What follows belongs to an exercise in optimizing a design on an open flow for small area, a short achievable clock period and few clock cycles per item; a production flow would make more cautious choices.
RTL that was checked went through simulation tests only; none was proved equivalent to the original.
The series may have gaps, and a smaller design here may also do less where the tests do not look.
No functional check of the RTL was part of runs 3 to 5.

**Run 1: the clock tree on the layout**

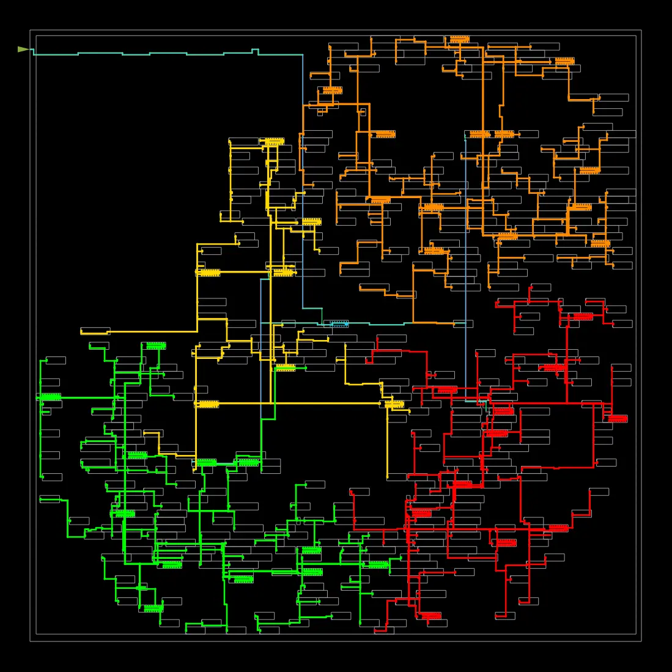
**Run 1: zoomed window**

The bar under the picture is 5 um long. Window x 104 to 124, y 104 to 124 um. Cells in gray, sequential cells in the stronger gray; small squares are vias.
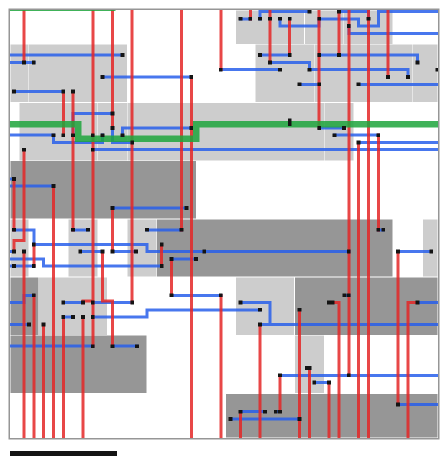
**Run 1: signal wires on met2**

The bar under the picture is 50 um long.
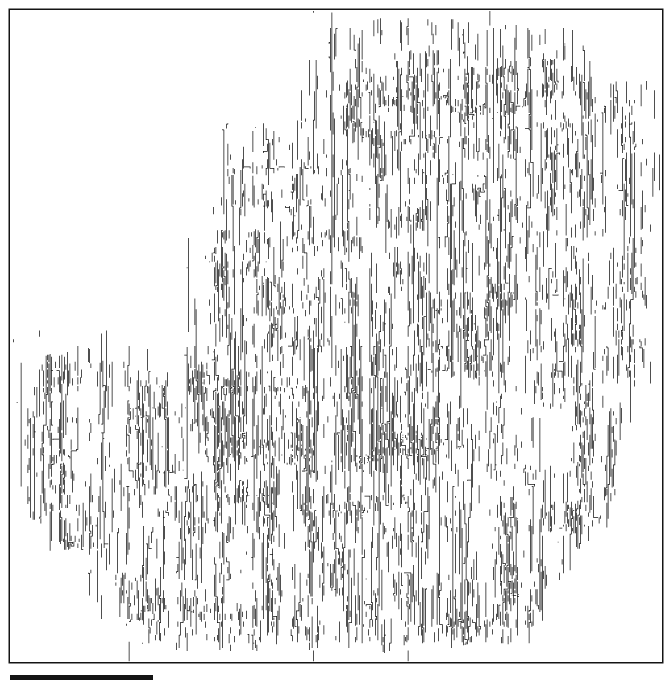
**Run 1: signal wires by layer**

The bar under the picture is 50 um long. Two of the layers only.
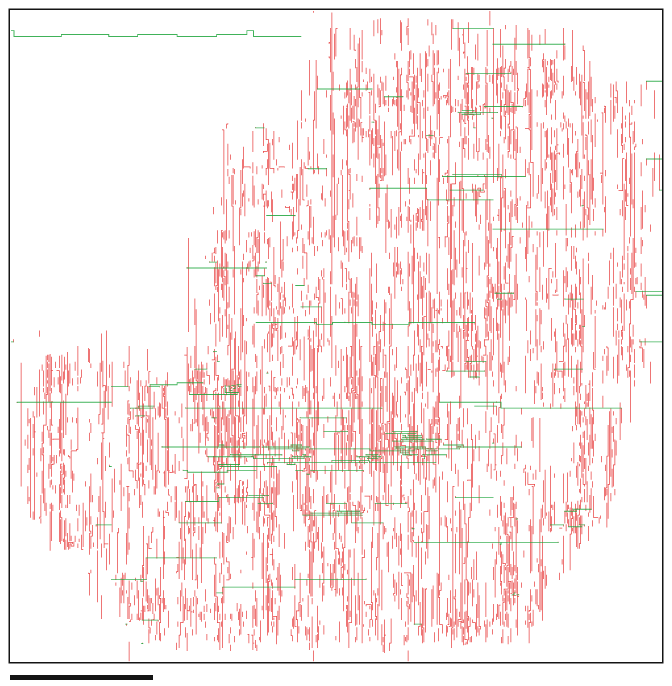
$ cat flow/run.sh
#!/bin/bash
# synth_recipe.tcl (not shown) runs the flow's synth.tcl, then flattens the netlist and writes it again
# the make line also repeats each setting of config.mk as NAME=value (left out here)
make -C /OpenROAD-flow-scripts/flow DESIGN_CONFIG=/design/flow/config.mk WORK_HOME=/design/flow/orfs CLKGATE_MAP_FILE= SYNTH_SCRIPT=/design/flow/synth_recipe.tcl finish
$ cat flow/config.mk
export PLATFORM = sky130hd
export DESIGN_NAME = top
export DESIGN_NICKNAME = top
export VERILOG_FILES = /design/flow/design.v
export SDC_FILE = /design/flow/constraint.sdc
export NUM_CORES = 4
export LEC_CHECK = 0
export CAP_MARGIN = 20
export CORE_MARGIN = 2
export CORE_UTILIZATION = 40
export PLACE_DENSITY = 0.6
export SLEW_MARGIN = 20
$ cat flow/constraint.sdc
create_clock -name core_clock -period 5.0 [get_ports {clk}]
set_input_delay 1.0000 -clock core_clock [delete_from_list [all_inputs] [get_ports {clk}]]
set_output_delay 1.0000 -clock core_clock [all_outputs]
set_load 0.01 [all_outputs]
$ cat flow/design.v
module top(clk, rst, start,i, socin1
  ,socin2
  ,socin3
  ,socin4,
  socout1
  ,socout2
  ,socout3
  ,socout4
  ,outReady);
  input i;
  input start;
  input clk;
  input rst;
  input socin1;
  input socin2;
  input socin3;
  input socin4;
  output socout1;
  output socout2;
  output socout3;
  output socout4;
  output outReady;
wire loadOut1
  ,loadOut2
  ,loadOut3
  ,loadOut4
  ,shft
  ,clrCount1
  ,loadDivide1
  ,loadDivide2
  ,loadMultiply
  ,divideDone1
  ,divideDone2
  ,multiplyDone
  ,ngtv
  ,loaded
  ,outDone;
  wire [1:0] sel2;
  CONTROLPATH z0 (
   loadOut1
  ,loadOut2
  ,loadOut3
  ,loadOut4
  ,shft
  ,clrCount1
  ,sel2
  ,loadDivide1
  ,loadDivide2
  ,loadMultiply
  ,divideDone1
  ,divideDone2
  ,multiplyDone
  ,ngtv
  ,loaded
  ,start
  ,clk
  ,rst
  ,outDone
);
 DATAPATH z1 (
   i
  ,clk
  ,rst
  ,socin1
  ,socin2
  ,socin3
  ,socin4
  ,shft
  ,loadOut1
  ,loadOut2
  ,loadOut3
  ,loadOut4
  ,clrCount1
  ,sel2
  ,loadDivide1
  ,loadDivide2
  ,loadMultiply
  ,socout1
  ,socout2
  ,socout3
  ,socout4
  ,divideDone1
  ,divideDone2
  ,multiplyDone
  ,outDone
  ,outReady
  ,loaded
  ,ngtv
);
endmodule
module CONTROLPATH(
   loadOut1
  ,loadOut2
  ,loadOut3
  ,loadOut4
  ,shft
  ,clrCount1
  ,sel2
  ,loadDivide1
  ,loadDivide2
  ,loadMultiply
  ,divideDone1
  ,divideDone2
  ,multiplyDone
  ,ngtv
  ,loaded
  ,start
  ,clk
  ,rst
  ,outDone
);
  input clk;
  input rst;
  input divideDone1;
  input divideDone2;
  input loaded;
  input multiplyDone;
  input ngtv;
  input start;
  input outDone;
  output reg loadOut1;
  output reg loadOut2;
  output reg loadOut3;
  output reg loadOut4;
  output reg clrCount1;
  output reg [1:0] sel2;
  output reg shft;
  output reg loadDivide1;
  output reg loadDivide2;
  output reg loadMultiply;
  reg [4:0] state;
  parameter S0=5'b00000,S1=5'b00001,S2=5'b00010,S3=5'b00011,S4=5'b00100,S5=5'b00101,S6=5'b00110,S7=5'b00111,S8=5'b01000,S9=5'b01001, S10=5'b01010,S11=5'b01011,S12=5'b01100,S13=5'b01101,S14=5'b01110,S15=5'b01111,S16=5'b10000,S17=5'b10001,S18=5'b10010,S19=5'b10011, S20=5'b10100,S21=5'b10101,S22=5'b10110,S23=5'b10111,S24=5'b11000,S25=5'b11001;
  always@(posedge clk)
    if(rst) state <= S0;
    else
    case(state)
      S0: if(start == 1) state <= S1;
      S1: state <= S2;  
      S2: if(loaded) begin if(!ngtv) state <= S3; else state <= S24; end  
      S3: state <= S4;  
      S4: if(divideDone2) state <= S5;  
      S5: state <= S6;  
      S6: if(multiplyDone) state <= S7;  
      S7: state <= S8;  
      S8: state <= S9;  
      S9: if(divideDone2) state <= S10;  
      S10: state <= S11;  
      S11: if(multiplyDone) state <= S12;  
      S12: state <= S13;  
      S13: state <= S14;  
      S14: if(divideDone2) state <= S15;  
      S15: state <= S16;  
      S16: if(multiplyDone) state <= S17;  
      S17: state <= S18;  
      S18: state <= S19;  
      S19: if(divideDone2) state <= S20;  
      S20: state <= S21;  
      S21: if(multiplyDone) state <= S22;  
      S22: state <= S23;  
      S23: if(outDone) state <= S0;
      S24: state <= S25;  
      S25: if(divideDone1) state <= S3;
  default: state <= S0;
    endcase
  always@(*)
    begin
      clrCount1    = (state==S1);
      loadDivide2  = (state==S3)|(state==S8)|(state==S13)|(state==S18);
      loadMultiply = (state==S5)|(state==S10)|(state==S15)|(state==S20);
      loadOut1     = (state==S7);
      loadOut2     = (state==S12);
      loadOut3     = (state==S17);
      loadOut4     = (state==S22);
      shft         = (state==S23);
      loadDivide1  = (state==S24);
      if(state>=S8 && state<=S12) sel2 = 2'd1;
      else if(state>=S13 && state<=S17) sel2 = 2'd2;
      else if(state>=S18 && state<=S23) sel2 = 2'd3;
      else sel2 = 2'd0;
    end
endmodule
module DATAPATH(
   i
  ,clk
  ,rst
  ,socin1
  ,socin2
  ,socin3
  ,socin4
  ,shft
  ,loadOut1
  ,loadOut2
  ,loadOut3
  ,loadOut4
  ,clrCount1
  ,sel2
  ,loadDivide1
  ,loadDivide2
  ,loadMultiply
  ,socout1
  ,socout2
  ,socout3
  ,socout4
  ,divideDone1
  ,divideDone2
  ,multiplyDone
  ,outDone
  ,outReady
  ,loaded
  ,ngtv
);
  input i;
  input clk;
  input rst;
  input socin1;
  input socin2;
  input socin3;
  input socin4;
  input loadOut1;
  input loadOut2;
  input loadOut3;
  input loadOut4;
  input shft;
  input clrCount1;
  input loadMultiply;
  input loadDivide1;
  input loadDivide2;
  input [1:0] sel2;
  output socout1;
  output ngtv;
  output loaded;
  output socout2;
  output socout3;
  output socout4;
  output divideDone1;
  output divideDone2;
  output outDone;
  output outReady;
  output multiplyDone;
  wire ld1;
  wire ld2;
  wire [12:0] current;
  wire [9:0] soc1;
  wire [9:0] soc2;
  wire [9:0] soc3;
  wire [9:0] soc4;
  wire [3:0] count;
  wire [10:0] soc_1;
  wire [10:0] soc_2;
  wire [10:0] soc_3;
  wire [10:0] soc_4;
  wire [43:0] mux_out;
  wire [12:0] sum_out;
  wire [25:0] multiplyOut;
  wire outDone1;
  wire outDone2;
  wire outDone3;
  wire outDone4;
  wire outReady1;
  wire outReady2;
  wire outReady3;
  wire outReady4;
  assign outReady = outReady1&outReady2&outReady3&outReady4;
  assign outDone  = outDone1&outDone2&outDone3&outDone4;
  assign loaded = !ld1;
  wire sel;
  assign sel = current[12];
  assign ngtv = current[12];
  wire [12:0] divideOut;
  wire [12:0] divideIn;
  wire divideDone11;
  wire divideDone12;
  wire divideDone13;
  wire divideDone14;
  wire s1;
  wire s2;
  wire s3;
  wire s4;
  wire [10:0] soc_11;
  wire [10:0] soc_22;
  wire [10:0] soc_33;
  wire [10:0] soc_44;
  assign s1 = |{1'b0,soc1};
  assign s2 = |{1'b0,soc2};
  assign s3 = |{1'b0,soc3};
  assign s4 = |{1'b0,soc4};
  assign divideDone1 = divideDone11&divideDone12&divideDone13&divideDone14;
  SIPO13     S1(current,i,clk,ld1);
  SIPO10     S2(soc1,socin1,clk,ld2);
  SIPO10     S3(soc2,socin2,clk,ld2);
  SIPO10     S4(soc3,socin3,clk,ld2);
  SIPO10     S5(soc4,socin4,clk,ld2);
  COUNTER1   A1(count,clk,clrCount1,rst);
  COMPARATOR C1(count,ld1,ld2);
  DIVIDER1    A2(soc_1,divideDone11,10'd1,soc1,loadDivide1,clk);
  DIVIDER1    A3(soc_2,divideDone12,10'd1,soc2,loadDivide1,clk);
  DIVIDER1    A4(soc_3,divideDone13,10'd1,soc3,loadDivide1,clk);
  DIVIDER1    A5(soc_4,divideDone14,10'd1,soc4,loadDivide1,clk);
  DIVIDER2    A6(divideIn,sum_out,divideOut,loadDivide2,clk,divideDone2);
  MUX1       M1({1'b0,soc1},{1'b0,soc2},{1'b0,soc3},{1'b0,soc4},soc_11,soc_22,soc_33,soc_44,mux_out,sel);
  MUX2       M2(mux_out[43:33],mux_out[32:22],mux_out[21:11],mux_out[10:0],divideIn[10:0],sel2);
  assign divideIn[12:11] = 2'b00;
  MUX3       M3(11'b0,soc_1,s1,soc_11);
  MUX3       M4(11'b0,soc_2,s2,soc_22);
  MUX3       M5(11'b0,soc_3,s3,soc_33);
  MUX3       M6(11'b0,soc_4,s4,soc_44);
  ADDER      W1(mux_out[43:33],mux_out[32:22],mux_out[21:11],mux_out[10:0],sum_out);
  BOOTH      B1(current,{1'b0,divideOut[12:1]},multiplyOut,loadMultiply,clk,multiplyDone);
  PISO       P1(multiplyOut[23:11],socout1,clk,rst,loadOut1,outDone1,outReady1,shft);
  PISO       P2(multiplyOut[23:11],socout2,clk,rst,loadOut2,outDone2,outReady2,shft);
  PISO       P3(multiplyOut[23:11],socout3,clk,rst,loadOut3,outDone3,outReady3,shft);
  PISO       P4(multiplyOut[23:11],socout4,clk,rst,loadOut4,outDone4,outReady4,shft);
endmodule
module SIPO13(d_out,d_in,clk,en);
  input d_in,clk,en;
  output [12:0] d_out;
  reg [12:0] out;
  assign d_out = out;
  always@(posedge clk)
    if(en)
    begin
      out[12] <= d_in;
      out[11:0] <= out[12:1];
    end
endmodule
module SIPO10(d_out,d_in,clk,en);  
  input d_in,clk,en;
  output [9:0] d_out;
  reg [9:0] out;
  assign d_out = out;
  always@(posedge clk)
    if(en)
    begin
      out[9] <= d_in;
      out[8:0] <= out[9:1];
    end
endmodule
module COUNTER1(d_out,clk,clr,rst);
  input clk,clr,rst;
  output reg [3:0] d_out;
  always@(posedge clk)
    begin
      if(rst)
        d_out <= 13;
      else if(clr)
        d_out <= 0;
      else if(d_out < 13)
        d_out <= d_out + 1;
    end
endmodule
module COMPARATOR(din,ld1,ld2);
  input [3:0] din;
  output ld1,ld2;
  assign ld1 = din<13;
  assign ld2 = din<10;
endmodule
module DIVIDER1(d_out,divideDone,numerator,denominator,load,clk);
  input [9:0] numerator,denominator;
  input load,clk;
  output divideDone;
  output [10:0] d_out;  
  reg [3:0] count;  
  reg [10:0] A;  
  reg [10:0] Q; 
  reg [9:0] M;  
  wire [10:0]AM;
  assign AM = A-M;
  assign d_out = Q;
  assign divideDone = (count==10);
  always@(posedge clk)
    begin
      if(load==1)
        begin
          count <= 0;
          A <= {1'b0,numerator};
          M <= denominator;
          Q <= 0;
        end
      else if(count < 11)
        begin
          count <= count +1 ;
          if(A<M)
            begin 
             Q <= Q << 1;
             A <= A << 1;
            end
          else
            begin
              Q <= {Q[9:0],1'b1};
              A <= {AM[9:0],1'b0};
            end
        end
    end
endmodule
module DIVIDER2(numerator,denominator,d_out,load,clk,divideDone);
  input [12:0] numerator,denominator;
  input load,clk;
  output [12:0] d_out;
  output divideDone;
  reg [12:0] Q;
  reg[13:0] A;
  reg [12:0] M;
  reg [3:0] count;
  wire [13:0] AM;
  assign AM = A-M;
  assign d_out = Q;
  assign divideDone = (count==13);
  always@(posedge clk)
    begin
      if(load)
        begin
          count <= 0;
          Q <= 0;
          M <= denominator;
          A <= {1'b0,numerator};
        end
      else if(count < 13)
        begin
          count <= count+1;
          if(A < M)
            begin
              Q <= Q << 1;
              A <= A << 1;
            end
          else 
            begin
              A <= {AM[12:0],1'b0};
              Q <= {Q[12:0],1'b1};
            end
         end
    end
endmodule
module ADDER(in1,in2,in3,in4,out);
  input [10:0] in1;
  input [10:0] in2;
  input [10:0] in3;
  input [10:0] in4;
  output reg [12:0] out;
  always@(*)
    out = {2'b00,in1}+{2'b00,in2}+{2'b00,in3}+{2'b00,in4};
endmodule
module MUX1(in1,in2,in3,in4,in5,in6,in7,in8,out,sel);
  input [10:0] in1;
  input [10:0] in2;
  input [10:0] in3;
  input [10:0] in4;
  input [10:0] in5;
  input [10:0] in6;
  input [10:0] in7;
  input [10:0] in8;
  input sel;
  output reg [43:0] out;
  always@(*)
    out = sel ? {in5,in6,in7,in8}:{in1,in2,in3,in4};
endmodule
module MUX2(in1,in2,in3,in4,out,sel);
  input [10:0] in1;
  input [10:0] in2;
  input [10:0] in3;
  input [10:0] in4;
  input [1:0] sel;
  output reg [10:0] out;
  always@(*)
    case(sel)
      2'b00: out[10:0] = in1[10:0];
      2'b01: out[10:0] = in2[10:0];
      2'b10: out[10:0] = in3[10:0];
      2'b11: out[10:0] = in4[10:0];
    endcase
endmodule
module MUX3(in1,in2,sel,out);
  input [10:0] in1;
  input [10:0] in2;
  input sel;
  output reg [10:0] out;
  always@(*)
    out = sel ? in2:in1;
endmodule
module BOOTH(in1,in2,out,load,clk,done);
  input [12:0] in1,in2;
  input clk,load;
  output [25:0] out;
  output done;
  reg [12:0] A;
  reg [12:0] Q;
  reg [12:0] M;
  wire [13:0] AM1;
  wire [13:0] AM2;
  assign AM1 = {A[12],A}+{M[12],M};
  assign AM2 = {A[12],A}-{M[12],M};
  assign out = {A,Q};
  reg [3:0] count;
  reg Q_1;
  assign done = (count==13);
  always@(posedge clk)
    begin
      if(load)
        begin
          count <= 0;
          A <= 0;
          M <= in1;
          Q <= in2;
          Q_1 <= 0;
        end
      else if(count < 13)
        begin
          count <= count + 1;
          if(in2 == 4096)
            begin
            A<= 0;
          	Q <= in1;
            end
          else if({Q[0],Q_1} == 2'b00 | {Q[0],Q_1} == 2'b11)
             begin
               A <= {A[12],A[12:1]};
               Q <= {A[0],Q[12:1]};
               Q_1 <= Q[0];
             end
          else if({Q[0],Q_1} == 2'b01)
            begin
              A <= AM1[13:1];
              Q <= {AM1[0],Q[12:1]};
              Q_1 <= Q[0];
            end
          else
            begin
              A <= AM2[13:1];
              Q <= {AM2[0],Q[12:1]};
              Q_1 <= Q[0];
            end
        end 
    end
endmodule
module PISO(d_in,d_out,clk,rst,load,done,ready,shft);
  input [12:0] d_in;
  input clk;
  input rst;
  input load;
  input shft;
  output d_out;
  output done;
  output ready;
  reg [12:0] out;
  reg [4:0] count;
  assign d_out = out[0];
  assign done = count==13;
  assign ready = !done;
  always@(posedge clk)
    begin
      if(rst)
        count <= 13;
      else if(load)
        begin
          out <= d_in;
          count <= 1;
        end
      else if(count < 13 & shft)
        begin
        count <= count+1;
          out <= out >>1;
        end
    end
endmodule
==> reports/metrics.csv, run 1 <==
stage;metric;value;unit
status;run status;no timing/DRC/antenna violations;
critical_path;kind of cell with the highest combined delay on the critical path;adder cells;
floorplan;die boundary width;228;um
clocking;insertion delay to the later sink of the worst-skew pair;0.57;ns
detailed_routing;length of routed met2 wiring;20100;um
floorplan;# rows;82;
layout;share of cell area taken by flip-flops and latches;40.7;%
sta;final max-slew violation count;0;
sta;Total Neg Setup Slack;0;ns
layout;commonest cells after routing, fill and taps aside;236 x sky130_fd_sc_hd__nand2_1, 194 x sky130_fd_sc_hd__edfxtp_1, 172 x sky130_fd_sc_hd__dfxtp_1;
synth;post-synthesis cell type with the largest combined area;sky130_fd_sc_hd__edfxtp_1;
layout;final standard cell utilization of the core;45.7;%
detailed_routing;drt drc;0;
synth;dominant register cell in the synthesized netlist;sky130_fd_sc_hd__edfxtp_1;
clocking;clock-pin slew on the worst setup and hold paths;0.06;ns
sta;tightest hold margin;0.425;ns
critical_path;Setup Crit Path Kind;flop to flop;
synth;proportion of synthesized chip area in sequential cells;46.2;%
critical_path;delay of the slowest cell on the worst path;0.54;ns
layout;area of the multi-input gates;9920;um^2
synth;parity-gate share of the synthesized area counting xor and xnor cells;3.45;%
clocking;post-CTS sizing;3;
clocking;hold buffer count at cts;0;
layout;area growth from synthesis to layout;13.6;%
layout;relative area of non-clock buffer cells in the final design;2.08;%
critical_path;Critical Path Start Type;flop;
layout;top cell category;multi-input gates;
layout;Storage cell area;9270;um^2
detailed_routing;topmost layer with routed signal wires;met4;
layout;share of post-route cells with drive strength above 1;10.9;%
synth;share of synthesized flip-flops with an asynchronous set or reset;0;%
synth;number of warnings printed during yosys synthesis;12;
critical_path;worst-path cell with the longest stage delay;sky130_fd_sc_hd__fa_1;
global_routing;Remaining Overflow, GRT;0;
detailed_routing;initial DRC count;1108;
floorplan;total die area;51900;um^2
sta;Setup Skew;0.0294;ns
detailed_routing;length of routed wiring on met1;21000;um
layout;multi-input gate count;1447;
layout;fin area;22800;um^2
detailed_routing;via count normalized by instance count;5.34;
sta;slew at the pin closest to its max-slew limit;1.09;ns
placed_design;Cell Area, Placed;21000;um^2
synth;synthesized-area fraction occupied by ao, oa, aoi and oai cells;16.3;%
critical_path;depth of the worst register-to-register path;19;
hold_path;beginning of the worst hold path;z1.S1.out[0]$_DFFE_PN_;
floorplan;Die H;228;um
global_routing;initial antenna violation count;0;
critical_path;Critical R2R Capture;z1.A6.M[10]$_DFFE_PN_;
clocking;number of buffers on the longest clock path;3;
detailed_routing;routed wire length on met3;1680;um
layout;final net count;2233;
layout;inverter count;163;
layout;most frequent standard cell in the layout excluding fill and tap cells;sky130_fd_sc_hd__nand2_1;
global_routing;number of global-route vias before repair;14539;
clocking;number of CTS-inserted buffers;44;
critical_path;Critical R2R Launch;z1.S2.out[7]$_DFFE_PN_;
synth;number of unique standard cell types used by synthesis;82;
layout;Largest Register;z1.A6.A;
floorplan;boundary pin count;13;
layout;clk tree area frac;7.23;%
critical_path;depth of the critical timing path with buffers and inverters included;19;
placed_design;Port Buffers;12;
floorplan;Tap Cells;672;
floorplan;area inside the core boundary;49900;um^2
layout;fraction of standard cell area in multi-input logic;43.6;%
clocking;clock tree from TritonCTS;built;
critical_path;worst setup path startpoint;z1.S2.out[7]$_DFFE_PN_;
detailed_routing;TritonRoute pass-1 iters;5;
Testbench counts for the RTL of run 1, summed over its fixed seeds: cycles 80,824, items 512.
About 'the clock tree on the layout':
htree depth: 2
num sequential: 366

About 'zoomed window':
M2 -> red
M1 -> blue
M3 -> green
sequential cells in the window = 5
most frequent = inv_1 (5), edfxtp_1 (5)
cells with their middle in the window = 22
netlist names of flops here include = z1.A6.M (5)

About 'signal wires on met2':
share of all routed wire = 46%
wire length on this layer = 20.1 mm
longest straight run = 94.9 um
routed wire length: 43600 um
total vias in the final route: 14.9k
fraction of met2 tracks used by global routing: 27.5%

About 'signal wires by layer':
M3 -> green  # wire length 1680 um
M2 -> red  # wire length 20.1 mm
detail-routed net length per standard cell: 15.7 um
total track usage: 16.8%

[run 1: Yosys cell counts, types with 6 or more instances]
cell type                   number
sky130_fd_sc_hd__a2111oi_0      11
sky130_fd_sc_hd__a211oi_1       19
sky130_fd_sc_hd__a21o_1         23
sky130_fd_sc_hd__a21oi_1       167
sky130_fd_sc_hd__a2bb2oi_1       7
sky130_fd_sc_hd__a311oi_1        7
sky130_fd_sc_hd__a31oi_1        26
sky130_fd_sc_hd__a41oi_1         8
sky130_fd_sc_hd__and3_1         14
sky130_fd_sc_hd__buf_2          24
sky130_fd_sc_hd__clkbuf_1       65
sky130_fd_sc_hd__dfxtp_1       172
sky130_fd_sc_hd__edfxtp_1      194
sky130_fd_sc_hd__fa_1           20
sky130_fd_sc_hd__ha_1          126
sky130_fd_sc_hd__inv_1         159
sky130_fd_sc_hd__mux2_2         55
sky130_fd_sc_hd__mux2i_1        32
sky130_fd_sc_hd__nand2_1       236
sky130_fd_sc_hd__nand2b_1       23
sky130_fd_sc_hd__nand3_1        48
sky130_fd_sc_hd__nand3b_1        7
sky130_fd_sc_hd__nand4_1         7
sky130_fd_sc_hd__nor2_1        139
sky130_fd_sc_hd__nor2b_1        46
sky130_fd_sc_hd__nor3_1         30
sky130_fd_sc_hd__nor3_2          6
sky130_fd_sc_hd__nor3b_1         8
sky130_fd_sc_hd__nor4_1         14
sky130_fd_sc_hd__o2111ai_1       6
sky130_fd_sc_hd__o21a_1         17
sky130_fd_sc_hd__o21ai_0       125
sky130_fd_sc_hd__o21bai_1       14
sky130_fd_sc_hd__o22ai_1        14
sky130_fd_sc_hd__o31a_1          6
sky130_fd_sc_hd__or2_2          12
sky130_fd_sc_hd__or3_1           8
sky130_fd_sc_hd__xnor2_1        57
sky130_fd_sc_hd__xor2_1         22
[run 1: stage by stage]
stage	setup WS [ns]	std cells
4_1_cts	0.0106	2785
6_report	0.160	2787
3_5_place_dp	-0.0734	2703
5_1_grt	-0.0335	2787
2_1_floorplan	0.179	2069
3_3_place_gp	0.0719	2703
[run 1: routing by layer]
metal	up-vias	global-route usage, %
li1	7396	-
met1	7169	23.1
met2	265	27.5
met3	57	2.26
met4	0	4.92
met5	-	0
--- run 2 (diff from run 1) ---
==> flow/design.v (replaced) <==
module top(clk, rst, start, i, socin1, socin2, socin3, socin4,
           socout1, socout2, socout3, socout4, outReady);
  input clk, rst, start, i;
  input socin1, socin2, socin3, socin4;
  output socout1, socout2, socout3, socout4;
  output reg outReady;
  localparam IDLE = 2'd0, INP = 2'd1, REC = 2'd2, MAIN = 2'd3;
  reg [1:0] state;
  reg       outp;           
  reg [4:0] cnt;
  reg [12:0] c;             
  reg [9:0]  tpos_lo;       
  reg [1:0]  tpos_hi;
  reg [1:0]  tcar;
  reg [12:0] tneg;          
  wire ng = c[12];
  wire inp       = (state == INP);
  wire sh_c      = inp & (cnt >= 5'd2) & (cnt <= 5'd14);
  wire sh_s      = inp & (cnt >= 5'd2) & (cnt <= 5'd11);
  wire tpos_acc  = inp & (cnt >= 5'd3) & (cnt <= 5'd12);
  wire a_pre     = inp & (cnt <= 5'd11);
  wire rec_it    = (inp & (cnt >= 5'd12) & ((cnt != 5'd15) | ng)) |
                   ((state == REC) & (cnt <= 5'd22));
  wire tneg_acc  = (inp & (cnt >= 5'd13)) | (state == REC);
  wire main_init = (inp & (cnt == 5'd15) & !ng) | ((state == REC) & (cnt == 5'd23));
  wire main_run  = (state == MAIN) & !outp;
  wire main_it   = main_run & (cnt <= 5'd11);
  wire out_sh    = (state == MAIN) & outp & (cnt <= 5'd11);
  always @(posedge clk) begin
    if (rst) begin
      state <= IDLE;
      outp <= 1'b0;
      outReady <= 1'b0;
      cnt <= 5'd0;
    end else begin
      case (state)
        IDLE: if (start) begin state <= INP; cnt <= 5'd1; end
        INP: begin
          cnt <= cnt + 5'd1;
          if (cnt == 5'd15) begin
            if (!ng) begin state <= MAIN; cnt <= 5'd0; end
            else state <= REC;
          end
        end
        REC: begin
          cnt <= cnt + 5'd1;
          if (cnt == 5'd23) begin state <= MAIN; cnt <= 5'd0; end
        end
        MAIN: begin
          cnt <= cnt + 5'd1;
          if (!outp) begin
            if (cnt == 5'd12) begin outp <= 1'b1; outReady <= 1'b1; cnt <= 5'd0; end
          end else begin
            if (cnt == 5'd11) outReady <= 1'b0;
            if (cnt == 5'd12) begin state <= IDLE; outp <= 1'b0; end
          end
        end
      endcase
    end
  end
  always @(posedge clk) begin
    if (sh_c) c <= {i, c[12:1]};
  end
  wire [24:0] P1, P2, P3, P4;
  wire q1, q2, q3, q4;    
  assign q1 = P1[0]; assign q2 = P2[0]; assign q3 = P3[0]; assign q4 = P4[0];
  wire [2:0] ssum = P1[24] + P2[24] + P3[24] + P4[24] + tcar;
  always @(posedge clk) begin
    if (inp & (cnt <= 5'd2)) tcar <= 2'd0;
    else if (tpos_acc) begin
      tcar <= ssum[2:1];
      tpos_lo <= {ssum[0], tpos_lo[9:1]};
      if (cnt == 5'd12) tpos_hi <= ssum[2:1];
    end
  end
  wire [2:0] pc = q1 + q2 + q3 + q4;
  always @(posedge clk) begin
    if (inp & (cnt == 5'd12)) tneg <= 13'd0;
    else if (tneg_acc) tneg <= {tneg[11:0], 1'b0} + pc;
  end
  wire [12:0] T = ng ? tneg : {1'b0, tpos_hi, tpos_lo};
  UNIT u1(clk, socin1, sh_s, a_pre, rec_it, main_init, main_it, main_run, out_sh, ng, c, T, P1);
  UNIT u2(clk, socin2, sh_s, a_pre, rec_it, main_init, main_it, main_run, out_sh, ng, c, T, P2);
  UNIT u3(clk, socin3, sh_s, a_pre, rec_it, main_init, main_it, main_run, out_sh, ng, c, T, P3);
  UNIT u4(clk, socin4, sh_s, a_pre, rec_it, main_init, main_it, main_run, out_sh, ng, c, T, P4);
  assign socout1 = P1[11];
  assign socout2 = P2[11];
  assign socout3 = P3[11];
  assign socout4 = P4[11];
endmodule
module UNIT(clk, sin, sh_s, a_pre, rec_it, main_init, main_it, main_run, out_sh, ng, c, T, P);
  input clk, sin, sh_s, a_pre, rec_it, main_init, main_it, main_run, out_sh, ng;
  input [12:0] c;
  input [12:0] T;
  output reg [24:0] P;
  reg [12:0] A;
  reg        qd;
  wire [9:0] s  = P[24:15];
  wire       nz = |s;
  wire [12:0] M = rec_it ? {3'b000, s} : T;
  wire [13:0] D = {1'b0, A} - {1'b0, M};
  wire ge = !D[13];
  always @(posedge clk) begin
    if (a_pre) A <= 13'd1;
    else if (main_init) A <= ng ? {2'b00, P[10:0]} : {3'b000, s};
    else if (rec_it | main_it) A <= ge ? {D[11:0], 1'b0} : {A[11:0], 1'b0};
  end
  always @(posedge clk) begin
    if (main_init) qd <= 1'b0;
    else if (main_it) qd <= ge;
    else qd <= 1'b0;
  end
  always @(posedge clk) begin
    if (sh_s) P[24:15] <= {sin, P[24:16]};
    else if (rec_it) P[10:0] <= {P[9:0], ge & nz};
    else if (main_init) P <= 25'd0;
    else if (main_run) P <= {P[23:0], 1'b0} + (qd ? {{12{c[12]}}, c} : 25'd0);
    else if (out_sh) P <= {P[24], P[24:1]};
  end
endmodule
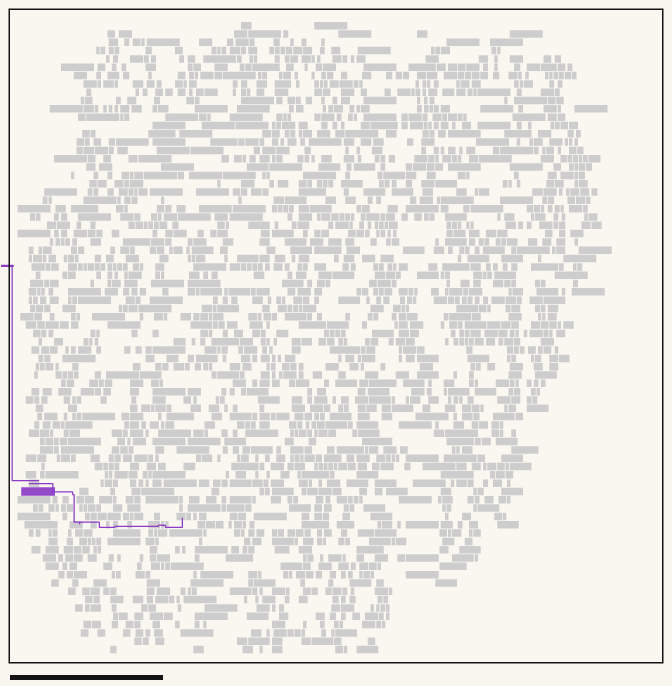
**Above:** run 2 (wires at chosen ports, followed through buffers).
The bar under the picture is 50 um long.
socout3 -> purple  # bits 1, direction output, end cells 1, buffers 1, wire 150 um

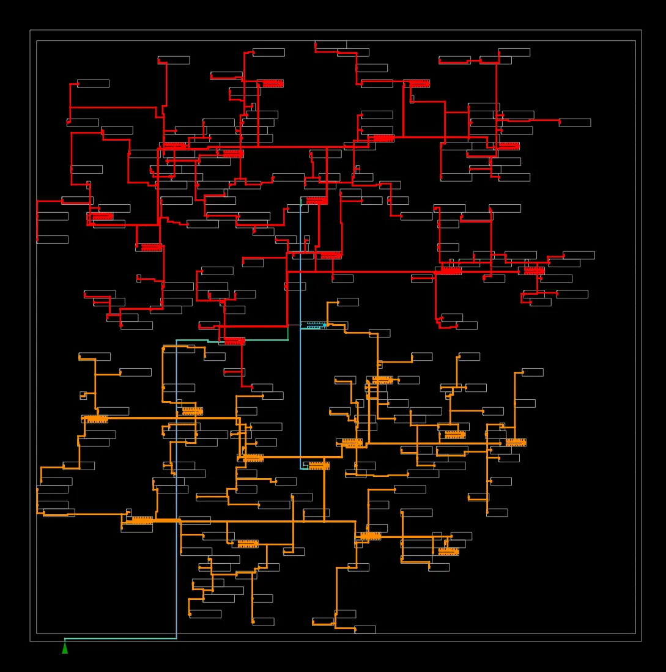
**Above:** run 2 (the clock tree on the layout).
htree depth: 1
root buffer cell: sky130_fd_sc_hd__clkbuf_16
clock net sink count: 205

==> run 2 against run 1 <==
Effect of this change: count of clock-buffer cells in the layout is 28 lower; non-clock buffer count decreased by 5; synthesized cell count fell by 2.4%; global-route usage grew 7.7 points; cell count down 6.2%; flip-flop and latch count decreased by 161; sequential share of layout area fell by 13 points; via count up 7.2%.
==> reports/metrics.csv, run 2 <==
stage;metric;value;unit
sta;Rel. slew slack;31.8;%
critical_path;Critical Path Start Type;flop;
hold_path;hold path endpoint;tpos_lo[6]$_DFFE_PP_;
critical_path;cell occurring most often along the worst timing path;sky130_fd_sc_hd__ha_1;
critical_path;worst-path cell with the longest stage delay;sky130_fd_sc_hd__o41ai_4;
layout;most frequent standard cell in the layout excluding fill and tap cells;sky130_fd_sc_hd__a21oi_1;
status;run status;no timing/DRC/antenna violations;
synth;leading cell types by total area after synthesis;sky130_fd_sc_hd__edfxtp_1 21%, sky130_fd_sc_hd__ha_1 11%, sky130_fd_sc_hd__dfxtp_1 9.1%, sky130_fd_sc_hd__mux2i_1 5.4%, sky130_fd_sc_hd__a21oi_1 5.2%;
placed_design;Port Buffers;12;
sta;unrepaired setup endpoints after global routing;true;
synth;largest family of logic cells by synthesized area;compound AO/OA/AOI/OAI gates;
global_routing;maximum number of pins on one net before global-route repair;76;
global_routing;wire length of the first global-routing pass;87100;um
layout;share of post-route cells with drive strength above 1;5.62;%
hold_path;Hold Path Stages;0;
hold_path;path category of the worst min-delay check;flop to flop;
clocking;post-CTS repair timing setup buffer count;0;
critical_path;Data arrival, critical path;5.04;ns
synth;cell area after synthesis;17500;um^2
layout;area of the multi-input gates;11600;um^2
placed_design;final weighted congestion in routability-driven placement;0.930;
floorplan;starting utilization of the core area;40.5;%
synth;syn avg cell area;8.67;um^2
critical_path;critical path, cell by cell;ha_1 > and3_1 > ha_1 > inv_1 > o21ai_1 > o21a_4 > nand2_1 > o21ai_0 > ha_1 > nor2b_1 > o31a_1 > nor3_2 > o41ai_2 > o41ai_4 > buf_4 > mux2i_1 > o22ai_1;
synth;most repeated cell in the gate-level netlist after synthesis;sky130_fd_sc_hd__a21oi_1;
floorplan;Die H;213;um
synth;synthesized-area fraction occupied by ao, oa, aoi and oai cells;25.7;%
detailed_routing;length of routed wiring on met1;25400;um
detailed_routing;drt drc;0;
synth;parity-gate share of the synthesized area counting xor and xnor cells;5.70;%
critical_path;Data required, critical path;5.39;ns
global_routing;Remaining Overflow, GRT;0;
clocking;number of buffers on the longest clock path;3;
placed_design;Cell Area, Placed;18400;um^2
critical_path;Critical R2R Launch;cnt[0]$_SDFFE_PP0P_;
floorplan;area inside the core boundary;43200;um^2
detailed_routing;routed wire length;55800;um
hold_path;beginning of the worst hold path;tpos_lo[7]$_DFFE_PP_;
placed_design;setup slack after placement;0.346;ns
detailed_routing;length of routed met2 wiring;25600;um
floorplan;total die area;45500;um^2
synth;post-synth top area share;21.4;%
global_routing;initial antenna violation count;0;
detailed_routing;total vias in the final route;15961;
sta;share of the clock period used by the worst path after layout;93.1;%
synth;post-synthesis cell type with the largest combined area;sky130_fd_sc_hd__edfxtp_1;
floorplan;boundary pin count;13;
sta;slew at the pin closest to its max-slew limit;1.02;ns
synth;share of synthesized cell area in and, or, nand and nor gates;15.9;%
clocking;insertion delay to the later sink of the worst-skew pair;0.55;ns
layout;fin area;19200;um^2
synth;Post-Synthesis Net Count;2197;
synth;dominant register cell in the synthesized netlist;sky130_fd_sc_hd__edfxtp_1;
synth;share of synthesized flip-flops with an asynchronous set or reset;0;%
synth;count of state elements after synthesis;205;
critical_path;kind of cell with the highest combined delay on the critical path;compound AO/OA/AOI/OAI gates;
detailed_routing;TritonRoute pass-1 iters;6;
synth;number of unique standard cell types used by synthesis;77;
sta;number of failing hold endpoints at the final stage;0;
synth;most used standard cells in the synthesized netlist;182 x sky130_fd_sc_hd__a21oi_1, 166 x sky130_fd_sc_hd__nand2_1, 156 x sky130_fd_sc_hd__ha_1;
synth;proportion of synthesized area in mux cells;6.15;%
detailed_routing;routed wire length on met3;3140;um
critical_path;Worst Path Buf+Inv;2;
detailed_routing;initial DRC count;1523;
sta;final max-slew violation count;0;
synth;fraction of the mapped netlist area in adder cells;12.6;%
floorplan;# rows;76;
critical_path;depth of the worst register-to-register path;17;
sta;crit path setup slack, layout;0.343;ns
sta;Setup-failing EPs final;0;
global_routing;total track usage;24.5;%
run;number of max-cap violations;0;
placed_design;Detail Placement HPWL;40700;um
synth;number of warnings printed during yosys synthesis;2;
layout;area growth from synthesis to layout;9.46;%
sta;Setup Skew;0.0174;ns
floorplan;die boundary width;213;um
critical_path;delay of the slowest cell on the worst path;0.45;ns
clocking;number of CTS-inserted buffers;26;
detailed_routing;residual antenna-violating net count after detailed routing;0;
detailed_routing;via count normalized by instance count;6.11;
critical_path;Critical R2R Capture;u3.A[4]$_SDFFE_PP0P_;
clocking;clock-pin slew on the worst setup and hold paths;0.06;ns
critical_path;flop-to-flop setup slack;0.34;ns
clocking;clock tree from TritonCTS;built;
layout;final net count;2185;
detailed_routing;detail-routed net length per standard cell;21.4;um
global_routing;number of global-route vias before repair;15281;
detailed_routing;topmost layer with routed signal wires;met4;
sta;maximum clock frequency;0.215;GHz
critical_path;critical path endpoint category;flop;
critical_path;worst-path maximum fanout;17;
layout;commonest cells after routing, fill and taps aside;181 x sky130_fd_sc_hd__a21oi_1, 166 x sky130_fd_sc_hd__nand2_1, 156 x sky130_fd_sc_hd__ha_1;
synth;EDFF count, synth;125;
sta;post-layout min period;4.66;ns
sta;tightest hold margin;0.454;ns
synth;proportion of synthesized chip area in sequential cells;30.6;%
layout;count of fill cells added during filler insertion;4230;
critical_path;Setup Crit Path Kind;flop to flop;
synth;cell count after synthesis;2020;
Testbench counts for the RTL of run 2, summed over its fixed seeds: cycles 22,992, items 512.
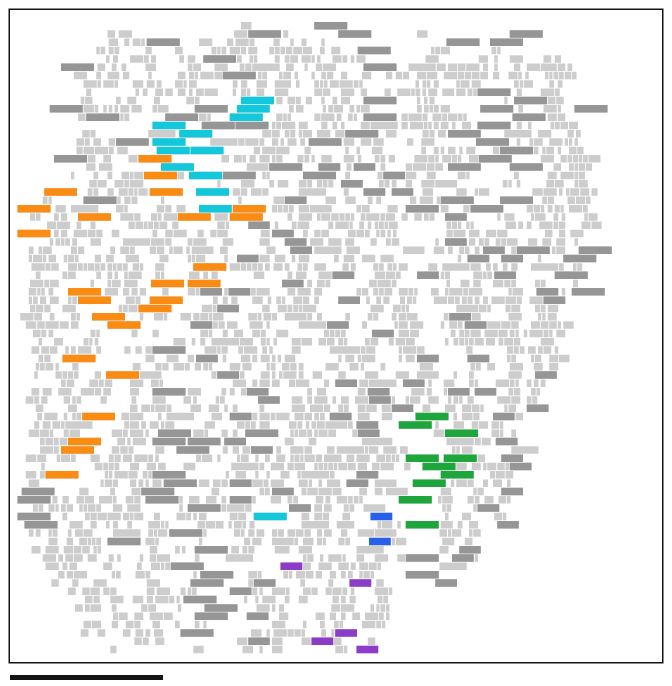
**Above:** run 2 (register map, names as in the netlist).
The bar under the picture is 50 um long.
tcar -> blue  # sequential cells 2
c -> cyan  # sequential cells 13
u2.P -> orange  # sequential cells 25
cnt -> purple  # sequential cells 5, where south
tpos_lo -> green  # sequential cells 10
Storage cell area: 5360 um^2
final standard cell utilization of the core: 44.4%

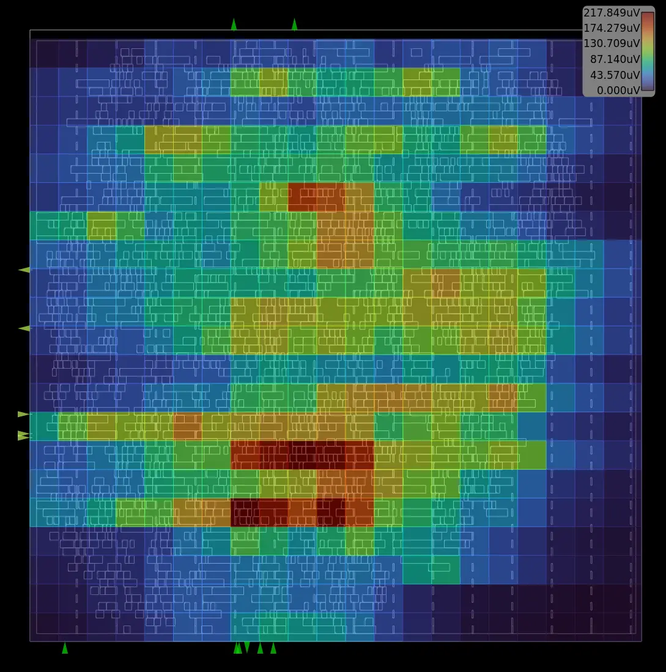
**Above:** run 2 (supply voltage drop heat map).

==> run 2: changes by cell type after synthesis, moves of 30 or more <==
cell / delta
sky130_fd_sc_hd__mux2_2: -45
sky130_fd_sc_hd__a21o_1: +31
sky130_fd_sc_hd__o21ai_1: +80
sky130_fd_sc_hd__inv_1: -101
sky130_fd_sc_hd__dfxtp_1: -92
sky130_fd_sc_hd__mux2i_1: +62
sky130_fd_sc_hd__edfxtp_1: -69
sky130_fd_sc_hd__o31ai_1: +30
sky130_fd_sc_hd__ha_1: +30
sky130_fd_sc_hd__nand2_1: -70
sky130_fd_sc_hd__and2_1: +48
==> run 2: cell type report <==
class	instances	share of cell area [%]
clock inverters	18	0.477
multi-input cells	1665	60.7
flip-flops and latches	205	27.9
repair buffers	52	2.32
well taps	585	3.82
inverters	58	1.14
clock buffers	30	3.58
diodes	1	0.0131
==> run 2: metrics by stage <==
step	util, %	cells	setup TNS (ns)
floorplan	-	2020	0
global placement	42.6	2565	0
detailed placement	42.6	2565	0
CTS	44.4	2613	0
global route	44.4	2613	-0.0198
finish	44.4	2614	0
==> run 2: timing repair <==
action	4_1_cts	5_1_grt
hold buffers	0	0
endpoints found under the hold margin	0	0
resized for setup	0	2
setup endpoints to repair	0	11
==> run 2: worst max-delay path by stage <==
stage | startpoint | end | slack [ns] | depth (start not counted)
after floorplan | cnt[0]$_SDFFE_PP0P_ | u1.P[0]$_DFFE_PP_ | 0.61 | 9
after global placement | cnt[0]$_SDFFE_PP0P_ | u3.A[7]$_SDFFE_PP0P_ | 0.56 | 17
after detailed placement | cnt[0]$_SDFFE_PP0P_ | u3.A[7]$_SDFFE_PP0P_ | 0.35 | 17
after CTS | cnt[0]$_SDFFE_PP0P_ | u3.A[4]$_SDFFE_PP0P_ | 0.31 | 17
after global routing | cnt[0]$_SDFFE_PP0P_ | u3.A[6]$_SDFFE_PP0P_ | -0.02 | 17
final | cnt[0]$_SDFFE_PP0P_ | u3.A[4]$_SDFFE_PP0P_ | 0.34 | 17
==> run 2: layer usage <==
layer / track usage [%] / vias up
met4: 7.97 / 0
li1: - / 7573
met1: 33.5 / 7747
met3: 2.34 / 98
met2: 40.7 / 543
met5: 0 / -
==> run 2: cell families after synthesis <==
group	count (synthesis)
flops	205
xor+xnor	114
mux	106
simple gates	578
fa+ha+maj	169
buf+inv	150
compound gates	698
--- run 3 (diff from run 2) ---
==> flow/design.v (replaced) <==
module top(clk, rst, start, i, socin1, socin2, socin3, socin4,
           socout1, socout2, socout3, socout4, outReady);
  input clk, rst, start, i;
  input socin1, socin2, socin3, socin4;
  output socout1, socout2, socout3, socout4;
  output reg outReady;
  reg [5:0] cnt;            
  reg [12:0] c;             
  reg [9:0]  tpos_lo;       
  reg [1:0]  tpos_hi;
  reg [1:0]  tcar;
  reg [12:0] tneg;          
  wire ng = c[12];
  reg sh_c, sh_s, tpos_acc, tpos_fin, a_pre, rec, tneg_clr, tneg_acc;
  reg at15, at23, main_it, horner, out_sh;
  wire main_init = at23 | (at15 & !ng);
  wire [12:0] c_n = sh_c ? {i, c[12:1]} : c;
  wire [5:0] cnt_n = rst ? 6'd0 :
                     (cnt == 6'd0) ? {5'd0, start} :
                     (cnt == 6'd15 && !ng) ? 6'd24 :
                     (cnt == 6'd49) ? 6'd0 : cnt + 6'd1;
  always @(posedge clk) begin
    cnt      <= cnt_n;
    sh_c     <= (cnt_n >= 6'd2)  & (cnt_n <= 6'd14);
    sh_s     <= (cnt_n >= 6'd2)  & (cnt_n <= 6'd11);
    tpos_acc <= (cnt_n >= 6'd3)  & (cnt_n <= 6'd12);
    tpos_fin <= (cnt_n == 6'd12);
    a_pre    <= (cnt_n >= 6'd1)  & (cnt_n <= 6'd11);
    rec      <= (cnt_n >= 6'd12) & (cnt_n <= 6'd22);
    tneg_clr <= (cnt_n == 6'd12);
    tneg_acc <= (cnt_n >= 6'd13) & (cnt_n <= 6'd23);
    at15     <= (cnt_n == 6'd15);
    at23     <= (cnt_n == 6'd23);
    main_it  <= (cnt_n >= 6'd24) & (cnt_n <= 6'd35);
    horner   <= (cnt_n >= 6'd24) & (cnt_n <= 6'd36);
    out_sh   <= (cnt_n >= 6'd37) & (cnt_n <= 6'd48);
    outReady <= (cnt_n >= 6'd37) & (cnt_n <= 6'd48);
  end
  always @(posedge clk) c <= c_n;
  wire [24:0] P1, P2, P3, P4;
  wire [2:0] ssum = P1[24] + P2[24] + P3[24] + P4[24] + tcar;
  always @(posedge clk) begin
    if (a_pre & !tpos_acc) tcar <= 2'd0;
    else if (tpos_acc) begin
      tcar <= ssum[2:1];
      tpos_lo <= {ssum[0], tpos_lo[9:1]};
      if (tpos_fin) tpos_hi <= ssum[2:1];
    end
  end
  wire [2:0] pc = P1[0] + P2[0] + P3[0] + P4[0];
  always @(posedge clk) begin
    if (tneg_clr) tneg <= 13'd0;
    else if (tneg_acc) tneg <= {tneg[11:0], 1'b0} + pc;
  end
  wire [12:0] T = ng ? tneg : {1'b0, tpos_hi, tpos_lo};
  UNIT u1(clk, socin1, sh_s, a_pre, rec, main_init, main_it, horner, out_sh, ng, c, T, P1);
  UNIT u2(clk, socin2, sh_s, a_pre, rec, main_init, main_it, horner, out_sh, ng, c, T, P2);
  UNIT u3(clk, socin3, sh_s, a_pre, rec, main_init, main_it, horner, out_sh, ng, c, T, P3);
  UNIT u4(clk, socin4, sh_s, a_pre, rec, main_init, main_it, horner, out_sh, ng, c, T, P4);
  assign socout1 = P1[11];
  assign socout2 = P2[11];
  assign socout3 = P3[11];
  assign socout4 = P4[11];
endmodule
module UNIT(clk, sin, sh_s, a_pre, rec, main_init, main_it, horner, out_sh, ng, c, T, P);
  input clk, sin, sh_s, a_pre, rec, main_init, main_it, horner, out_sh, ng;
  input [12:0] c;
  input [12:0] T;
  output reg [24:0] P;
  reg [12:0] A;
  reg        qd;
  wire [9:0] s  = P[24:15];
  wire       nz = |s;
  wire [12:0] M = rec ? {3'b000, s} : T;
  wire [13:0] D = {1'b0, A} - {1'b0, M};
  wire ge = !D[13];
  always @(posedge clk) begin
    if (a_pre) A <= 13'd1;
    else if (main_init) A <= ng ? {2'b00, P[10:0]} : {3'b000, s};
    else if (rec | main_it) A <= ge ? {D[11:0], 1'b0} : {A[11:0], 1'b0};
  end
  always @(posedge clk) qd <= main_it & ge;
  always @(posedge clk) begin
    if (sh_s) P[24:15] <= {sin, P[24:16]};
    else if (main_init) P <= 25'd0;
    else if (rec) P[10:0] <= {P[9:0], ge & nz};
    else if (horner) P <= {P[23:0], 1'b0} + (qd ? {{12{c[12]}}, c} : 25'd0);
    else if (out_sh) P <= {P[24], P[24:1]};
  end
endmodule
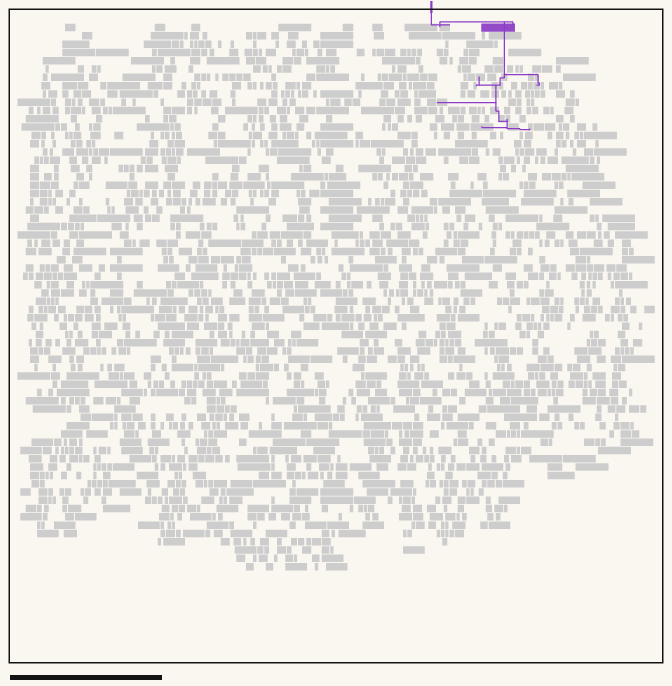
**Above:** run 3 (wires at chosen ports, followed through buffers).
The bar under the picture is 50 um long.
socout3 -> purple  # bits 1, direction output, end cells 1, buffers 1, wire 141 um
Port Buffers: 12
boundary pin count: 13

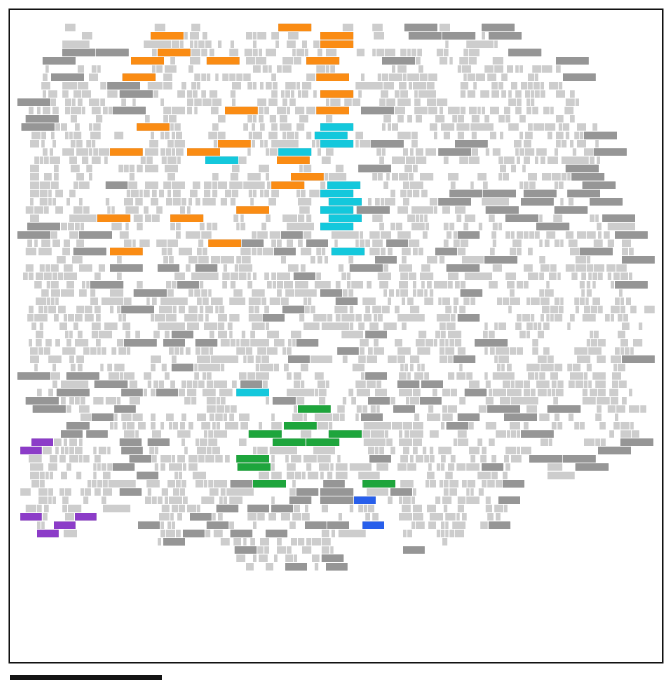
**Above:** run 3 (register map, names as in the netlist).
The bar under the picture is 50 um long.
cnt -> purple  # sequential cells 6, where south-west
tpos_lo -> green  # sequential cells 10
tcar -> blue  # sequential cells 2
c -> cyan  # sequential cells 13, where north
u2.P -> orange  # sequential cells 25
share of cell area taken by flip-flops and latches: 29.0%
Storage cell area: 5540 um^2
final standard cell utilization of the core: 44.1%

==> run 3 against run 2 <==
Effect of this change: clock skew shrank 0.0016 ns; critical endpoint is now u3.P[0]$_SDFFCE_PN0P_; highest routed layer is now met5; sequential share of layout area grew 1.1 points; still clean; critical path type unchanged; die area grew 0.61%; synthesized cell count grew 4.0%; cell count grew 1.2%; setup slack gained 0.19 ns.
==> reports/metrics.csv, run 3 <==
stage;metric;value;unit
sta;Total Neg Setup Slack;0;ns
critical_path;Worst Setup EP;u3.P[0]$_SDFFCE_PN0P_;
layout;Final Non-Filler Cells;2646;
critical_path;worst setup path startpoint;c[12]$_DFFE_PP_;
synth;count of state elements after synthesis;214;
detailed_routing;initial DRC count;1403;
clocking;number of CTS-inserted buffers;27;
floorplan;total die area;45700;um^2
sta;post-layout min period;4.46;ns
layout;area of the multi-input gates;11300;um^2
clocking;post-CTS repair timing setup buffer count;0;
run;number of max-cap violations;0;
layout;area growth from synthesis to layout;8.30;%
critical_path;delay of the slowest cell on the worst path;0.89;ns
floorplan;Die H;214;um
detailed_routing;drt drc;0;
critical_path;Setup Crit Path Kind;flop to flop;
critical_path;flop-to-flop setup slack;0.54;ns
placed_design;Cell Area, Placed;18200;um^2
synth;share of synthesized flip-flops with an asynchronous set or reset;0;%
synth;Post-Synthesis Net Count;2223;
global_routing;total track usage;24.9;%
sta;unrepaired setup endpoints after global routing;false;
critical_path;Data arrival, critical path;4.86;ns
placed_design;number of cells in the design after placement;2596;
detailed_routing;TritonRoute pass-1 iters;7;
critical_path;Worst Path Buf+Inv;1;
critical_path;Data required, critical path;5.39;ns
detailed_routing;residual antenna-violating net count after detailed routing;0;
layout;most frequent standard cell in the layout excluding fill and tap cells;sky130_fd_sc_hd__nand2_1;
clocking;clock net sink count;214;
synth;cell area after synthesis;17600;um^2
critical_path;kind of cell with the highest combined delay on the critical path;compound AO/OA/AOI/OAI gates;
synth;cell count after synthesis;2101;
critical_path;critical path, cell by cell;inv_1 > a211oi_1 > a21oi_1 > ha_1 > nor2b_1 > o2111ai_1 > a311oi_1 > a41oi_1 > a21oi_2 > o31ai_1 > a211oi_1;
synth;syn avg cell area;8.38;um^2
global_routing;Remaining Overflow, GRT;0;
layout;count of fill cells added during filler insertion;4330;
critical_path;Critical R2R Capture;u3.P[0]$_SDFFCE_PN0P_;
status;run status;no timing/DRC/antenna violations;
synth;most repeated cell in the gate-level netlist after synthesis;sky130_fd_sc_hd__nand2_1;
clocking;hold buffer count at cts;0;
synth;EDFF count, synth;125;
synth;dominant register cell in the synthesized netlist;sky130_fd_sc_hd__edfxtp_1;
critical_path;worst-path maximum fanout;19;
clocking;clock-pin slew on the worst setup and hold paths;0.06;ns
sta;share of the clock period used by the worst path after layout;89.3;%
layout;Inserted Diodes;0;
floorplan;die boundary width;214;um
critical_path;worst-path cell with the longest stage delay;sky130_fd_sc_hd__edfxtp_1;
sta;final max-slew violation count;0;
clocking;insertion delay to the later sink of the worst-skew pair;0.58;ns
sta;Rel. slew slack;31.0;%
global_routing;number of global-route vias before repair;15599;
detailed_routing;detail-routed net length per standard cell;21.5;um
sta;Setup-failing EPs final;0;
critical_path;cell occurring most often along the worst timing path;sky130_fd_sc_hd__a211oi_1;
critical_path;Critical Path Start Type;flop;
sta;maximum clock frequency;0.224;GHz
sta;number of failing hold endpoints at the final stage;0;
hold_path;path category of the worst min-delay check;flop to flop;
synth;post-synth top area share;21.3;%
global_routing;maximum number of pins on one net before global-route repair;64;
floorplan;# rows;76;
layout;fin area;19100;um^2
sta;slew at the pin closest to its max-slew limit;1.04;ns
clocking;clock tree from TritonCTS;built;
clocking;root buffer cell;sky130_fd_sc_hd__clkbuf_16;
synth;number of unique standard cell types used by synthesis;99;
clocking;post-CTS sizing;0;
detailed_routing;total vias in the final route;16237;
synth;post-synthesis cell type with the largest combined area;sky130_fd_sc_hd__edfxtp_1;
layout;share of post-route cells with drive strength above 1;6.02;%
synth;most used standard cells in the synthesized netlist;180 x sky130_fd_sc_hd__nand2_1, 170 x sky130_fd_sc_hd__nor2_1, 168 x sky130_fd_sc_hd__o21ai_0;
floorplan;starting utilization of the core area;40.7;%
synth;leading cell types by total area after synthesis;sky130_fd_sc_hd__edfxtp_1 21%, sky130_fd_sc_hd__dfxtp_1 10%, sky130_fd_sc_hd__ha_1 7.2%, sky130_fd_sc_hd__mux2i_1 5.8%, sky130_fd_sc_hd__o21ai_0 4.8%;
detailed_routing;via count normalized by instance count;6.14;
layout;commonest cells after routing, fill and taps aside;180 x sky130_fd_sc_hd__nand2_1, 170 x sky130_fd_sc_hd__nor2_1, 167 x sky130_fd_sc_hd__o21ai_0;
detailed_routing;routed wire length;56900;um
clocking;htree depth;1;
floorplan;area inside the core boundary;43300;um^2
placed_design;final weighted congestion in routability-driven placement;0.936;
placed_design;Detail Placement HPWL;40800;um
layout;final net count;2162;
critical_path;depth of the worst register-to-register path;11;
synth;number of warnings printed during yosys synthesis;2;
global_routing;initial antenna violation count;1;
critical_path;critical path endpoint category;flop;
sta;Setup Skew;0.0158;ns
synth;proportion of synthesized chip area in sequential cells;31.4;%
critical_path;Critical R2R Launch;c[12]$_DFFE_PP_;
clocking;number of buffers on the longest clock path;3;
global_routing;wire length of the first global-routing pass;88700;um
critical_path;depth of the critical timing path with buffers and inverters included;11;
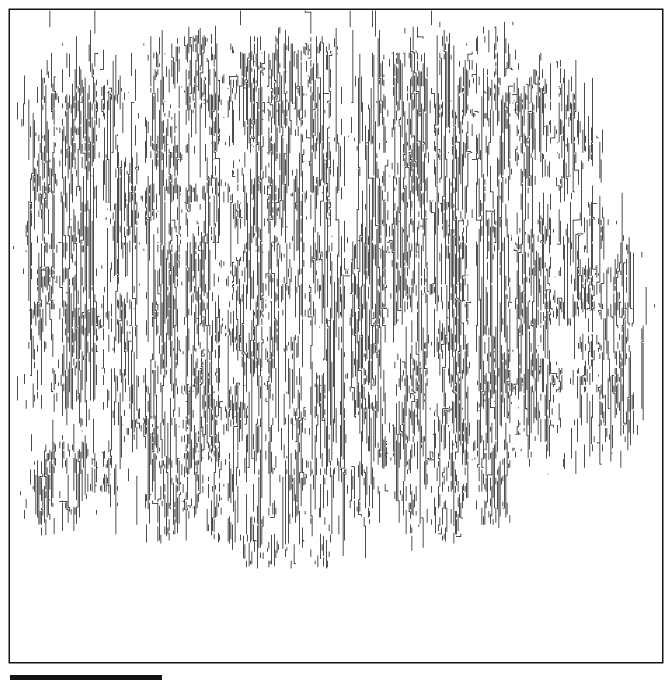
**Above:** run 3 (signal wires on met2).
The bar under the picture is 50 um long.
main direction = vertical
nets with wire on the layer = 1809
wire length on this layer = 26.0 mm
share of all routed wire = 46%
longest straight run = 84.7 um

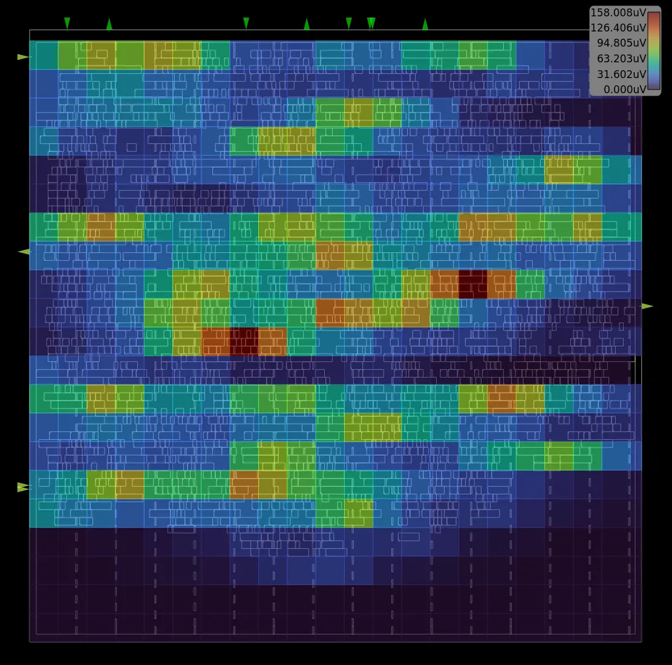
**Above:** run 3 (supply voltage drop heat map).

## run 3: final cells by class
type                            count  area share [%]
Clock buffer                       40            4.22
Clock inverter                     10           0.361
Inverter                           72            1.42
Multi-Input combinational cell   1684            59.4
Sequential cell                   214            29.0
Tap cell                          585            3.84
Timing Repair Buffer               41            1.77
## run 3: how the worst min path moves through the flow
stage | from | endpoint | cells after the start
floorplan | tpos_lo[1]$_DFFE_PP_ | tpos_lo[0]$_DFFE_PP_ | 0
global placement | tpos_lo[4]$_DFFE_PP_ | tpos_lo[3]$_DFFE_PP_ | 0
detailed placement | tpos_lo[5]$_DFFE_PP_ | tpos_lo[4]$_DFFE_PP_ | 0
CTS | tpos_lo[5]$_DFFE_PP_ | tpos_lo[4]$_DFFE_PP_ | 0
global route | tpos_lo[1]$_DFFE_PP_ | tpos_lo[0]$_DFFE_PP_ | 0
finish | tpos_lo[1]$_DFFE_PP_ | tpos_lo[0]$_DFFE_PP_ | 0
## run 3: per-layer routing
layer  vias up  GRT usage (%)  wire length (um)
met4         2           8.86              2110
met1      7931           33.5             25200
li1       7632              -                 -
met5         -              0                11
met3       125           3.76              3630
met2       547           40.5             26000
## run 3: metrics by stage
step,utilization (%),hold slack [ns],worst slack [ns]
final,44.1,0.449,0.536
after global routing,44.1,0.456,0.340
after CTS,44.1,0.454,0.561
after detailed placement,42.1,0.439,0.610
after global placement,42.1,0.435,0.815
after floorplan,-,0.418,1.38
## run 3: logic make-up (layout without fill, tap and decap cells)
family | after synthesis | in the layout | share of synthesized area (%)
AO/OA/AOI/OAI | 635 | 635 | 23.2
multiplexers | 111 | 111 | 6.41
XOR/XNOR | 108 | 108 | 5.37
adder cells (fa/ha/maj) | 116 | 116 | 8.77
buffers and inverters | 203 | 163 | 4.50
AND/OR/NAND/NOR | 714 | 714 | 20.3
flip-flops | 214 | 214 | 31.4
--- run 4 (diff from run 3) ---
--- a/flow/config.mk
+++ b/flow/config.mk
@@ -7,2 +7,3 @@
 export LEC_CHECK = 0
+export ABC_CLOCK_PERIOD_IN_PS = 2500
 export CAP_MARGIN = 20
@@ -11,2 +12,3 @@
 export PLACE_DENSITY = 0.6
+export SETUP_SLACK_MARGIN = 2.2
 export SLEW_MARGIN = 20
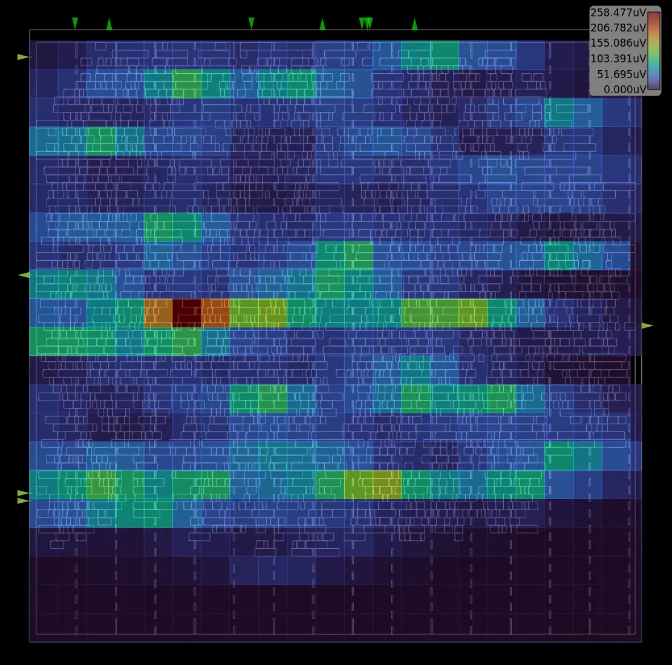
**Above:** run 4 (supply voltage drop heat map).

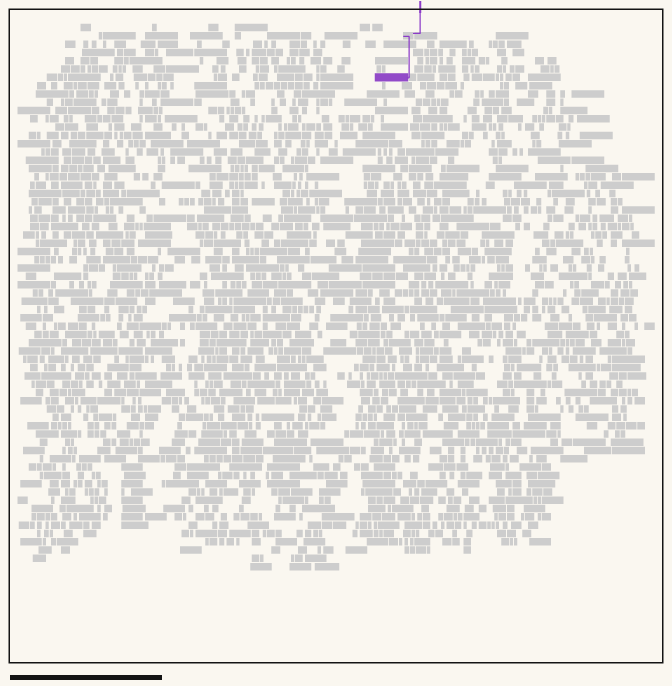
**Above:** run 4 (wires at chosen ports, followed through buffers).
The bar under the picture is 50 um long.

==> run 4 against run 3 <==
Effect of this change: worst hold slack better by 0.011 ns; maximum frequency increased by 41%; flip-flop and latch count is the same; non-clock buffer count is 195 higher; utilization up 8.4 points; routed wire length up 13%; critical path depth shrank 1; first-iteration DRC count grew 22%; critical path type unchanged; critical endpoint is now u4.A[4]$_SDFFE_PP0P_.
==> reports/metrics.csv, run 4 <==
stage;metric;value;unit
clocking;htree depth;1;
placed_design;setup slack after placement;1.16;ns
detailed_routing;detail-routed net length per standard cell;22.6;um
synth;cell area after synthesis;17600;um^2
synth;leading cell types by total area after synthesis;sky130_fd_sc_hd__edfxtp_1 21%, sky130_fd_sc_hd__dfxtp_1 10%, sky130_fd_sc_hd__ha_1 7.2%, sky130_fd_sc_hd__mux2i_1 5.8%, sky130_fd_sc_hd__o21ai_0 4.8%;
critical_path;critical path endpoint category;flop;
sta;post-layout min period;3.17;ns
floorplan;area inside the core boundary;43300;um^2
critical_path;Setup Crit Path Kind;flop to flop;
clocking;number of buffers on the longest clock path;3;
critical_path;Worst Setup EP;u4.A[4]$_SDFFE_PP0P_;
critical_path;kind of cell with the highest combined delay on the critical path;simple AND/OR/NAND/NOR gates;
sta;tightest hold margin;0.461;ns
global_routing;M1 GR Usage;35.8;%
placed_design;Detail Placement HPWL;41200;um
sta;unrepaired setup endpoints after global routing;true;
layout;Inserted Diodes;0;
sta;maximum clock frequency;0.315;GHz
detailed_routing;initial DRC count;1705;
synth;most repeated cell in the gate-level netlist after synthesis;sky130_fd_sc_hd__nand2_1;
synth;EDFF count, synth;125;
synth;most used standard cells in the synthesized netlist;180 x sky130_fd_sc_hd__nand2_1, 170 x sky130_fd_sc_hd__nor2_1, 168 x sky130_fd_sc_hd__o21ai_0;
synth;share of synthesized flip-flops with an asynchronous set or reset;0;%
layout;most frequent standard cell in the layout excluding fill and tap cells;sky130_fd_sc_hd__nand2_1;
global_routing;layer carrying the most global-route usage;met2;
sta;crit path setup slack, layout;1.83;ns
critical_path;critical path, cell by cell;buf_6 > buf_4 > mux2_2 > nand2_1 > ha_1 > nor3_1 > nor2_1 > and2_4 > o211ai_1 > a32o_1;
floorplan;# rows;76;
clocking;insertion delay to the later sink of the worst-skew pair;0.58;ns
global_routing;Remaining Overflow, GRT;0;
floorplan;total die area;45700;um^2
critical_path;flop-to-flop setup slack;1.83;ns
hold_path;path category of the worst min-delay check;flop to flop;
sta;final max-slew violation count;0;
detailed_routing;residual antenna-violating net count after detailed routing;0;
layout;commonest cells after routing, fill and taps aside;168 x sky130_fd_sc_hd__nand2_1, 164 x sky130_fd_sc_hd__nor2_1, 158 x sky130_fd_sc_hd__buf_4;
synth;Post-Synthesis Net Count;2223;
placed_design;final weighted congestion in routability-driven placement;0.951;
synth;cell count after synthesis;2101;
clocking;root buffer cell;sky130_fd_sc_hd__clkbuf_16;
critical_path;worst-path cell with the longest stage delay;sky130_fd_sc_hd__nor2_1;
sta;Rel. slew slack;39.1;%
clocking;post-CTS sizing;241;
clocking;clock tree from TritonCTS;built;
floorplan;Die H;214;um
synth;syn avg cell area;8.38;um^2
sta;Total Neg Setup Slack;0;ns
critical_path;worst-path maximum fanout;10;
placed_design;Cell Area, Placed;18400;um^2
clocking;hold buffer count at cts;0;
sta;number of failing hold endpoints at the final stage;0;
synth;post-synthesis cell type with the largest combined area;sky130_fd_sc_hd__edfxtp_1;
synth;number of warnings printed during yosys synthesis;2;
layout;share of post-route cells with drive strength above 1;25.0;%
status;run status;no timing/DRC/antenna violations;
synth;count of state elements after synthesis;214;
critical_path;depth of the critical timing path with buffers and inverters included;10;
layout;final net count;2359;
global_routing;wire length of the first global-routing pass;96700;um
layout;fin area;22700;um^2
critical_path;Critical R2R Capture;u4.A[4]$_SDFFE_PP0P_;
critical_path;Data required, critical path;5.47;ns
synth;proportion of synthesized chip area in sequential cells;31.4;%
clocking;post-CTS repair timing setup buffer count;120;
detailed_routing;drt drc;0;
global_routing;maximum number of pins on one net before global-route repair;47;
floorplan;starting utilization of the core area;40.7;%
sta;Setup-failing EPs final;0;
sta;Setup Skew;0.0202;ns
detailed_routing;via count normalized by instance count;6.18;
synth;dominant register cell in the synthesized netlist;sky130_fd_sc_hd__edfxtp_1;
global_routing;total track usage;27.1;%
global_routing;number of global-route vias before repair;16882;
global_routing;initial antenna violation count;0;
run;number of max-cap violations;0;
sta;slew at the pin closest to its max-slew limit;0.908;ns
critical_path;worst setup path startpoint;c[12]$_DFFE_PP_;
critical_path;depth of the worst register-to-register path;10;
sta;share of the clock period used by the worst path after layout;63.4;%
clocking;clock-pin slew on the worst setup and hold paths;0.06;ns
floorplan;boundary pin count;13;
floorplan;die boundary width;214;um
critical_path;delay of the slowest cell on the worst path;0.64;ns
critical_path;Worst Path Buf+Inv;2;
placed_design;Port Buffers;12;
critical_path;Critical Path Start Type;flop;
global_routing;met3 Resource Use GR;4.22;%
critical_path;Critical R2R Launch;c[12]$_DFFE_PP_;
synth;number of unique standard cell types used by synthesis;99;
critical_path;Data arrival, critical path;3.64;ns
synth;post-synth top area share;21.3;%
layout;area growth from synthesis to layout;29.0;%
layout;count of fill cells added during filler insertion;3859;
detailed_routing;TritonRoute pass-1 iters;5;
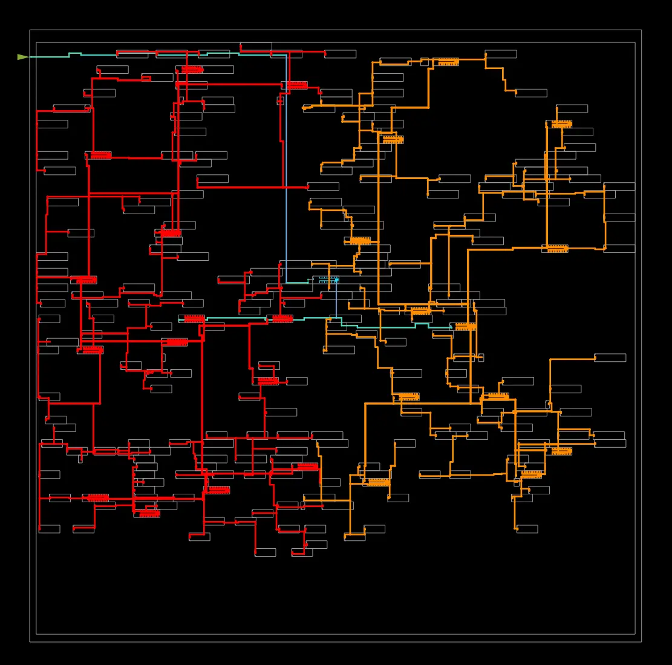
**Above:** run 4 (the clock tree on the layout).
number of CTS-inserted buffers: 27
num sequential: 214
clock net sink count: 214

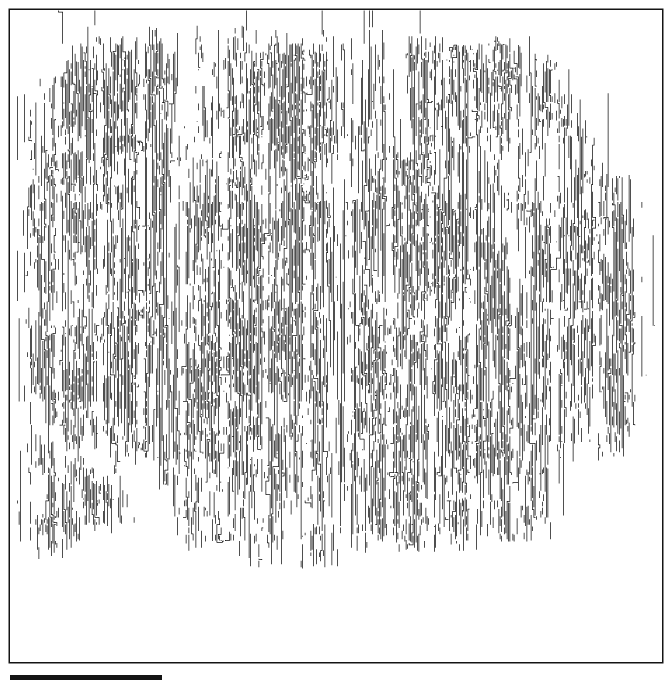
**Above:** run 4 (signal wires on met2).
The bar under the picture is 50 um long.
longest straight run = 92.1 um
main direction = vertical
total vias in the final route: 17.6k
routed wire length: 64300 um
fraction of met2 tracks used by global routing: 44.2%

==> run 4: cell types whose count changed in the layout (fill, tap and decap cells not counted), moves of 15 or more <==
cell,before,now
sky130_fd_sc_hd__buf_4,29,158
sky130_fd_sc_hd__and2_1,59,38
sky130_fd_sc_hd__and2_4,0,20
sky130_fd_sc_hd__o21ai_1,10,42
sky130_fd_sc_hd__a21oi_1,157,132
sky130_fd_sc_hd__ha_4,0,25
sky130_fd_sc_hd__o21ai_0,167,116
sky130_fd_sc_hd__a21oi_2,4,19
sky130_fd_sc_hd__ha_1,101,60
sky130_fd_sc_hd__ha_2,0,16
sky130_fd_sc_hd__buf_6,0,53
==> run 4: worst min-delay path by stage <==
stage	startpoint	depth (start not counted)	to	slack (ns)
finish	tpos_lo[5]$_DFFE_PP_	0	tpos_lo[4]$_DFFE_PP_	0.46
global route	tpos_lo[5]$_DFFE_PP_	0	tpos_lo[4]$_DFFE_PP_	0.47
CTS	tpos_lo[7]$_DFFE_PP_	0	tpos_lo[6]$_DFFE_PP_	0.45
detailed placement	tpos_lo[7]$_DFFE_PP_	0	tpos_lo[6]$_DFFE_PP_	0.44
global placement	tpos_lo[7]$_DFFE_PP_	0	tpos_lo[6]$_DFFE_PP_	0.43
floorplan	tpos_lo[1]$_DFFE_PP_	0	tpos_lo[0]$_DFFE_PP_	0.42
==> run 4: routing by layer <==
metal	share of wire, %	up-vias
li1	-	8042
met1	42	8573
met2	46	792
met3	7.7	168
met4	4.2	0
met5	0	-
==> run 4: through the flow <==
step / std cells / util [%]
after floorplan: 2101 / -
after global placement: 2603 / 42.5
after detailed placement: 2603 / 42.5
after CTS: 2776 / 49.4
after global routing: 2843 / 52.5
final: 2843 / 52.5
==> run 4: cell families after synthesis <==
kind of cell | synth area share, %
fa+ha+maj | 8.77
compound gates | 23.2
flops | 31.4
xor+xnor | 5.37
simple gates | 20.3
buf+inv | 4.50
mux | 6.41
==> run 4: cell type report <==
class | count | area [um^2] | share of cell area [%]
Multi-Input combinational cell | 1686 | 13000 | 57.4
Sequential cell | 214 | 5550 | 24.4
Timing Repair Buffer | 236 | 2190 | 9.64
Clock buffer | 40 | 787 | 3.46
Tap cell | 585 | 732 | 3.22
Inverter | 72 | 278 | 1.22
Clock inverter | 10 | 131 | 0.578
--- run 5 (diff from run 4) ---
--- a/flow/config.mk
+++ b/flow/config.mk
@@ -7,3 +7,3 @@
 export LEC_CHECK = 0
-export ABC_CLOCK_PERIOD_IN_PS = 2500
+export ABC_CLOCK_PERIOD_IN_PS = 2000
 export CAP_MARGIN = 20
@@ -12,3 +12,2 @@
 export PLACE_DENSITY = 0.6
-export SETUP_SLACK_MARGIN = 2.2
 export SLEW_MARGIN = 20
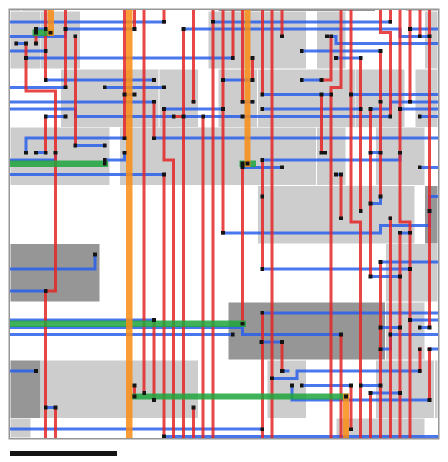
**Above:** run 5 (zoomed window).
The bar under the picture is 5 um long. Window x 97 to 117, y 97 to 117 um. Cells in gray, sequential cells in the stronger gray; small squares are vias.
M2 -> red
M1 -> blue
M4 -> orange
M3 -> green
netlist names of flops here include = u2.A (1), u3.A (1)
sequential cells in the window = 2
cells with their middle in the window = 21
most frequent = a21oi_1 (4), ha_1 (3)

==> run 5 against run 4 <==
Effect of this change: clock skew down 0.0044 ns; sequential share of layout area is 4.6 points higher; via count down 7.6%; utilization is 8.4 points lower; worst hold slack worse by 0.011 ns; global-route usage shrank 2.2 points; routed wire length decreased by 12%; critical path depth grew 1; highest routed layer is now met5.
==> reports/metrics.csv, run 5 <==
stage;metric;value;unit
detailed_routing;topmost layer with routed signal wires;met5;
critical_path;depth of the worst register-to-register path;11;
detailed_routing;via count normalized by instance count;6.14;
global_routing;number of global-route vias before repair;15599;
placed_design;setup slack after placement;0.610;ns
floorplan;area inside the core boundary;43300;um^2
layout;Inserted Diodes;0;
floorplan;die boundary width;214;um
placed_design;number of cells in the design after placement;2596;
synth;Post-Synthesis Net Count;2223;
critical_path;Data arrival, critical path;4.86;ns
sta;number of failing hold endpoints at the final stage;0;
synth;share of synthesized flip-flops with an asynchronous set or reset;0;%
synth;dominant register cell in the synthesized netlist;sky130_fd_sc_hd__edfxtp_1;
clocking;clock net sink count;214;
floorplan;Die H;214;um
global_routing;initial antenna violation count;1;
hold_path;Hold Path Stages;0;
placed_design;Cell Area, Placed;18200;um^2
synth;number of warnings printed during yosys synthesis;2;
detailed_routing;routed wire length;56900;um
critical_path;Setup Crit Path Kind;flop to flop;
synth;most used standard cells in the synthesized netlist;180 x sky130_fd_sc_hd__nand2_1, 170 x sky130_fd_sc_hd__nor2_1, 168 x sky130_fd_sc_hd__o21ai_0;
sta;post-layout min period;4.46;ns
synth;post-synthesis cell type with the largest combined area;sky130_fd_sc_hd__edfxtp_1;
synth;cell count after synthesis;2101;
placed_design;Port Buffers;12;
synth;most repeated cell in the gate-level netlist after synthesis;sky130_fd_sc_hd__nand2_1;
sta;maximum clock frequency;0.224;GHz
clocking;hold buffer count at cts;0;
detailed_routing;length of routed wiring on met1;25200;um
status;run status;no timing/DRC/antenna violations;
global_routing;total track usage;24.9;%
layout;final standard cell utilization of the core;44.1;%
layout;Final Non-Filler Cells;2646;
detailed_routing;total vias in the final route;16237;
critical_path;worst-path maximum fanout;19;
detailed_routing;routed wire length on met3;3630;um
clocking;root buffer cell;sky130_fd_sc_hd__clkbuf_16;
clocking;htree depth;1;
sta;Rel. slew slack;31.0;%
hold_path;beginning of the worst hold path;tpos_lo[1]$_DFFE_PP_;
detailed_routing;detail-routed net length per standard cell;21.5;um
clocking;number of CTS-inserted buffers;27;
sta;share of the clock period used by the worst path after layout;89.3;%
layout;share of post-route cells with drive strength above 1;6.02;%
sta;crit path setup slack, layout;0.536;ns
layout;area growth from synthesis to layout;8.30;%
floorplan;# rows;76;
clocking;post-CTS sizing;0;
critical_path;Critical R2R Launch;c[12]$_DFFE_PP_;
sta;unrepaired setup endpoints after global routing;false;
synth;leading cell types by total area after synthesis;sky130_fd_sc_hd__edfxtp_1 21%, sky130_fd_sc_hd__dfxtp_1 10%, sky130_fd_sc_hd__ha_1 7.2%, sky130_fd_sc_hd__mux2i_1 5.8%, sky130_fd_sc_hd__o21ai_0 4.8%;
synth;count of state elements after synthesis;214;
synth;syn avg cell area;8.38;um^2
layout;commonest cells after routing, fill and taps aside;180 x sky130_fd_sc_hd__nand2_1, 170 x sky130_fd_sc_hd__nor2_1, 167 x sky130_fd_sc_hd__o21ai_0;
clocking;insertion delay to the later sink of the worst-skew pair;0.58;ns
detailed_routing;TritonRoute pass-1 iters;7;
sta;Setup-failing EPs final;0;
critical_path;Data required, critical path;5.39;ns
global_routing;maximum number of pins on one net before global-route repair;64;
layout;final net count;2162;
critical_path;critical path endpoint category;flop;
critical_path;flop-to-flop setup slack;0.54;ns
floorplan;boundary pin count;13;
detailed_routing;length of routed met2 wiring;26000;um
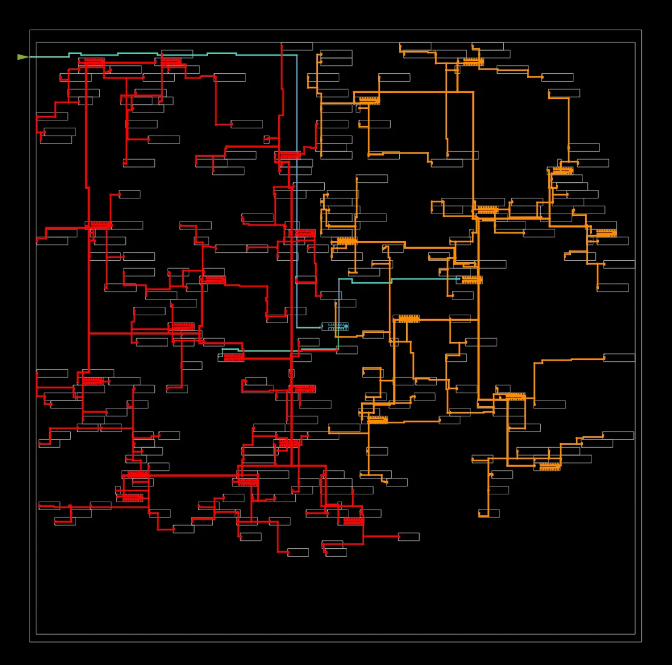
**Above:** run 5 (the clock tree on the layout).

[run 5: layout make-up]
type	instances	area share (%)
sequential	214	29.0
tap	585	3.84
inverter	72	1.42
clock inverter	10	0.361
multi-input combinational	1684	59.4
clock buffer	40	4.22
timing repair buffer	41	1.77
[run 5: how the worst max path moves through the flow]
stage | cells past startpoint | slack [ns] | startpoint | end
2_1_floorplan | 4 | 1.38 | rec$_DFF_P_ | u1.P[0]$_SDFFCE_PN0P_
3_5_place_dp | 11 | 0.61 | c[12]$_DFFE_PP_ | u3.P[0]$_SDFFCE_PN0P_
5_1_grt | 11 | 0.34 | c[12]$_DFFE_PP_ | u3.A[1]$_SDFFE_PP0P_
4_1_cts | 11 | 0.56 | c[12]$_DFFE_PP_ | u3.P[0]$_SDFFCE_PN0P_
3_3_place_gp | 11 | 0.82 | c[12]$_DFFE_PP_ | u3.A[1]$_SDFFE_PP0P_
6_report | 11 | 0.54 | c[12]$_DFFE_PP_ | u3.P[0]$_SDFFCE_PN0P_
[run 5: cell families (layout without fill, tap and decap cells)]
family / after synthesis / after routing / synth area share [%]
mux: 111 / 111 / 6.41
buf+inv: 203 / 163 / 4.50
flops: 214 / 214 / 31.4
xor+xnor: 108 / 108 / 5.37
simple gates: 714 / 714 / 20.3
fa+ha+maj: 116 / 116 / 8.77
compound gates: 635 / 635 / 23.2
[run 5: routing by layer]
metal / track usage, % / vias up
met4: 8.86 / 2
met5: 0 / -
li1: - / 7632
met2: 40.5 / 547
met1: 33.5 / 7931
met3: 3.76 / 125
[run 5: critical path: stages (launching register included)]
cell and delay (ns):
sky130_fd_sc_hd__edfxtp_1 0.89, sky130_fd_sc_hd__inv_1 0.24, sky130_fd_sc_hd__a211oi_1 0.60, sky130_fd_sc_hd__a21oi_1 0.09, sky130_fd_sc_hd__ha_1 0.25, sky130_fd_sc_hd__nor2b_1 0.16
sky130_fd_sc_hd__o2111ai_1 0.18, sky130_fd_sc_hd__a311oi_1 0.39, sky130_fd_sc_hd__a41oi_1 0.24, sky130_fd_sc_hd__a21oi_2 0.78, sky130_fd_sc_hd__o31ai_1 0.17, sky130_fd_sc_hd__a211oi_1 0.28
--- run 6 (diff from run 5) ---
--- a/flow/design.v
+++ b/flow/design.v
@@ -11,3 +11,3 @@
   reg [1:0]  tcar;
-  reg [12:0] tneg;          
+  reg [12:0] T;             
   wire ng = c[12];
@@ -51,6 +51,6 @@
   always @(posedge clk) begin
-    if (tneg_clr) tneg <= 13'd0;
-    else if (tneg_acc) tneg <= {tneg[11:0], 1'b0} + pc;
+    if (tneg_clr) T <= 13'd0;
+    else if (at15 & !ng) T <= {1'b0, tpos_hi, tpos_lo};
+    else if (tneg_acc) T <= {T[11:0], 1'b0} + pc;
   end
-  wire [12:0] T = ng ? tneg : {1'b0, tpos_hi, tpos_lo};
   UNIT u1(clk, socin1, sh_s, a_pre, rec, main_init, main_it, horner, out_sh, ng, c, T, P1);
--- a/flow/config.mk
+++ b/flow/config.mk
@@ -7,3 +7,2 @@
 export LEC_CHECK = 0
-export ABC_CLOCK_PERIOD_IN_PS = 2000
 export CAP_MARGIN = 20
@@ -12,2 +11,3 @@
 export PLACE_DENSITY = 0.6
+export SETUP_SLACK_MARGIN = 2.7
 export SLEW_MARGIN = 20
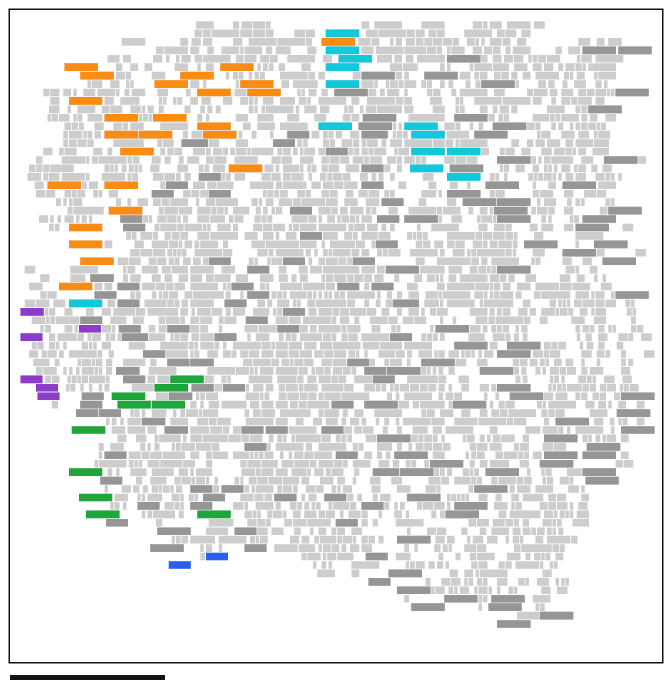
**Above:** run 6 (register map, names as in the netlist).
The bar under the picture is 50 um long.
c -> cyan  # sequential cells 13, where north
tpos_lo -> green  # sequential cells 10
u2.P -> orange  # sequential cells 25, where north-west
cnt -> purple  # sequential cells 6, where west
tcar -> blue  # sequential cells 2
not colored = 158

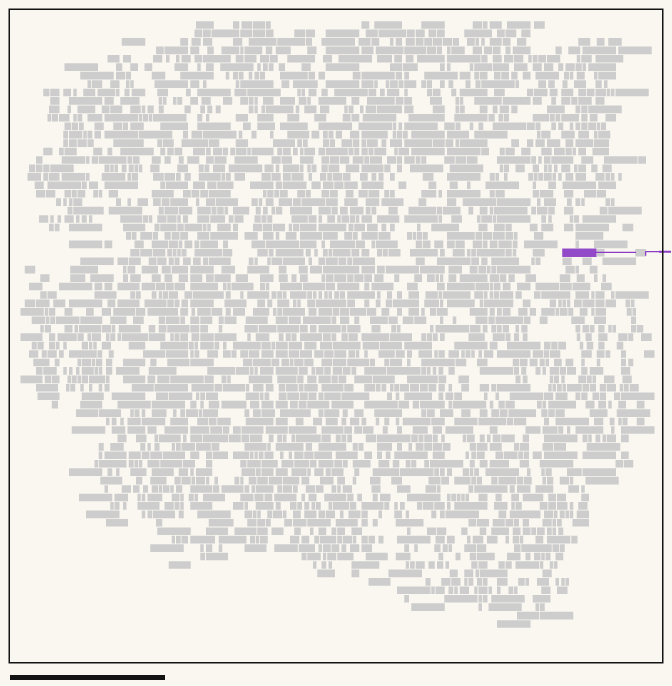
**Above:** run 6 (wires at chosen ports, followed through buffers).
The bar under the picture is 50 um long.
socout3 -> purple  # bits 1, direction output, end cells 1, buffers 1, wire 19.2 um

==> run 6 against run 5 <==
Effect of this change: still clean on timing, DRC and antenna; maximum frequency rose by 42%; setup slack improved by 1.3 ns; routed wire length rose by 11%; die area fell by 3.4%; flip-flop and latch count did not move; worst hold slack improved by 0.0094 ns; sequential share of layout area fell by 5.4 points; via count rose by 5.6%; final area rose by 23%.
==> reports/metrics.csv, run 6 <==
stage;metric;value;unit
detailed_routing;initial DRC count;1787;
sta;number of failing hold endpoints at the final stage;0;
clocking;post-CTS repair timing setup buffer count;187;
run;number of max-cap violations;0;
detailed_routing;length of routed wiring on met1;26700;um
global_routing;met3 Resource Use GR;3.98;%
synth;count of state elements after synthesis;214;
floorplan;area inside the core boundary;41900;um^2
hold_path;path category of the worst min-delay check;flop to flop;
clocking;root buffer cell;sky130_fd_sc_hd__clkbuf_16;
hold_path;Hold Path Stages;0;
global_routing;wire length of the first global-routing pass;93200;um
global_routing;number of global-route vias before repair;16189;
synth;cell area after synthesis;17000;um^2
critical_path;Critical R2R Capture;u3.A[10]$_SDFFE_PP0P_;
synth;proportion of synthesized area in mux cells;6.25;%
floorplan;die boundary width;210;um
critical_path;critical path endpoint category;flop;
layout;share of post-route cells with drive strength above 1;32.2;%
global_routing;maximum number of pins on one net before global-route repair;72;
detailed_routing;detail-routed net length per standard cell;22.6;um
synth;share of synthesized cell area in and, or, nand and nor gates;19.6;%
clocking;post-CTS sizing;311;
global_routing;layer carrying the most global-route usage;met2;
floorplan;boundary pin count;13;
layout;Inserted Diodes;0;
synth;most used standard cells in the synthesized netlist;234 x sky130_fd_sc_hd__a21oi_1, 197 x sky130_fd_sc_hd__nor2_1, 171 x sky130_fd_sc_hd__nand2_1;
critical_path;Critical R2R Launch;rec$_DFF_P_;
sta;share of the clock period used by the worst path after layout;62.9;%
clocking;hold buffer count at cts;0;
clocking;insertion delay to the later sink of the worst-skew pair;0.57;ns
synth;share of synthesized flip-flops with an asynchronous set or reset;0;%
sta;Setup Skew;0.0212;ns
synth;cell count after synthesis;2042;
sta;final max-slew violation count;0;
synth;parity-gate share of the synthesized area counting xor and xnor cells;6.13;%
global_routing;initial antenna violation count;1;
detailed_routing;drt drc;0;
hold_path;hold path endpoint;tpos_lo[4]$_DFFE_PP_;
critical_path;Critical Path Start Type;flop;
sta;Total Neg Setup Slack;0;ns
detailed_routing;topmost layer with routed signal wires;met4;
clocking;clock tree from TritonCTS;built;
placed_design;final weighted congestion in routability-driven placement;0.880;
layout;count of fill cells added during filler insertion;3589;
sta;Setup-failing EPs final;0;
layout;commonest cells after routing, fill and taps aside;183 x sky130_fd_sc_hd__a21oi_1, 177 x sky130_fd_sc_hd__nor2_1, 162 x sky130_fd_sc_hd__buf_4;
floorplan;Die H;210;um
critical_path;Data arrival, critical path;3.56;ns
sta;maximum clock frequency;0.318;GHz
clocking;clock net sink count;214;
layout;most frequent standard cell in the layout excluding fill and tap cells;sky130_fd_sc_hd__a21oi_1;
synth;dominant register cell in the synthesized netlist;sky130_fd_sc_hd__edfxtp_1;
critical_path;Data required, critical path;5.41;ns
detailed_routing;routed wire length on met3;4990;um
hold_path;beginning of the worst hold path;tpos_lo[5]$_DFFE_PP_;
global_routing;total track usage;26.8;%
critical_path;Worst Setup EP;u3.A[10]$_SDFFE_PP0P_;
critical_path;worst setup path startpoint;rec$_DFF_P_;
floorplan;# rows;75;
layout;area of the multi-input gates;13100;um^2
sta;Rel. slew slack;34.5;%
synth;number of unique standard cell types used by synthesis;89;
detailed_routing;length of routed met2 wiring;28700;um
detailed_routing;TritonRoute pass-1 iters;6;
sta;unrepaired setup endpoints after global routing;true;
synth;proportion of synthesized chip area in sequential cells;32.5;%
clocking;htree depth;1;
synth;fraction of the mapped netlist area in adder cells;8.96;%
clocking;number of CTS-inserted buffers;28;
critical_path;Setup Crit Path Kind;flop to flop;
floorplan;total die area;44200;um^2
critical_path;flop-to-flop setup slack;1.86;ns
layout;area growth from synthesis to layout;38.2;%
global_routing;Remaining Overflow, GRT;0;
synth;leading cell types by total area after synthesis;sky130_fd_sc_hd__edfxtp_1 22%, sky130_fd_sc_hd__dfxtp_1 10%, sky130_fd_sc_hd__ha_1 7.4%, sky130_fd_sc_hd__a21oi_1 6.9%, sky130_fd_sc_hd__mux2i_1 5.1%;
sta;post-layout min period;3.14;ns
status;run status;no timing/DRC/antenna violations;
synth;most repeated cell in the gate-level netlist after synthesis;sky130_fd_sc_hd__a21oi_1;
placed_design;Detail Placement HPWL;37500;um
synth;Post-Synthesis Net Count;2164;
placed_design;Port Buffers;12;
synth;EDFF count, synth;125;
synth;number of warnings printed during yosys synthesis;2;
clocking;number of buffers on the longest clock path;3;
sta;slew at the pin closest to its max-slew limit;0.981;ns
critical_path;worst-path maximum fanout;8;
global_routing;M1 GR Usage;36.5;%
synth;largest family of logic cells by synthesized area;compound AO/OA/AOI/OAI gates;
layout;final standard cell utilization of the core;56.0;%
synth;post-synth top area share;22.1;%
critical_path;depth of the worst register-to-register path;15;
Testbench counts for the RTL of run 6, summed over its fixed seeds: cycles 22,992, items 512.
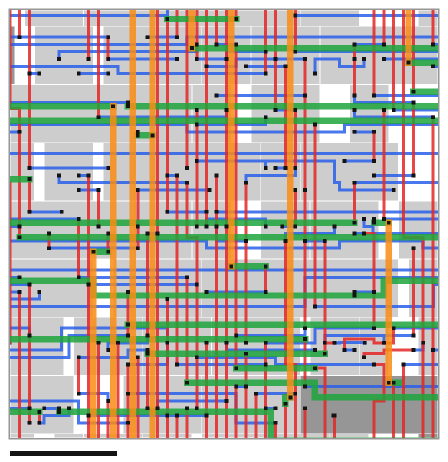
**Above:** run 6 (zoomed window).
The bar under the picture is 5 um long. Window x 95 to 115, y 95 to 115 um. Cells in gray, sequential cells in the stronger gray; small squares are vias.

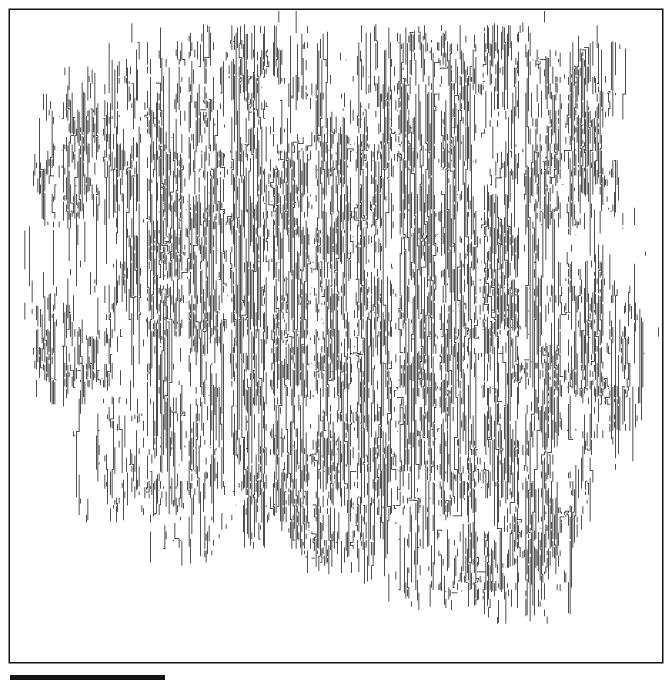
**Above:** run 6 (signal wires on met2).
The bar under the picture is 50 um long.
routed wire length: 63300 um
total vias in the final route: 17.2k
fraction of met2 tracks used by global routing: 42.7%

[run 6: cell types whose count changed in the layout (fill, tap and decap cells not counted), moves of 40 or more]
| cell | delta |
|---|---|
| sky130_fd_sc_hd__o21ai_0 | -79 |
| sky130_fd_sc_hd__buf_6 | +86 |
| sky130_fd_sc_hd__ha_1 | -47 |
| sky130_fd_sc_hd__a21oi_2 | +40 |
| sky130_fd_sc_hd__o21ai_1 | +43 |
| sky130_fd_sc_hd__buf_4 | +133 |
[run 6: cell type report]
| cell class | count | area share, % |
|---|---|---|
| Multi-Input combinational cell | 1642 | 55.5 |
| Sequential cell | 214 | 23.7 |
| Timing Repair Buffer | 294 | 12.8 |
| Clock buffer | 45 | 3.86 |
| Tap cell | 539 | 2.87 |
| Inverter | 56 | 0.937 |
| Clock inverter | 7 | 0.351 |
[run 6: critical path, cell delays in order (launching register included)]
cell and delay [ns]:
sky130_fd_sc_hd__dfxtp_4 0.37, sky130_fd_sc_hd__buf_12 0.15, sky130_fd_sc_hd__buf_12 0.14, sky130_fd_sc_hd__buf_12 0.15
sky130_fd_sc_hd__nor2b_4 0.24, sky130_fd_sc_hd__a21oi_2 0.06, sky130_fd_sc_hd__ha_1 0.33, sky130_fd_sc_hd__nand2_2 0.09
sky130_fd_sc_hd__a211oi_4 0.27, sky130_fd_sc_hd__nor4_2 0.06, sky130_fd_sc_hd__buf_4 0.15, sky130_fd_sc_hd__o31ai_4 0.27
sky130_fd_sc_hd__buf_12 0.17, sky130_fd_sc_hd__mux2_4 0.30, sky130_fd_sc_hd__a32oi_2 0.16, sky130_fd_sc_hd__a211oi_2 0.08
[run 6: metrics by stage]
step           hold slack, ns  instances  area, um^2  setup WS, ns
2_1_floorplan           0.427       2042       17700          2.03
5_1_grt                 0.482       2797       23500          1.76
3_3_place_gp            0.436       2489       18100         0.972
4_1_cts                 0.460       2734       22100          1.92
3_5_place_dp            0.448       2489       18100         0.934
6_report                0.459       2797       23500          1.86
--- run 7 (diff from run 6) ---
--- a/flow/config.mk
+++ b/flow/config.mk
@@ -11,3 +11,3 @@
 export PLACE_DENSITY = 0.6
-export SETUP_SLACK_MARGIN = 2.7
+export SETUP_SLACK_MARGIN = 2.4
 export SLEW_MARGIN = 20
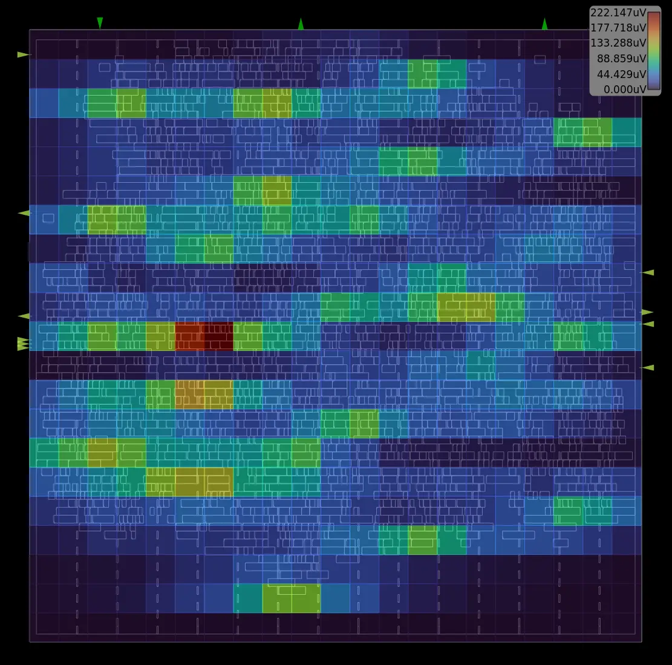
**Above:** run 7 (supply voltage drop heat map).

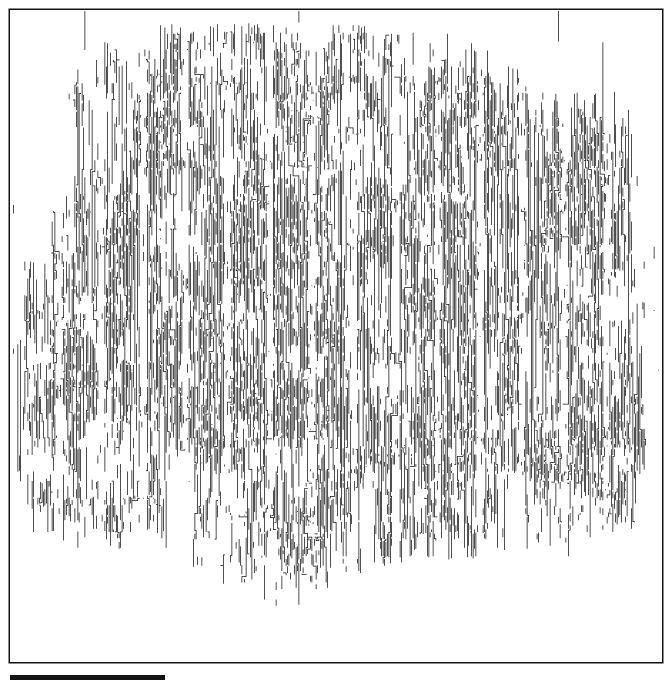
**Above:** run 7 (signal wires on met2).
The bar under the picture is 50 um long.
total vias in the final route: 16.7k
routed wire length: 60000 um

==> run 7 against run 6 <==
Effect of this change: non-clock buffer count shrank 48; final area shrank 3.6%; die area is the same; flip-flop and latch count is the same; critical endpoint is now u4.P[17]$_DFFE_PP_.
==> reports/metrics.csv, run 7 <==
stage;metric;value;unit
status;run status;no timing/DRC/antenna violations;
synth;syn avg cell area;8.33;um^2
floorplan;die boundary width;210;um
layout;area growth from synthesis to layout;33.3;%
floorplan;Die H;210;um
layout;final standard cell utilization of the core;54.0;%
synth;fraction of the mapped netlist area in adder cells;8.96;%
clocking;htree depth;1;
synth;post-synthesis cell type with the largest combined area;sky130_fd_sc_hd__edfxtp_1;
layout;Final Non-Filler Cells;2745;
sta;number of failing hold endpoints at the final stage;0;
synth;cell count after synthesis;2042;
floorplan;boundary pin count;13;
synth;cell area after synthesis;17000;um^2
detailed_routing;via count normalized by instance count;6.09;
synth;leading cell types by total area after synthesis;sky130_fd_sc_hd__edfxtp_1 22%, sky130_fd_sc_hd__dfxtp_1 10%, sky130_fd_sc_hd__ha_1 7.4%, sky130_fd_sc_hd__a21oi_1 6.9%, sky130_fd_sc_hd__mux2i_1 5.1%;
synth;synthesized-area fraction occupied by ao, oa, aoi and oai cells;22.2;%
clocking;clock tree from TritonCTS;built;
global_routing;wire length of the first global-routing pass;91200;um
layout;fin area;22700;um^2
placed_design;setup slack after placement;0.850;ns
detailed_routing;initial DRC count;1476;
critical_path;flop-to-flop setup slack;1.79;ns
sta;Total Neg Setup Slack;0;ns
sta;post-layout min period;3.21;ns
synth;most repeated cell in the gate-level netlist after synthesis;sky130_fd_sc_hd__a21oi_1;
hold_path;path category of the worst min-delay check;flop to flop;
global_routing;maximum number of pins on one net before global-route repair;57;
hold_path;Hold Path Stages;0;
clocking;post-CTS repair timing setup buffer count;156;
synth;number of warnings printed during yosys synthesis;2;
sta;share of the clock period used by the worst path after layout;64.3;%
placed_design;Cell Area, Placed;17900;um^2
detailed_routing;drt drc;0;
clocking;number of buffers on the longest clock path;3;
critical_path;depth of the worst register-to-register path;14;
critical_path;Setup Crit Path Kind;flop to flop;
sta;unrepaired setup endpoints after global routing;true;
clocking;insertion delay to the later sink of the worst-skew pair;0.57;ns
layout;final net count;2307;
floorplan;starting utilization of the core area;40.5;%
clocking;number of CTS-inserted buffers;26;
critical_path;Critical Path Start Type;flop;
critical_path;worst-path maximum fanout;4;
sta;Rel. slew slack;29.1;%
global_routing;total track usage;26.1;%
run;number of max-cap violations;0;
sta;crit path setup slack, layout;1.79;ns
placed_design;Detail Placement HPWL;37300;um
clocking;clock net sink count;214;
synth;count of state elements after synthesis;214;
synth;proportion of synthesized chip area in sequential cells;32.5;%
hold_path;beginning of the worst hold path;tpos_lo[4]$_DFFE_PP_;
global_routing;Remaining Overflow, GRT;0;
synth;dominant register cell in the synthesized netlist;sky130_fd_sc_hd__edfxtp_1;
clocking;post-CTS sizing;291;
detailed_routing;residual antenna-violating net count after detailed routing;0;
placed_design;final weighted congestion in routability-driven placement;0.907;
global_routing;initial antenna violation count;3;
clocking;root buffer cell;sky130_fd_sc_hd__clkbuf_16;
sta;Setup-failing EPs final;0;
synth;post-synth top area share;22.1;%
critical_path;Data required, critical path;5.31;ns
synth;number of unique standard cell types used by synthesis;89;
floorplan;# rows;75;
sta;Setup Skew;0.0214;ns
detailed_routing;TritonRoute pass-1 iters;6;
synth;share of synthesized cell area in and, or, nand and nor gates;19.6;%
floorplan;total die area;44200;um^2
clocking;hold buffer count at cts;0;
layout;commonest cells after routing, fill and taps aside;182 x sky130_fd_sc_hd__nor2_1, 177 x sky130_fd_sc_hd__a21oi_1, 144 x sky130_fd_sc_hd__nand2_1;
critical_path;Critical R2R Launch;c[1]$_DFFE_PP_;
floorplan;area inside the core boundary;41900;um^2
placed_design;Port Buffers;12;
synth;parity-gate share of the synthesized area counting xor and xnor cells;6.13;%
layout;share of post-route cells with drive strength above 1;29.3;%
synth;most used standard cells in the synthesized netlist;234 x sky130_fd_sc_hd__a21oi_1, 197 x sky130_fd_sc_hd__nor2_1, 171 x sky130_fd_sc_hd__nand2_1;
layout;most frequent standard cell in the layout excluding fill and tap cells;sky130_fd_sc_hd__nor2_1;
critical_path;Critical R2R Capture;u4.P[17]$_DFFE_PP_;
global_routing;number of global-route vias before repair;16221;
placed_design;number of cells in the design after placement;2485;
synth;EDFF count, synth;125;
synth;share of synthesized flip-flops with an asynchronous set or reset;0;%
sta;slew at the pin closest to its max-slew limit;1.06;ns
sta;tightest hold margin;0.440;ns
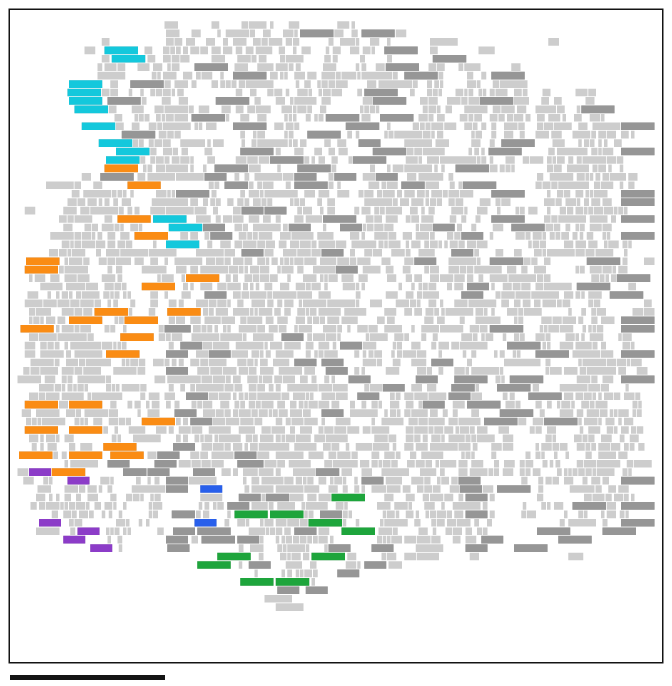
**Above:** run 7 (register map, names as in the netlist).
The bar under the picture is 50 um long.
tpos_lo -> green  # sequential cells 10, where south
cnt -> purple  # sequential cells 6, where south-west
c -> cyan  # sequential cells 13, where north-west
u2.P -> orange  # sequential cells 25, where west
tcar -> blue  # sequential cells 2
not colored = 158

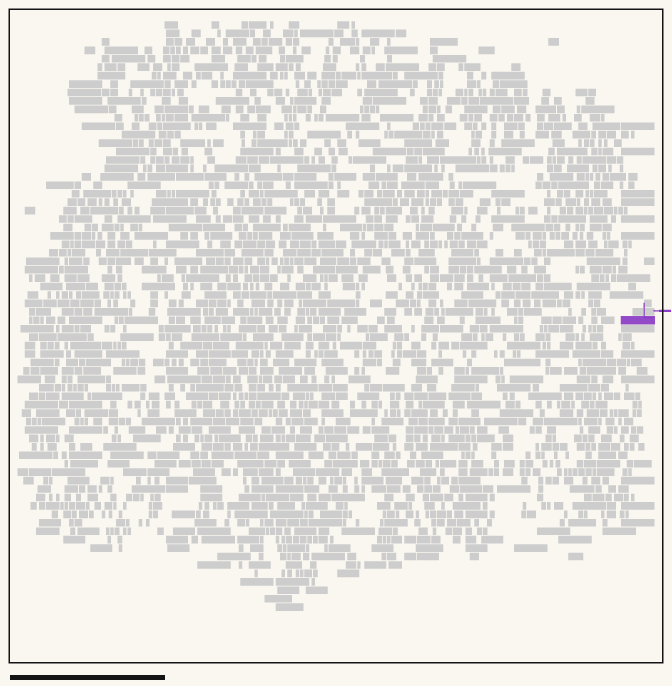
**Above:** run 7 (wires at chosen ports, followed through buffers).
The bar under the picture is 50 um long.
socout3 -> purple  # bits 1, direction output, end cells 1, buffers 1, wire 10.0 um

## run 7: cell count changes in the layout (fill, tap and decap cells not counted), sizes merged
cell,before,now
buf,277,230
clkbuf,48,35
clkdlybuf4s50,6,12
clkdlybuf4s15,3,0
clkinv,5,8
bufinv,2,4
clkinvlp,0,2
dlygate4sd2,2,0
bufbuf,2,3
diode,0,1
dlymetal6s2s,1,0
o311a,3,2
## run 7: worst max path at each step
stage                         from                endpoint  slack, ns  cells past startpoint
floorplan              rec$_DFF_P_   u3.A[10]$_SDFFE_PP0P_       2.03                     13
global placement       rec$_DFF_P_    u2.A[1]$_SDFFE_PP0P_       0.92                     12
detailed placement     rec$_DFF_P_    u2.A[1]$_SDFFE_PP0P_       0.85                     12
CTS                 c[1]$_DFFE_PP_      u4.P[17]$_DFFE_PP_       1.82                     14
global route        c[1]$_DFFE_PP_  u4.P[13]$_SDFFCE_PN0P_       1.69                     14
finish              c[1]$_DFFE_PP_      u4.P[17]$_DFFE_PP_       1.79                     14
## run 7: layout make-up
cell class | instances | area (um^2)
Sequential cell | 214 | 5550
Fill cell | 3678 | 19300
Clock buffer | 34 | 817
Timing Repair Buffer | 246 | 2490
Clock inverter | 14 | 189
Antenna cell | 1 | 2.50
Multi-Input combinational cell | 1641 | 12700
Inverter | 56 | 213
Tap cell | 539 | 674
## run 7: routing by layer
layer	up-vias	share of wire (%)	GRT usage [%]
met2	684	47	43.7
met5	-	0.020	0
li1	7728	-	-
met3	135	7.6	4.60
met1	8178	41	33.9
met4	2	3.6	8.93
## run 7: critical path: stages (launching register included)
cell                       delay [ns]
sky130_fd_sc_hd__edfxtp_1        0.52
sky130_fd_sc_hd__buf_4           0.17
sky130_fd_sc_hd__and2_4          0.14
sky130_fd_sc_hd__ha_4            0.13
sky130_fd_sc_hd__inv_2           0.04
sky130_fd_sc_hd__fa_2            0.34
sky130_fd_sc_hd__nor2b_2         0.14
sky130_fd_sc_hd__o31a_1          0.24
sky130_fd_sc_hd__o31ai_4         0.08
sky130_fd_sc_hd__a21oi_2         0.19
sky130_fd_sc_hd__a21o_1          0.20
sky130_fd_sc_hd__a21o_1          0.25
sky130_fd_sc_hd__mux2i_1         0.26
sky130_fd_sc_hd__xor2_1          0.16
sky130_fd_sc_hd__o21ai_1         0.09
--- run 8 (diff from run 7) ---
--- a/flow/config.mk
+++ b/flow/config.mk
@@ -11,3 +11,3 @@
 export PLACE_DENSITY = 0.6
-export SETUP_SLACK_MARGIN = 2.4
+export SETUP_SLACK_MARGIN = 2.0
 export SLEW_MARGIN = 20
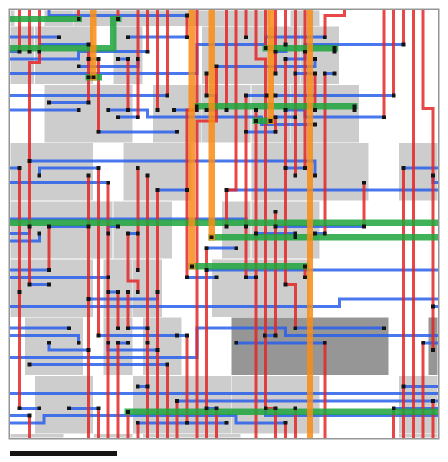
**Above:** run 8 (zoomed window).
The bar under the picture is 5 um long. Window x 95 to 115, y 95 to 115 um. Cells in gray, sequential cells in the stronger gray; small squares are vias.
M2 -> red
M4 -> orange
M1 -> blue
M3 -> green
most frequent = nor2_1 (3), ha_1 (3)
netlist names of flops here include = u2.A (1)
sequential cells in the window = 1
cells with their middle in the window = 26

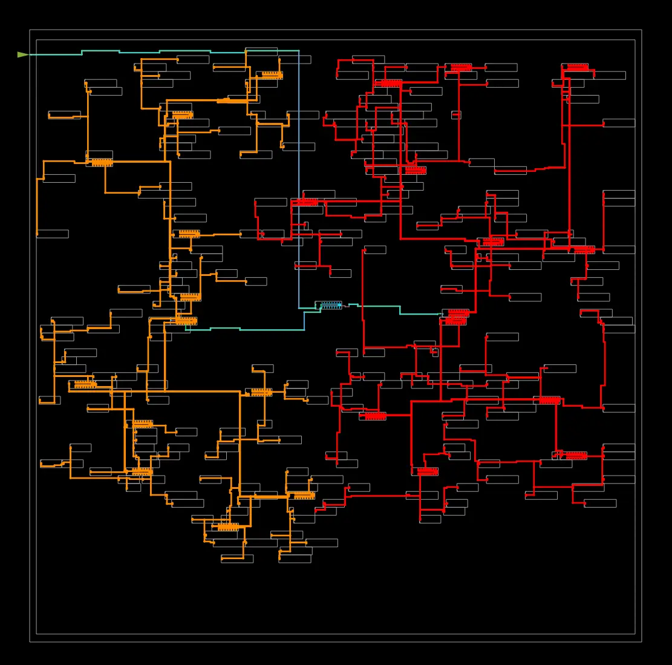
**Above:** run 8 (the clock tree on the layout).
number of CTS-inserted buffers: 26

==> run 8 against run 7 <==
Effect of this change: critical path depth grew 1; cell count shrank 1.9%; register-to-register slack gained 0.13 ns; routed wire length shrank 3.6%; global-route usage shrank 1.4 points; utilization shrank 3.3 points; sequential share of layout area grew 1.6 points; synthesized cell count is the same; non-clock buffer count shrank 51; flip-flop and latch count is the same.
==> reports/metrics.csv, run 8 <==
stage;metric;value;unit
layout;Final Non-Filler Cells;2692;
sta;final max-slew violation count;0;
clocking;post-CTS sizing;154;
floorplan;starting utilization of the core area;40.5;%
critical_path;Data arrival, critical path;3.35;ns
synth;post-synth top area share;22.1;%
clocking;clock net sink count;214;
sta;number of failing hold endpoints at the final stage;0;
sta;maximum clock frequency;0.324;GHz
layout;final standard cell utilization of the core;50.8;%
clocking;root buffer cell;sky130_fd_sc_hd__clkbuf_16;
sta;Setup Skew;0.0338;ns
layout;final net count;2255;
layout;most frequent standard cell in the layout excluding fill and tap cells;sky130_fd_sc_hd__a21oi_1;
synth;Post-Synthesis Net Count;2164;
clocking;clock tree from TritonCTS;built;
placed_design;number of cells in the design after placement;2488;
detailed_routing;detail-routed net length per standard cell;21.5;um
synth;syn avg cell area;8.33;um^2
global_routing;maximum number of pins on one net before global-route repair;65;
floorplan;die boundary width;210;um
clocking;clock-pin slew on the worst setup and hold paths;0.06;ns
clocking;number of buffers on the longest clock path;3;
detailed_routing;routed wire length;57800;um
sta;crit path setup slack, layout;1.91;ns
synth;dominant register cell in the synthesized netlist;sky130_fd_sc_hd__edfxtp_1;
detailed_routing;initial DRC count;1631;
placed_design;final weighted congestion in routability-driven placement;0.892;
critical_path;worst-path maximum fanout;3;
floorplan;area inside the core boundary;41900;um^2
hold_path;Hold Path Stages;0;
layout;commonest cells after routing, fill and taps aside;212 x sky130_fd_sc_hd__a21oi_1, 188 x sky130_fd_sc_hd__nor2_1, 160 x sky130_fd_sc_hd__nand2_1;
layout;count of fill cells added during filler insertion;3769;
placed_design;Detail Placement HPWL;36900;um
critical_path;critical path endpoint category;flop;
layout;area growth from synthesis to layout;25.2;%
critical_path;Data required, critical path;5.26;ns
critical_path;Setup Crit Path Kind;flop to flop;
synth;share of synthesized flip-flops with an asynchronous set or reset;0;%
hold_path;path category of the worst min-delay check;flop to flop;
synth;leading cell types by total area after synthesis;sky130_fd_sc_hd__edfxtp_1 22%, sky130_fd_sc_hd__dfxtp_1 10%, sky130_fd_sc_hd__ha_1 7.4%, sky130_fd_sc_hd__a21oi_1 6.9%, sky130_fd_sc_hd__mux2i_1 5.1%;
synth;most repeated cell in the gate-level netlist after synthesis;sky130_fd_sc_hd__a21oi_1;
floorplan;boundary pin count;13;
global_routing;number of global-route vias before repair;15673;
layout;fin area;21300;um^2
placed_design;setup slack after placement;1.11;ns
layout;share of post-route cells with drive strength above 1;22.2;%
placed_design;Port Buffers;12;
floorplan;# rows;75;
global_routing;initial antenna violation count;1;
layout;Inserted Diodes;0;
synth;post-synthesis cell type with the largest combined area;sky130_fd_sc_hd__edfxtp_1;
placed_design;Cell Area, Placed;17600;um^2
synth;proportion of synthesized chip area in sequential cells;32.5;%
clocking;insertion delay to the later sink of the worst-skew pair;0.56;ns
detailed_routing;residual antenna-violating net count after detailed routing;0;
synth;cell count after synthesis;2042;
critical_path;Critical Path Start Type;flop;
sta;slew at the pin closest to its max-slew limit;0.895;ns
sta;tightest hold margin;0.458;ns
synth;EDFF count, synth;125;
detailed_routing;drt drc;0;
global_routing;wire length of the first global-routing pass;87200;um
clocking;post-CTS repair timing setup buffer count;108;
sta;Setup-failing EPs final;0;
detailed_routing;TritonRoute pass-1 iters;6;
synth;number of warnings printed during yosys synthesis;2;
global_routing;Remaining Overflow, GRT;0;
synth;cell area after synthesis;17000;um^2
status;run status;no timing/DRC/antenna violations;
run;number of max-cap violations;0;
floorplan;Die H;210;um
sta;share of the clock period used by the worst path after layout;61.7;%
synth;number of unique standard cell types used by synthesis;89;
sta;post-layout min period;3.09;ns
sta;unrepaired setup endpoints after global routing;true;
detailed_routing;total vias in the final route;16515;
sta;Total Neg Setup Slack;0;ns
clocking;hold buffer count at cts;0;
floorplan;total die area;44200;um^2
synth;most used standard cells in the synthesized netlist;234 x sky130_fd_sc_hd__a21oi_1, 197 x sky130_fd_sc_hd__nor2_1, 171 x sky130_fd_sc_hd__nand2_1;
clocking;htree depth;1;
critical_path;depth of the worst register-to-register path;15;
synth;count of state elements after synthesis;214;
detailed_routing;via count normalized by instance count;6.13;
sta;Rel. slew slack;40.3;%
global_routing;total track usage;24.7;%
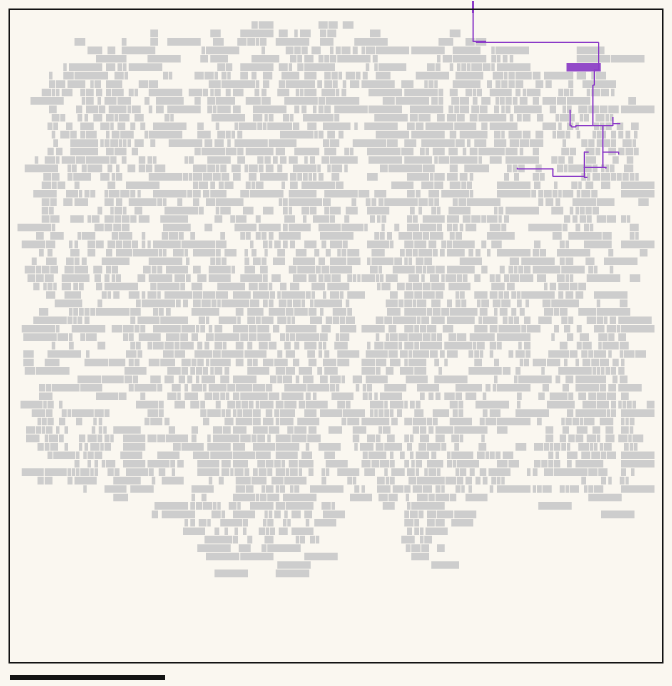
**Above:** run 8 (wires at chosen ports, followed through buffers).
The bar under the picture is 50 um long.
socout3 -> purple  # bits 1, direction output, end cells 1, buffers 1, wire 168 um

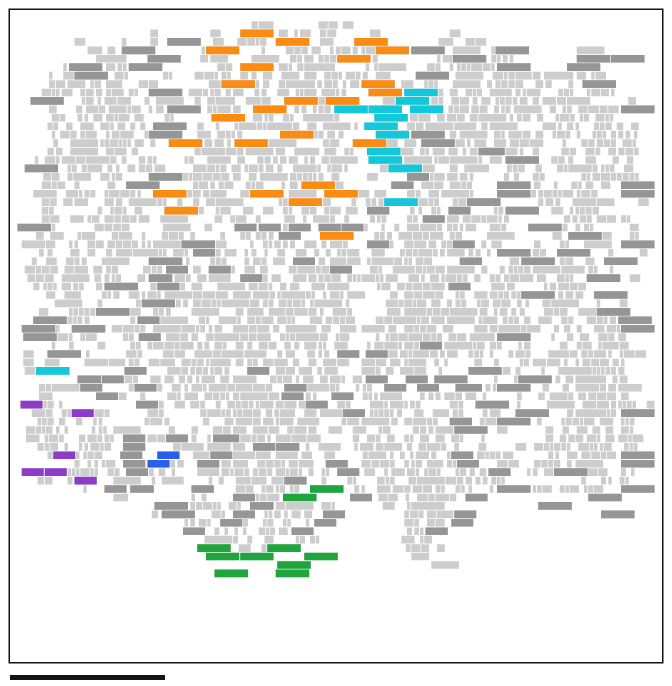
**Above:** run 8 (register map, names as in the netlist).
The bar under the picture is 50 um long.
tpos_lo -> green  # sequential cells 10, where south
u2.P -> orange  # sequential cells 25, where north
c -> cyan  # sequential cells 13, where north
tcar -> blue  # sequential cells 2
cnt -> purple  # sequential cells 6
not colored = 158

## run 8: final timing paths
kind / to / from / slack [ns]
worst min-delay path: tpos_lo[6]$_DFFE_PP_ / tpos_lo[7]$_DFFE_PP_ / 0.46
worst max register to register: u1.P[21]$_DFFE_PP_ / c[1]$_DFFE_PP_ / 1.91
worst min register to register: tpos_lo[6]$_DFFE_PP_ / tpos_lo[7]$_DFFE_PP_ / 0.46
worst max-delay path: u1.P[21]$_DFFE_PP_ / c[1]$_DFFE_PP_ / 1.91
## run 8: kinds of logic after synthesis
kind of cell | after synthesis | synth area share [%]
compound gates | 614 | 22.2
flops | 214 | 32.5
simple gates | 689 | 19.6
mux | 104 | 6.25
fa+ha+maj | 114 | 8.96
xor+xnor | 119 | 6.13
buf+inv | 188 | 4.26
## run 8: cell type report
type | instances | area, um^2 | area share, %
flip-flops and latches | 214 | 5550 | 26.1
clock buffers | 36 | 785 | 3.68
multi-input cells | 1640 | 12200 | 57.1
clock inverters | 12 | 119 | 0.558
inverters | 56 | 216 | 1.02
well taps | 539 | 674 | 3.17
repair buffers | 195 | 1780 | 8.35
## run 8: worst max-delay path, cell delays in order (launching register included)
cell	delay, ns
sky130_fd_sc_hd__edfxtp_1	0.38
sky130_fd_sc_hd__buf_6	0.15
sky130_fd_sc_hd__and2_4	0.15
sky130_fd_sc_hd__ha_4	0.14
sky130_fd_sc_hd__inv_2	0.04
sky130_fd_sc_hd__fa_2	0.37
sky130_fd_sc_hd__nor2b_2	0.17
sky130_fd_sc_hd__o31ai_2	0.11
sky130_fd_sc_hd__a211o_1	0.33
sky130_fd_sc_hd__nand3b_1	0.18
sky130_fd_sc_hd__nand3_2	0.14
sky130_fd_sc_hd__buf_6	0.16
sky130_fd_sc_hd__a22oi_2	0.19
sky130_fd_sc_hd__nor2_4	0.05
sky130_fd_sc_hd__xnor2_2	0.15
sky130_fd_sc_hd__o21ai_1	0.07
## run 8: routing by layer
layer / vias up / track usage, % / share of wire, %
met4: 0 / 9.15 / 3.9
li1: 7615 / - / -
met2: 701 / 41.0 / 47
met5: - / 0 / 0
met3: 145 / 2.62 / 6.7
met1: 8054 / 33.3 / 43

==> afterwards: timing with drivers on the ports <==
The results above use ideal ports. As a check the final layouts listed here were re-extracted and re-timed, cells and wires unchanged.
Step 1: set_driving_cell puts a clkbuf_16 on clk and a buf_2 on each other input, an assumption about the parent block.
Step 2 moves the port delays by t, midway between the first and last clock arrival at a register: inputs arrive t later, outputs are due t later. That takes back most of the time a late clock gives input paths.
Slacks: ideal ports / drivers / drivers and shift; pairs: ideal ports / drivers.
| run | shift t [ns] | slack for setup (ns) | worst data-port slew with drivers (ns) | cell pins on the clock port's net |
|---|---|---|---|---|
| run 1 | 0.613 | 0.160 / 0.160 / 0.160 | 0.09 | 1 |
| run 2 | 0.596 | 0.343 / 0.343 / 0.343 | 0.04 | 1 |
| run 3 | 0.626 | 0.536 / 0.536 / 0.536 | 0.05 | 1 |
| run 4 | 0.623 | 1.828 / 1.828 / 1.828 | 0.04 | 1 |
| run 5 | 0.626 | 0.536 / 0.536 / 0.536 | 0.05 | 1 |
| run 6 | 0.621 | 1.856 / 1.856 / 1.856 | 0.03 | 1 |
| run 7 | 0.619 | 1.787 / 1.787 / 1.787 | 0.05 | 1 |
| run 8 | 0.602 | 1.914 / 1.914 / 1.856 | 0.03 | 1 |
After both steps every run listed still meets setup and hold. For run 8, which loses most, drivers alone change the setup slack by 0.000 ns; drivers and shift together by -0.058 ns.
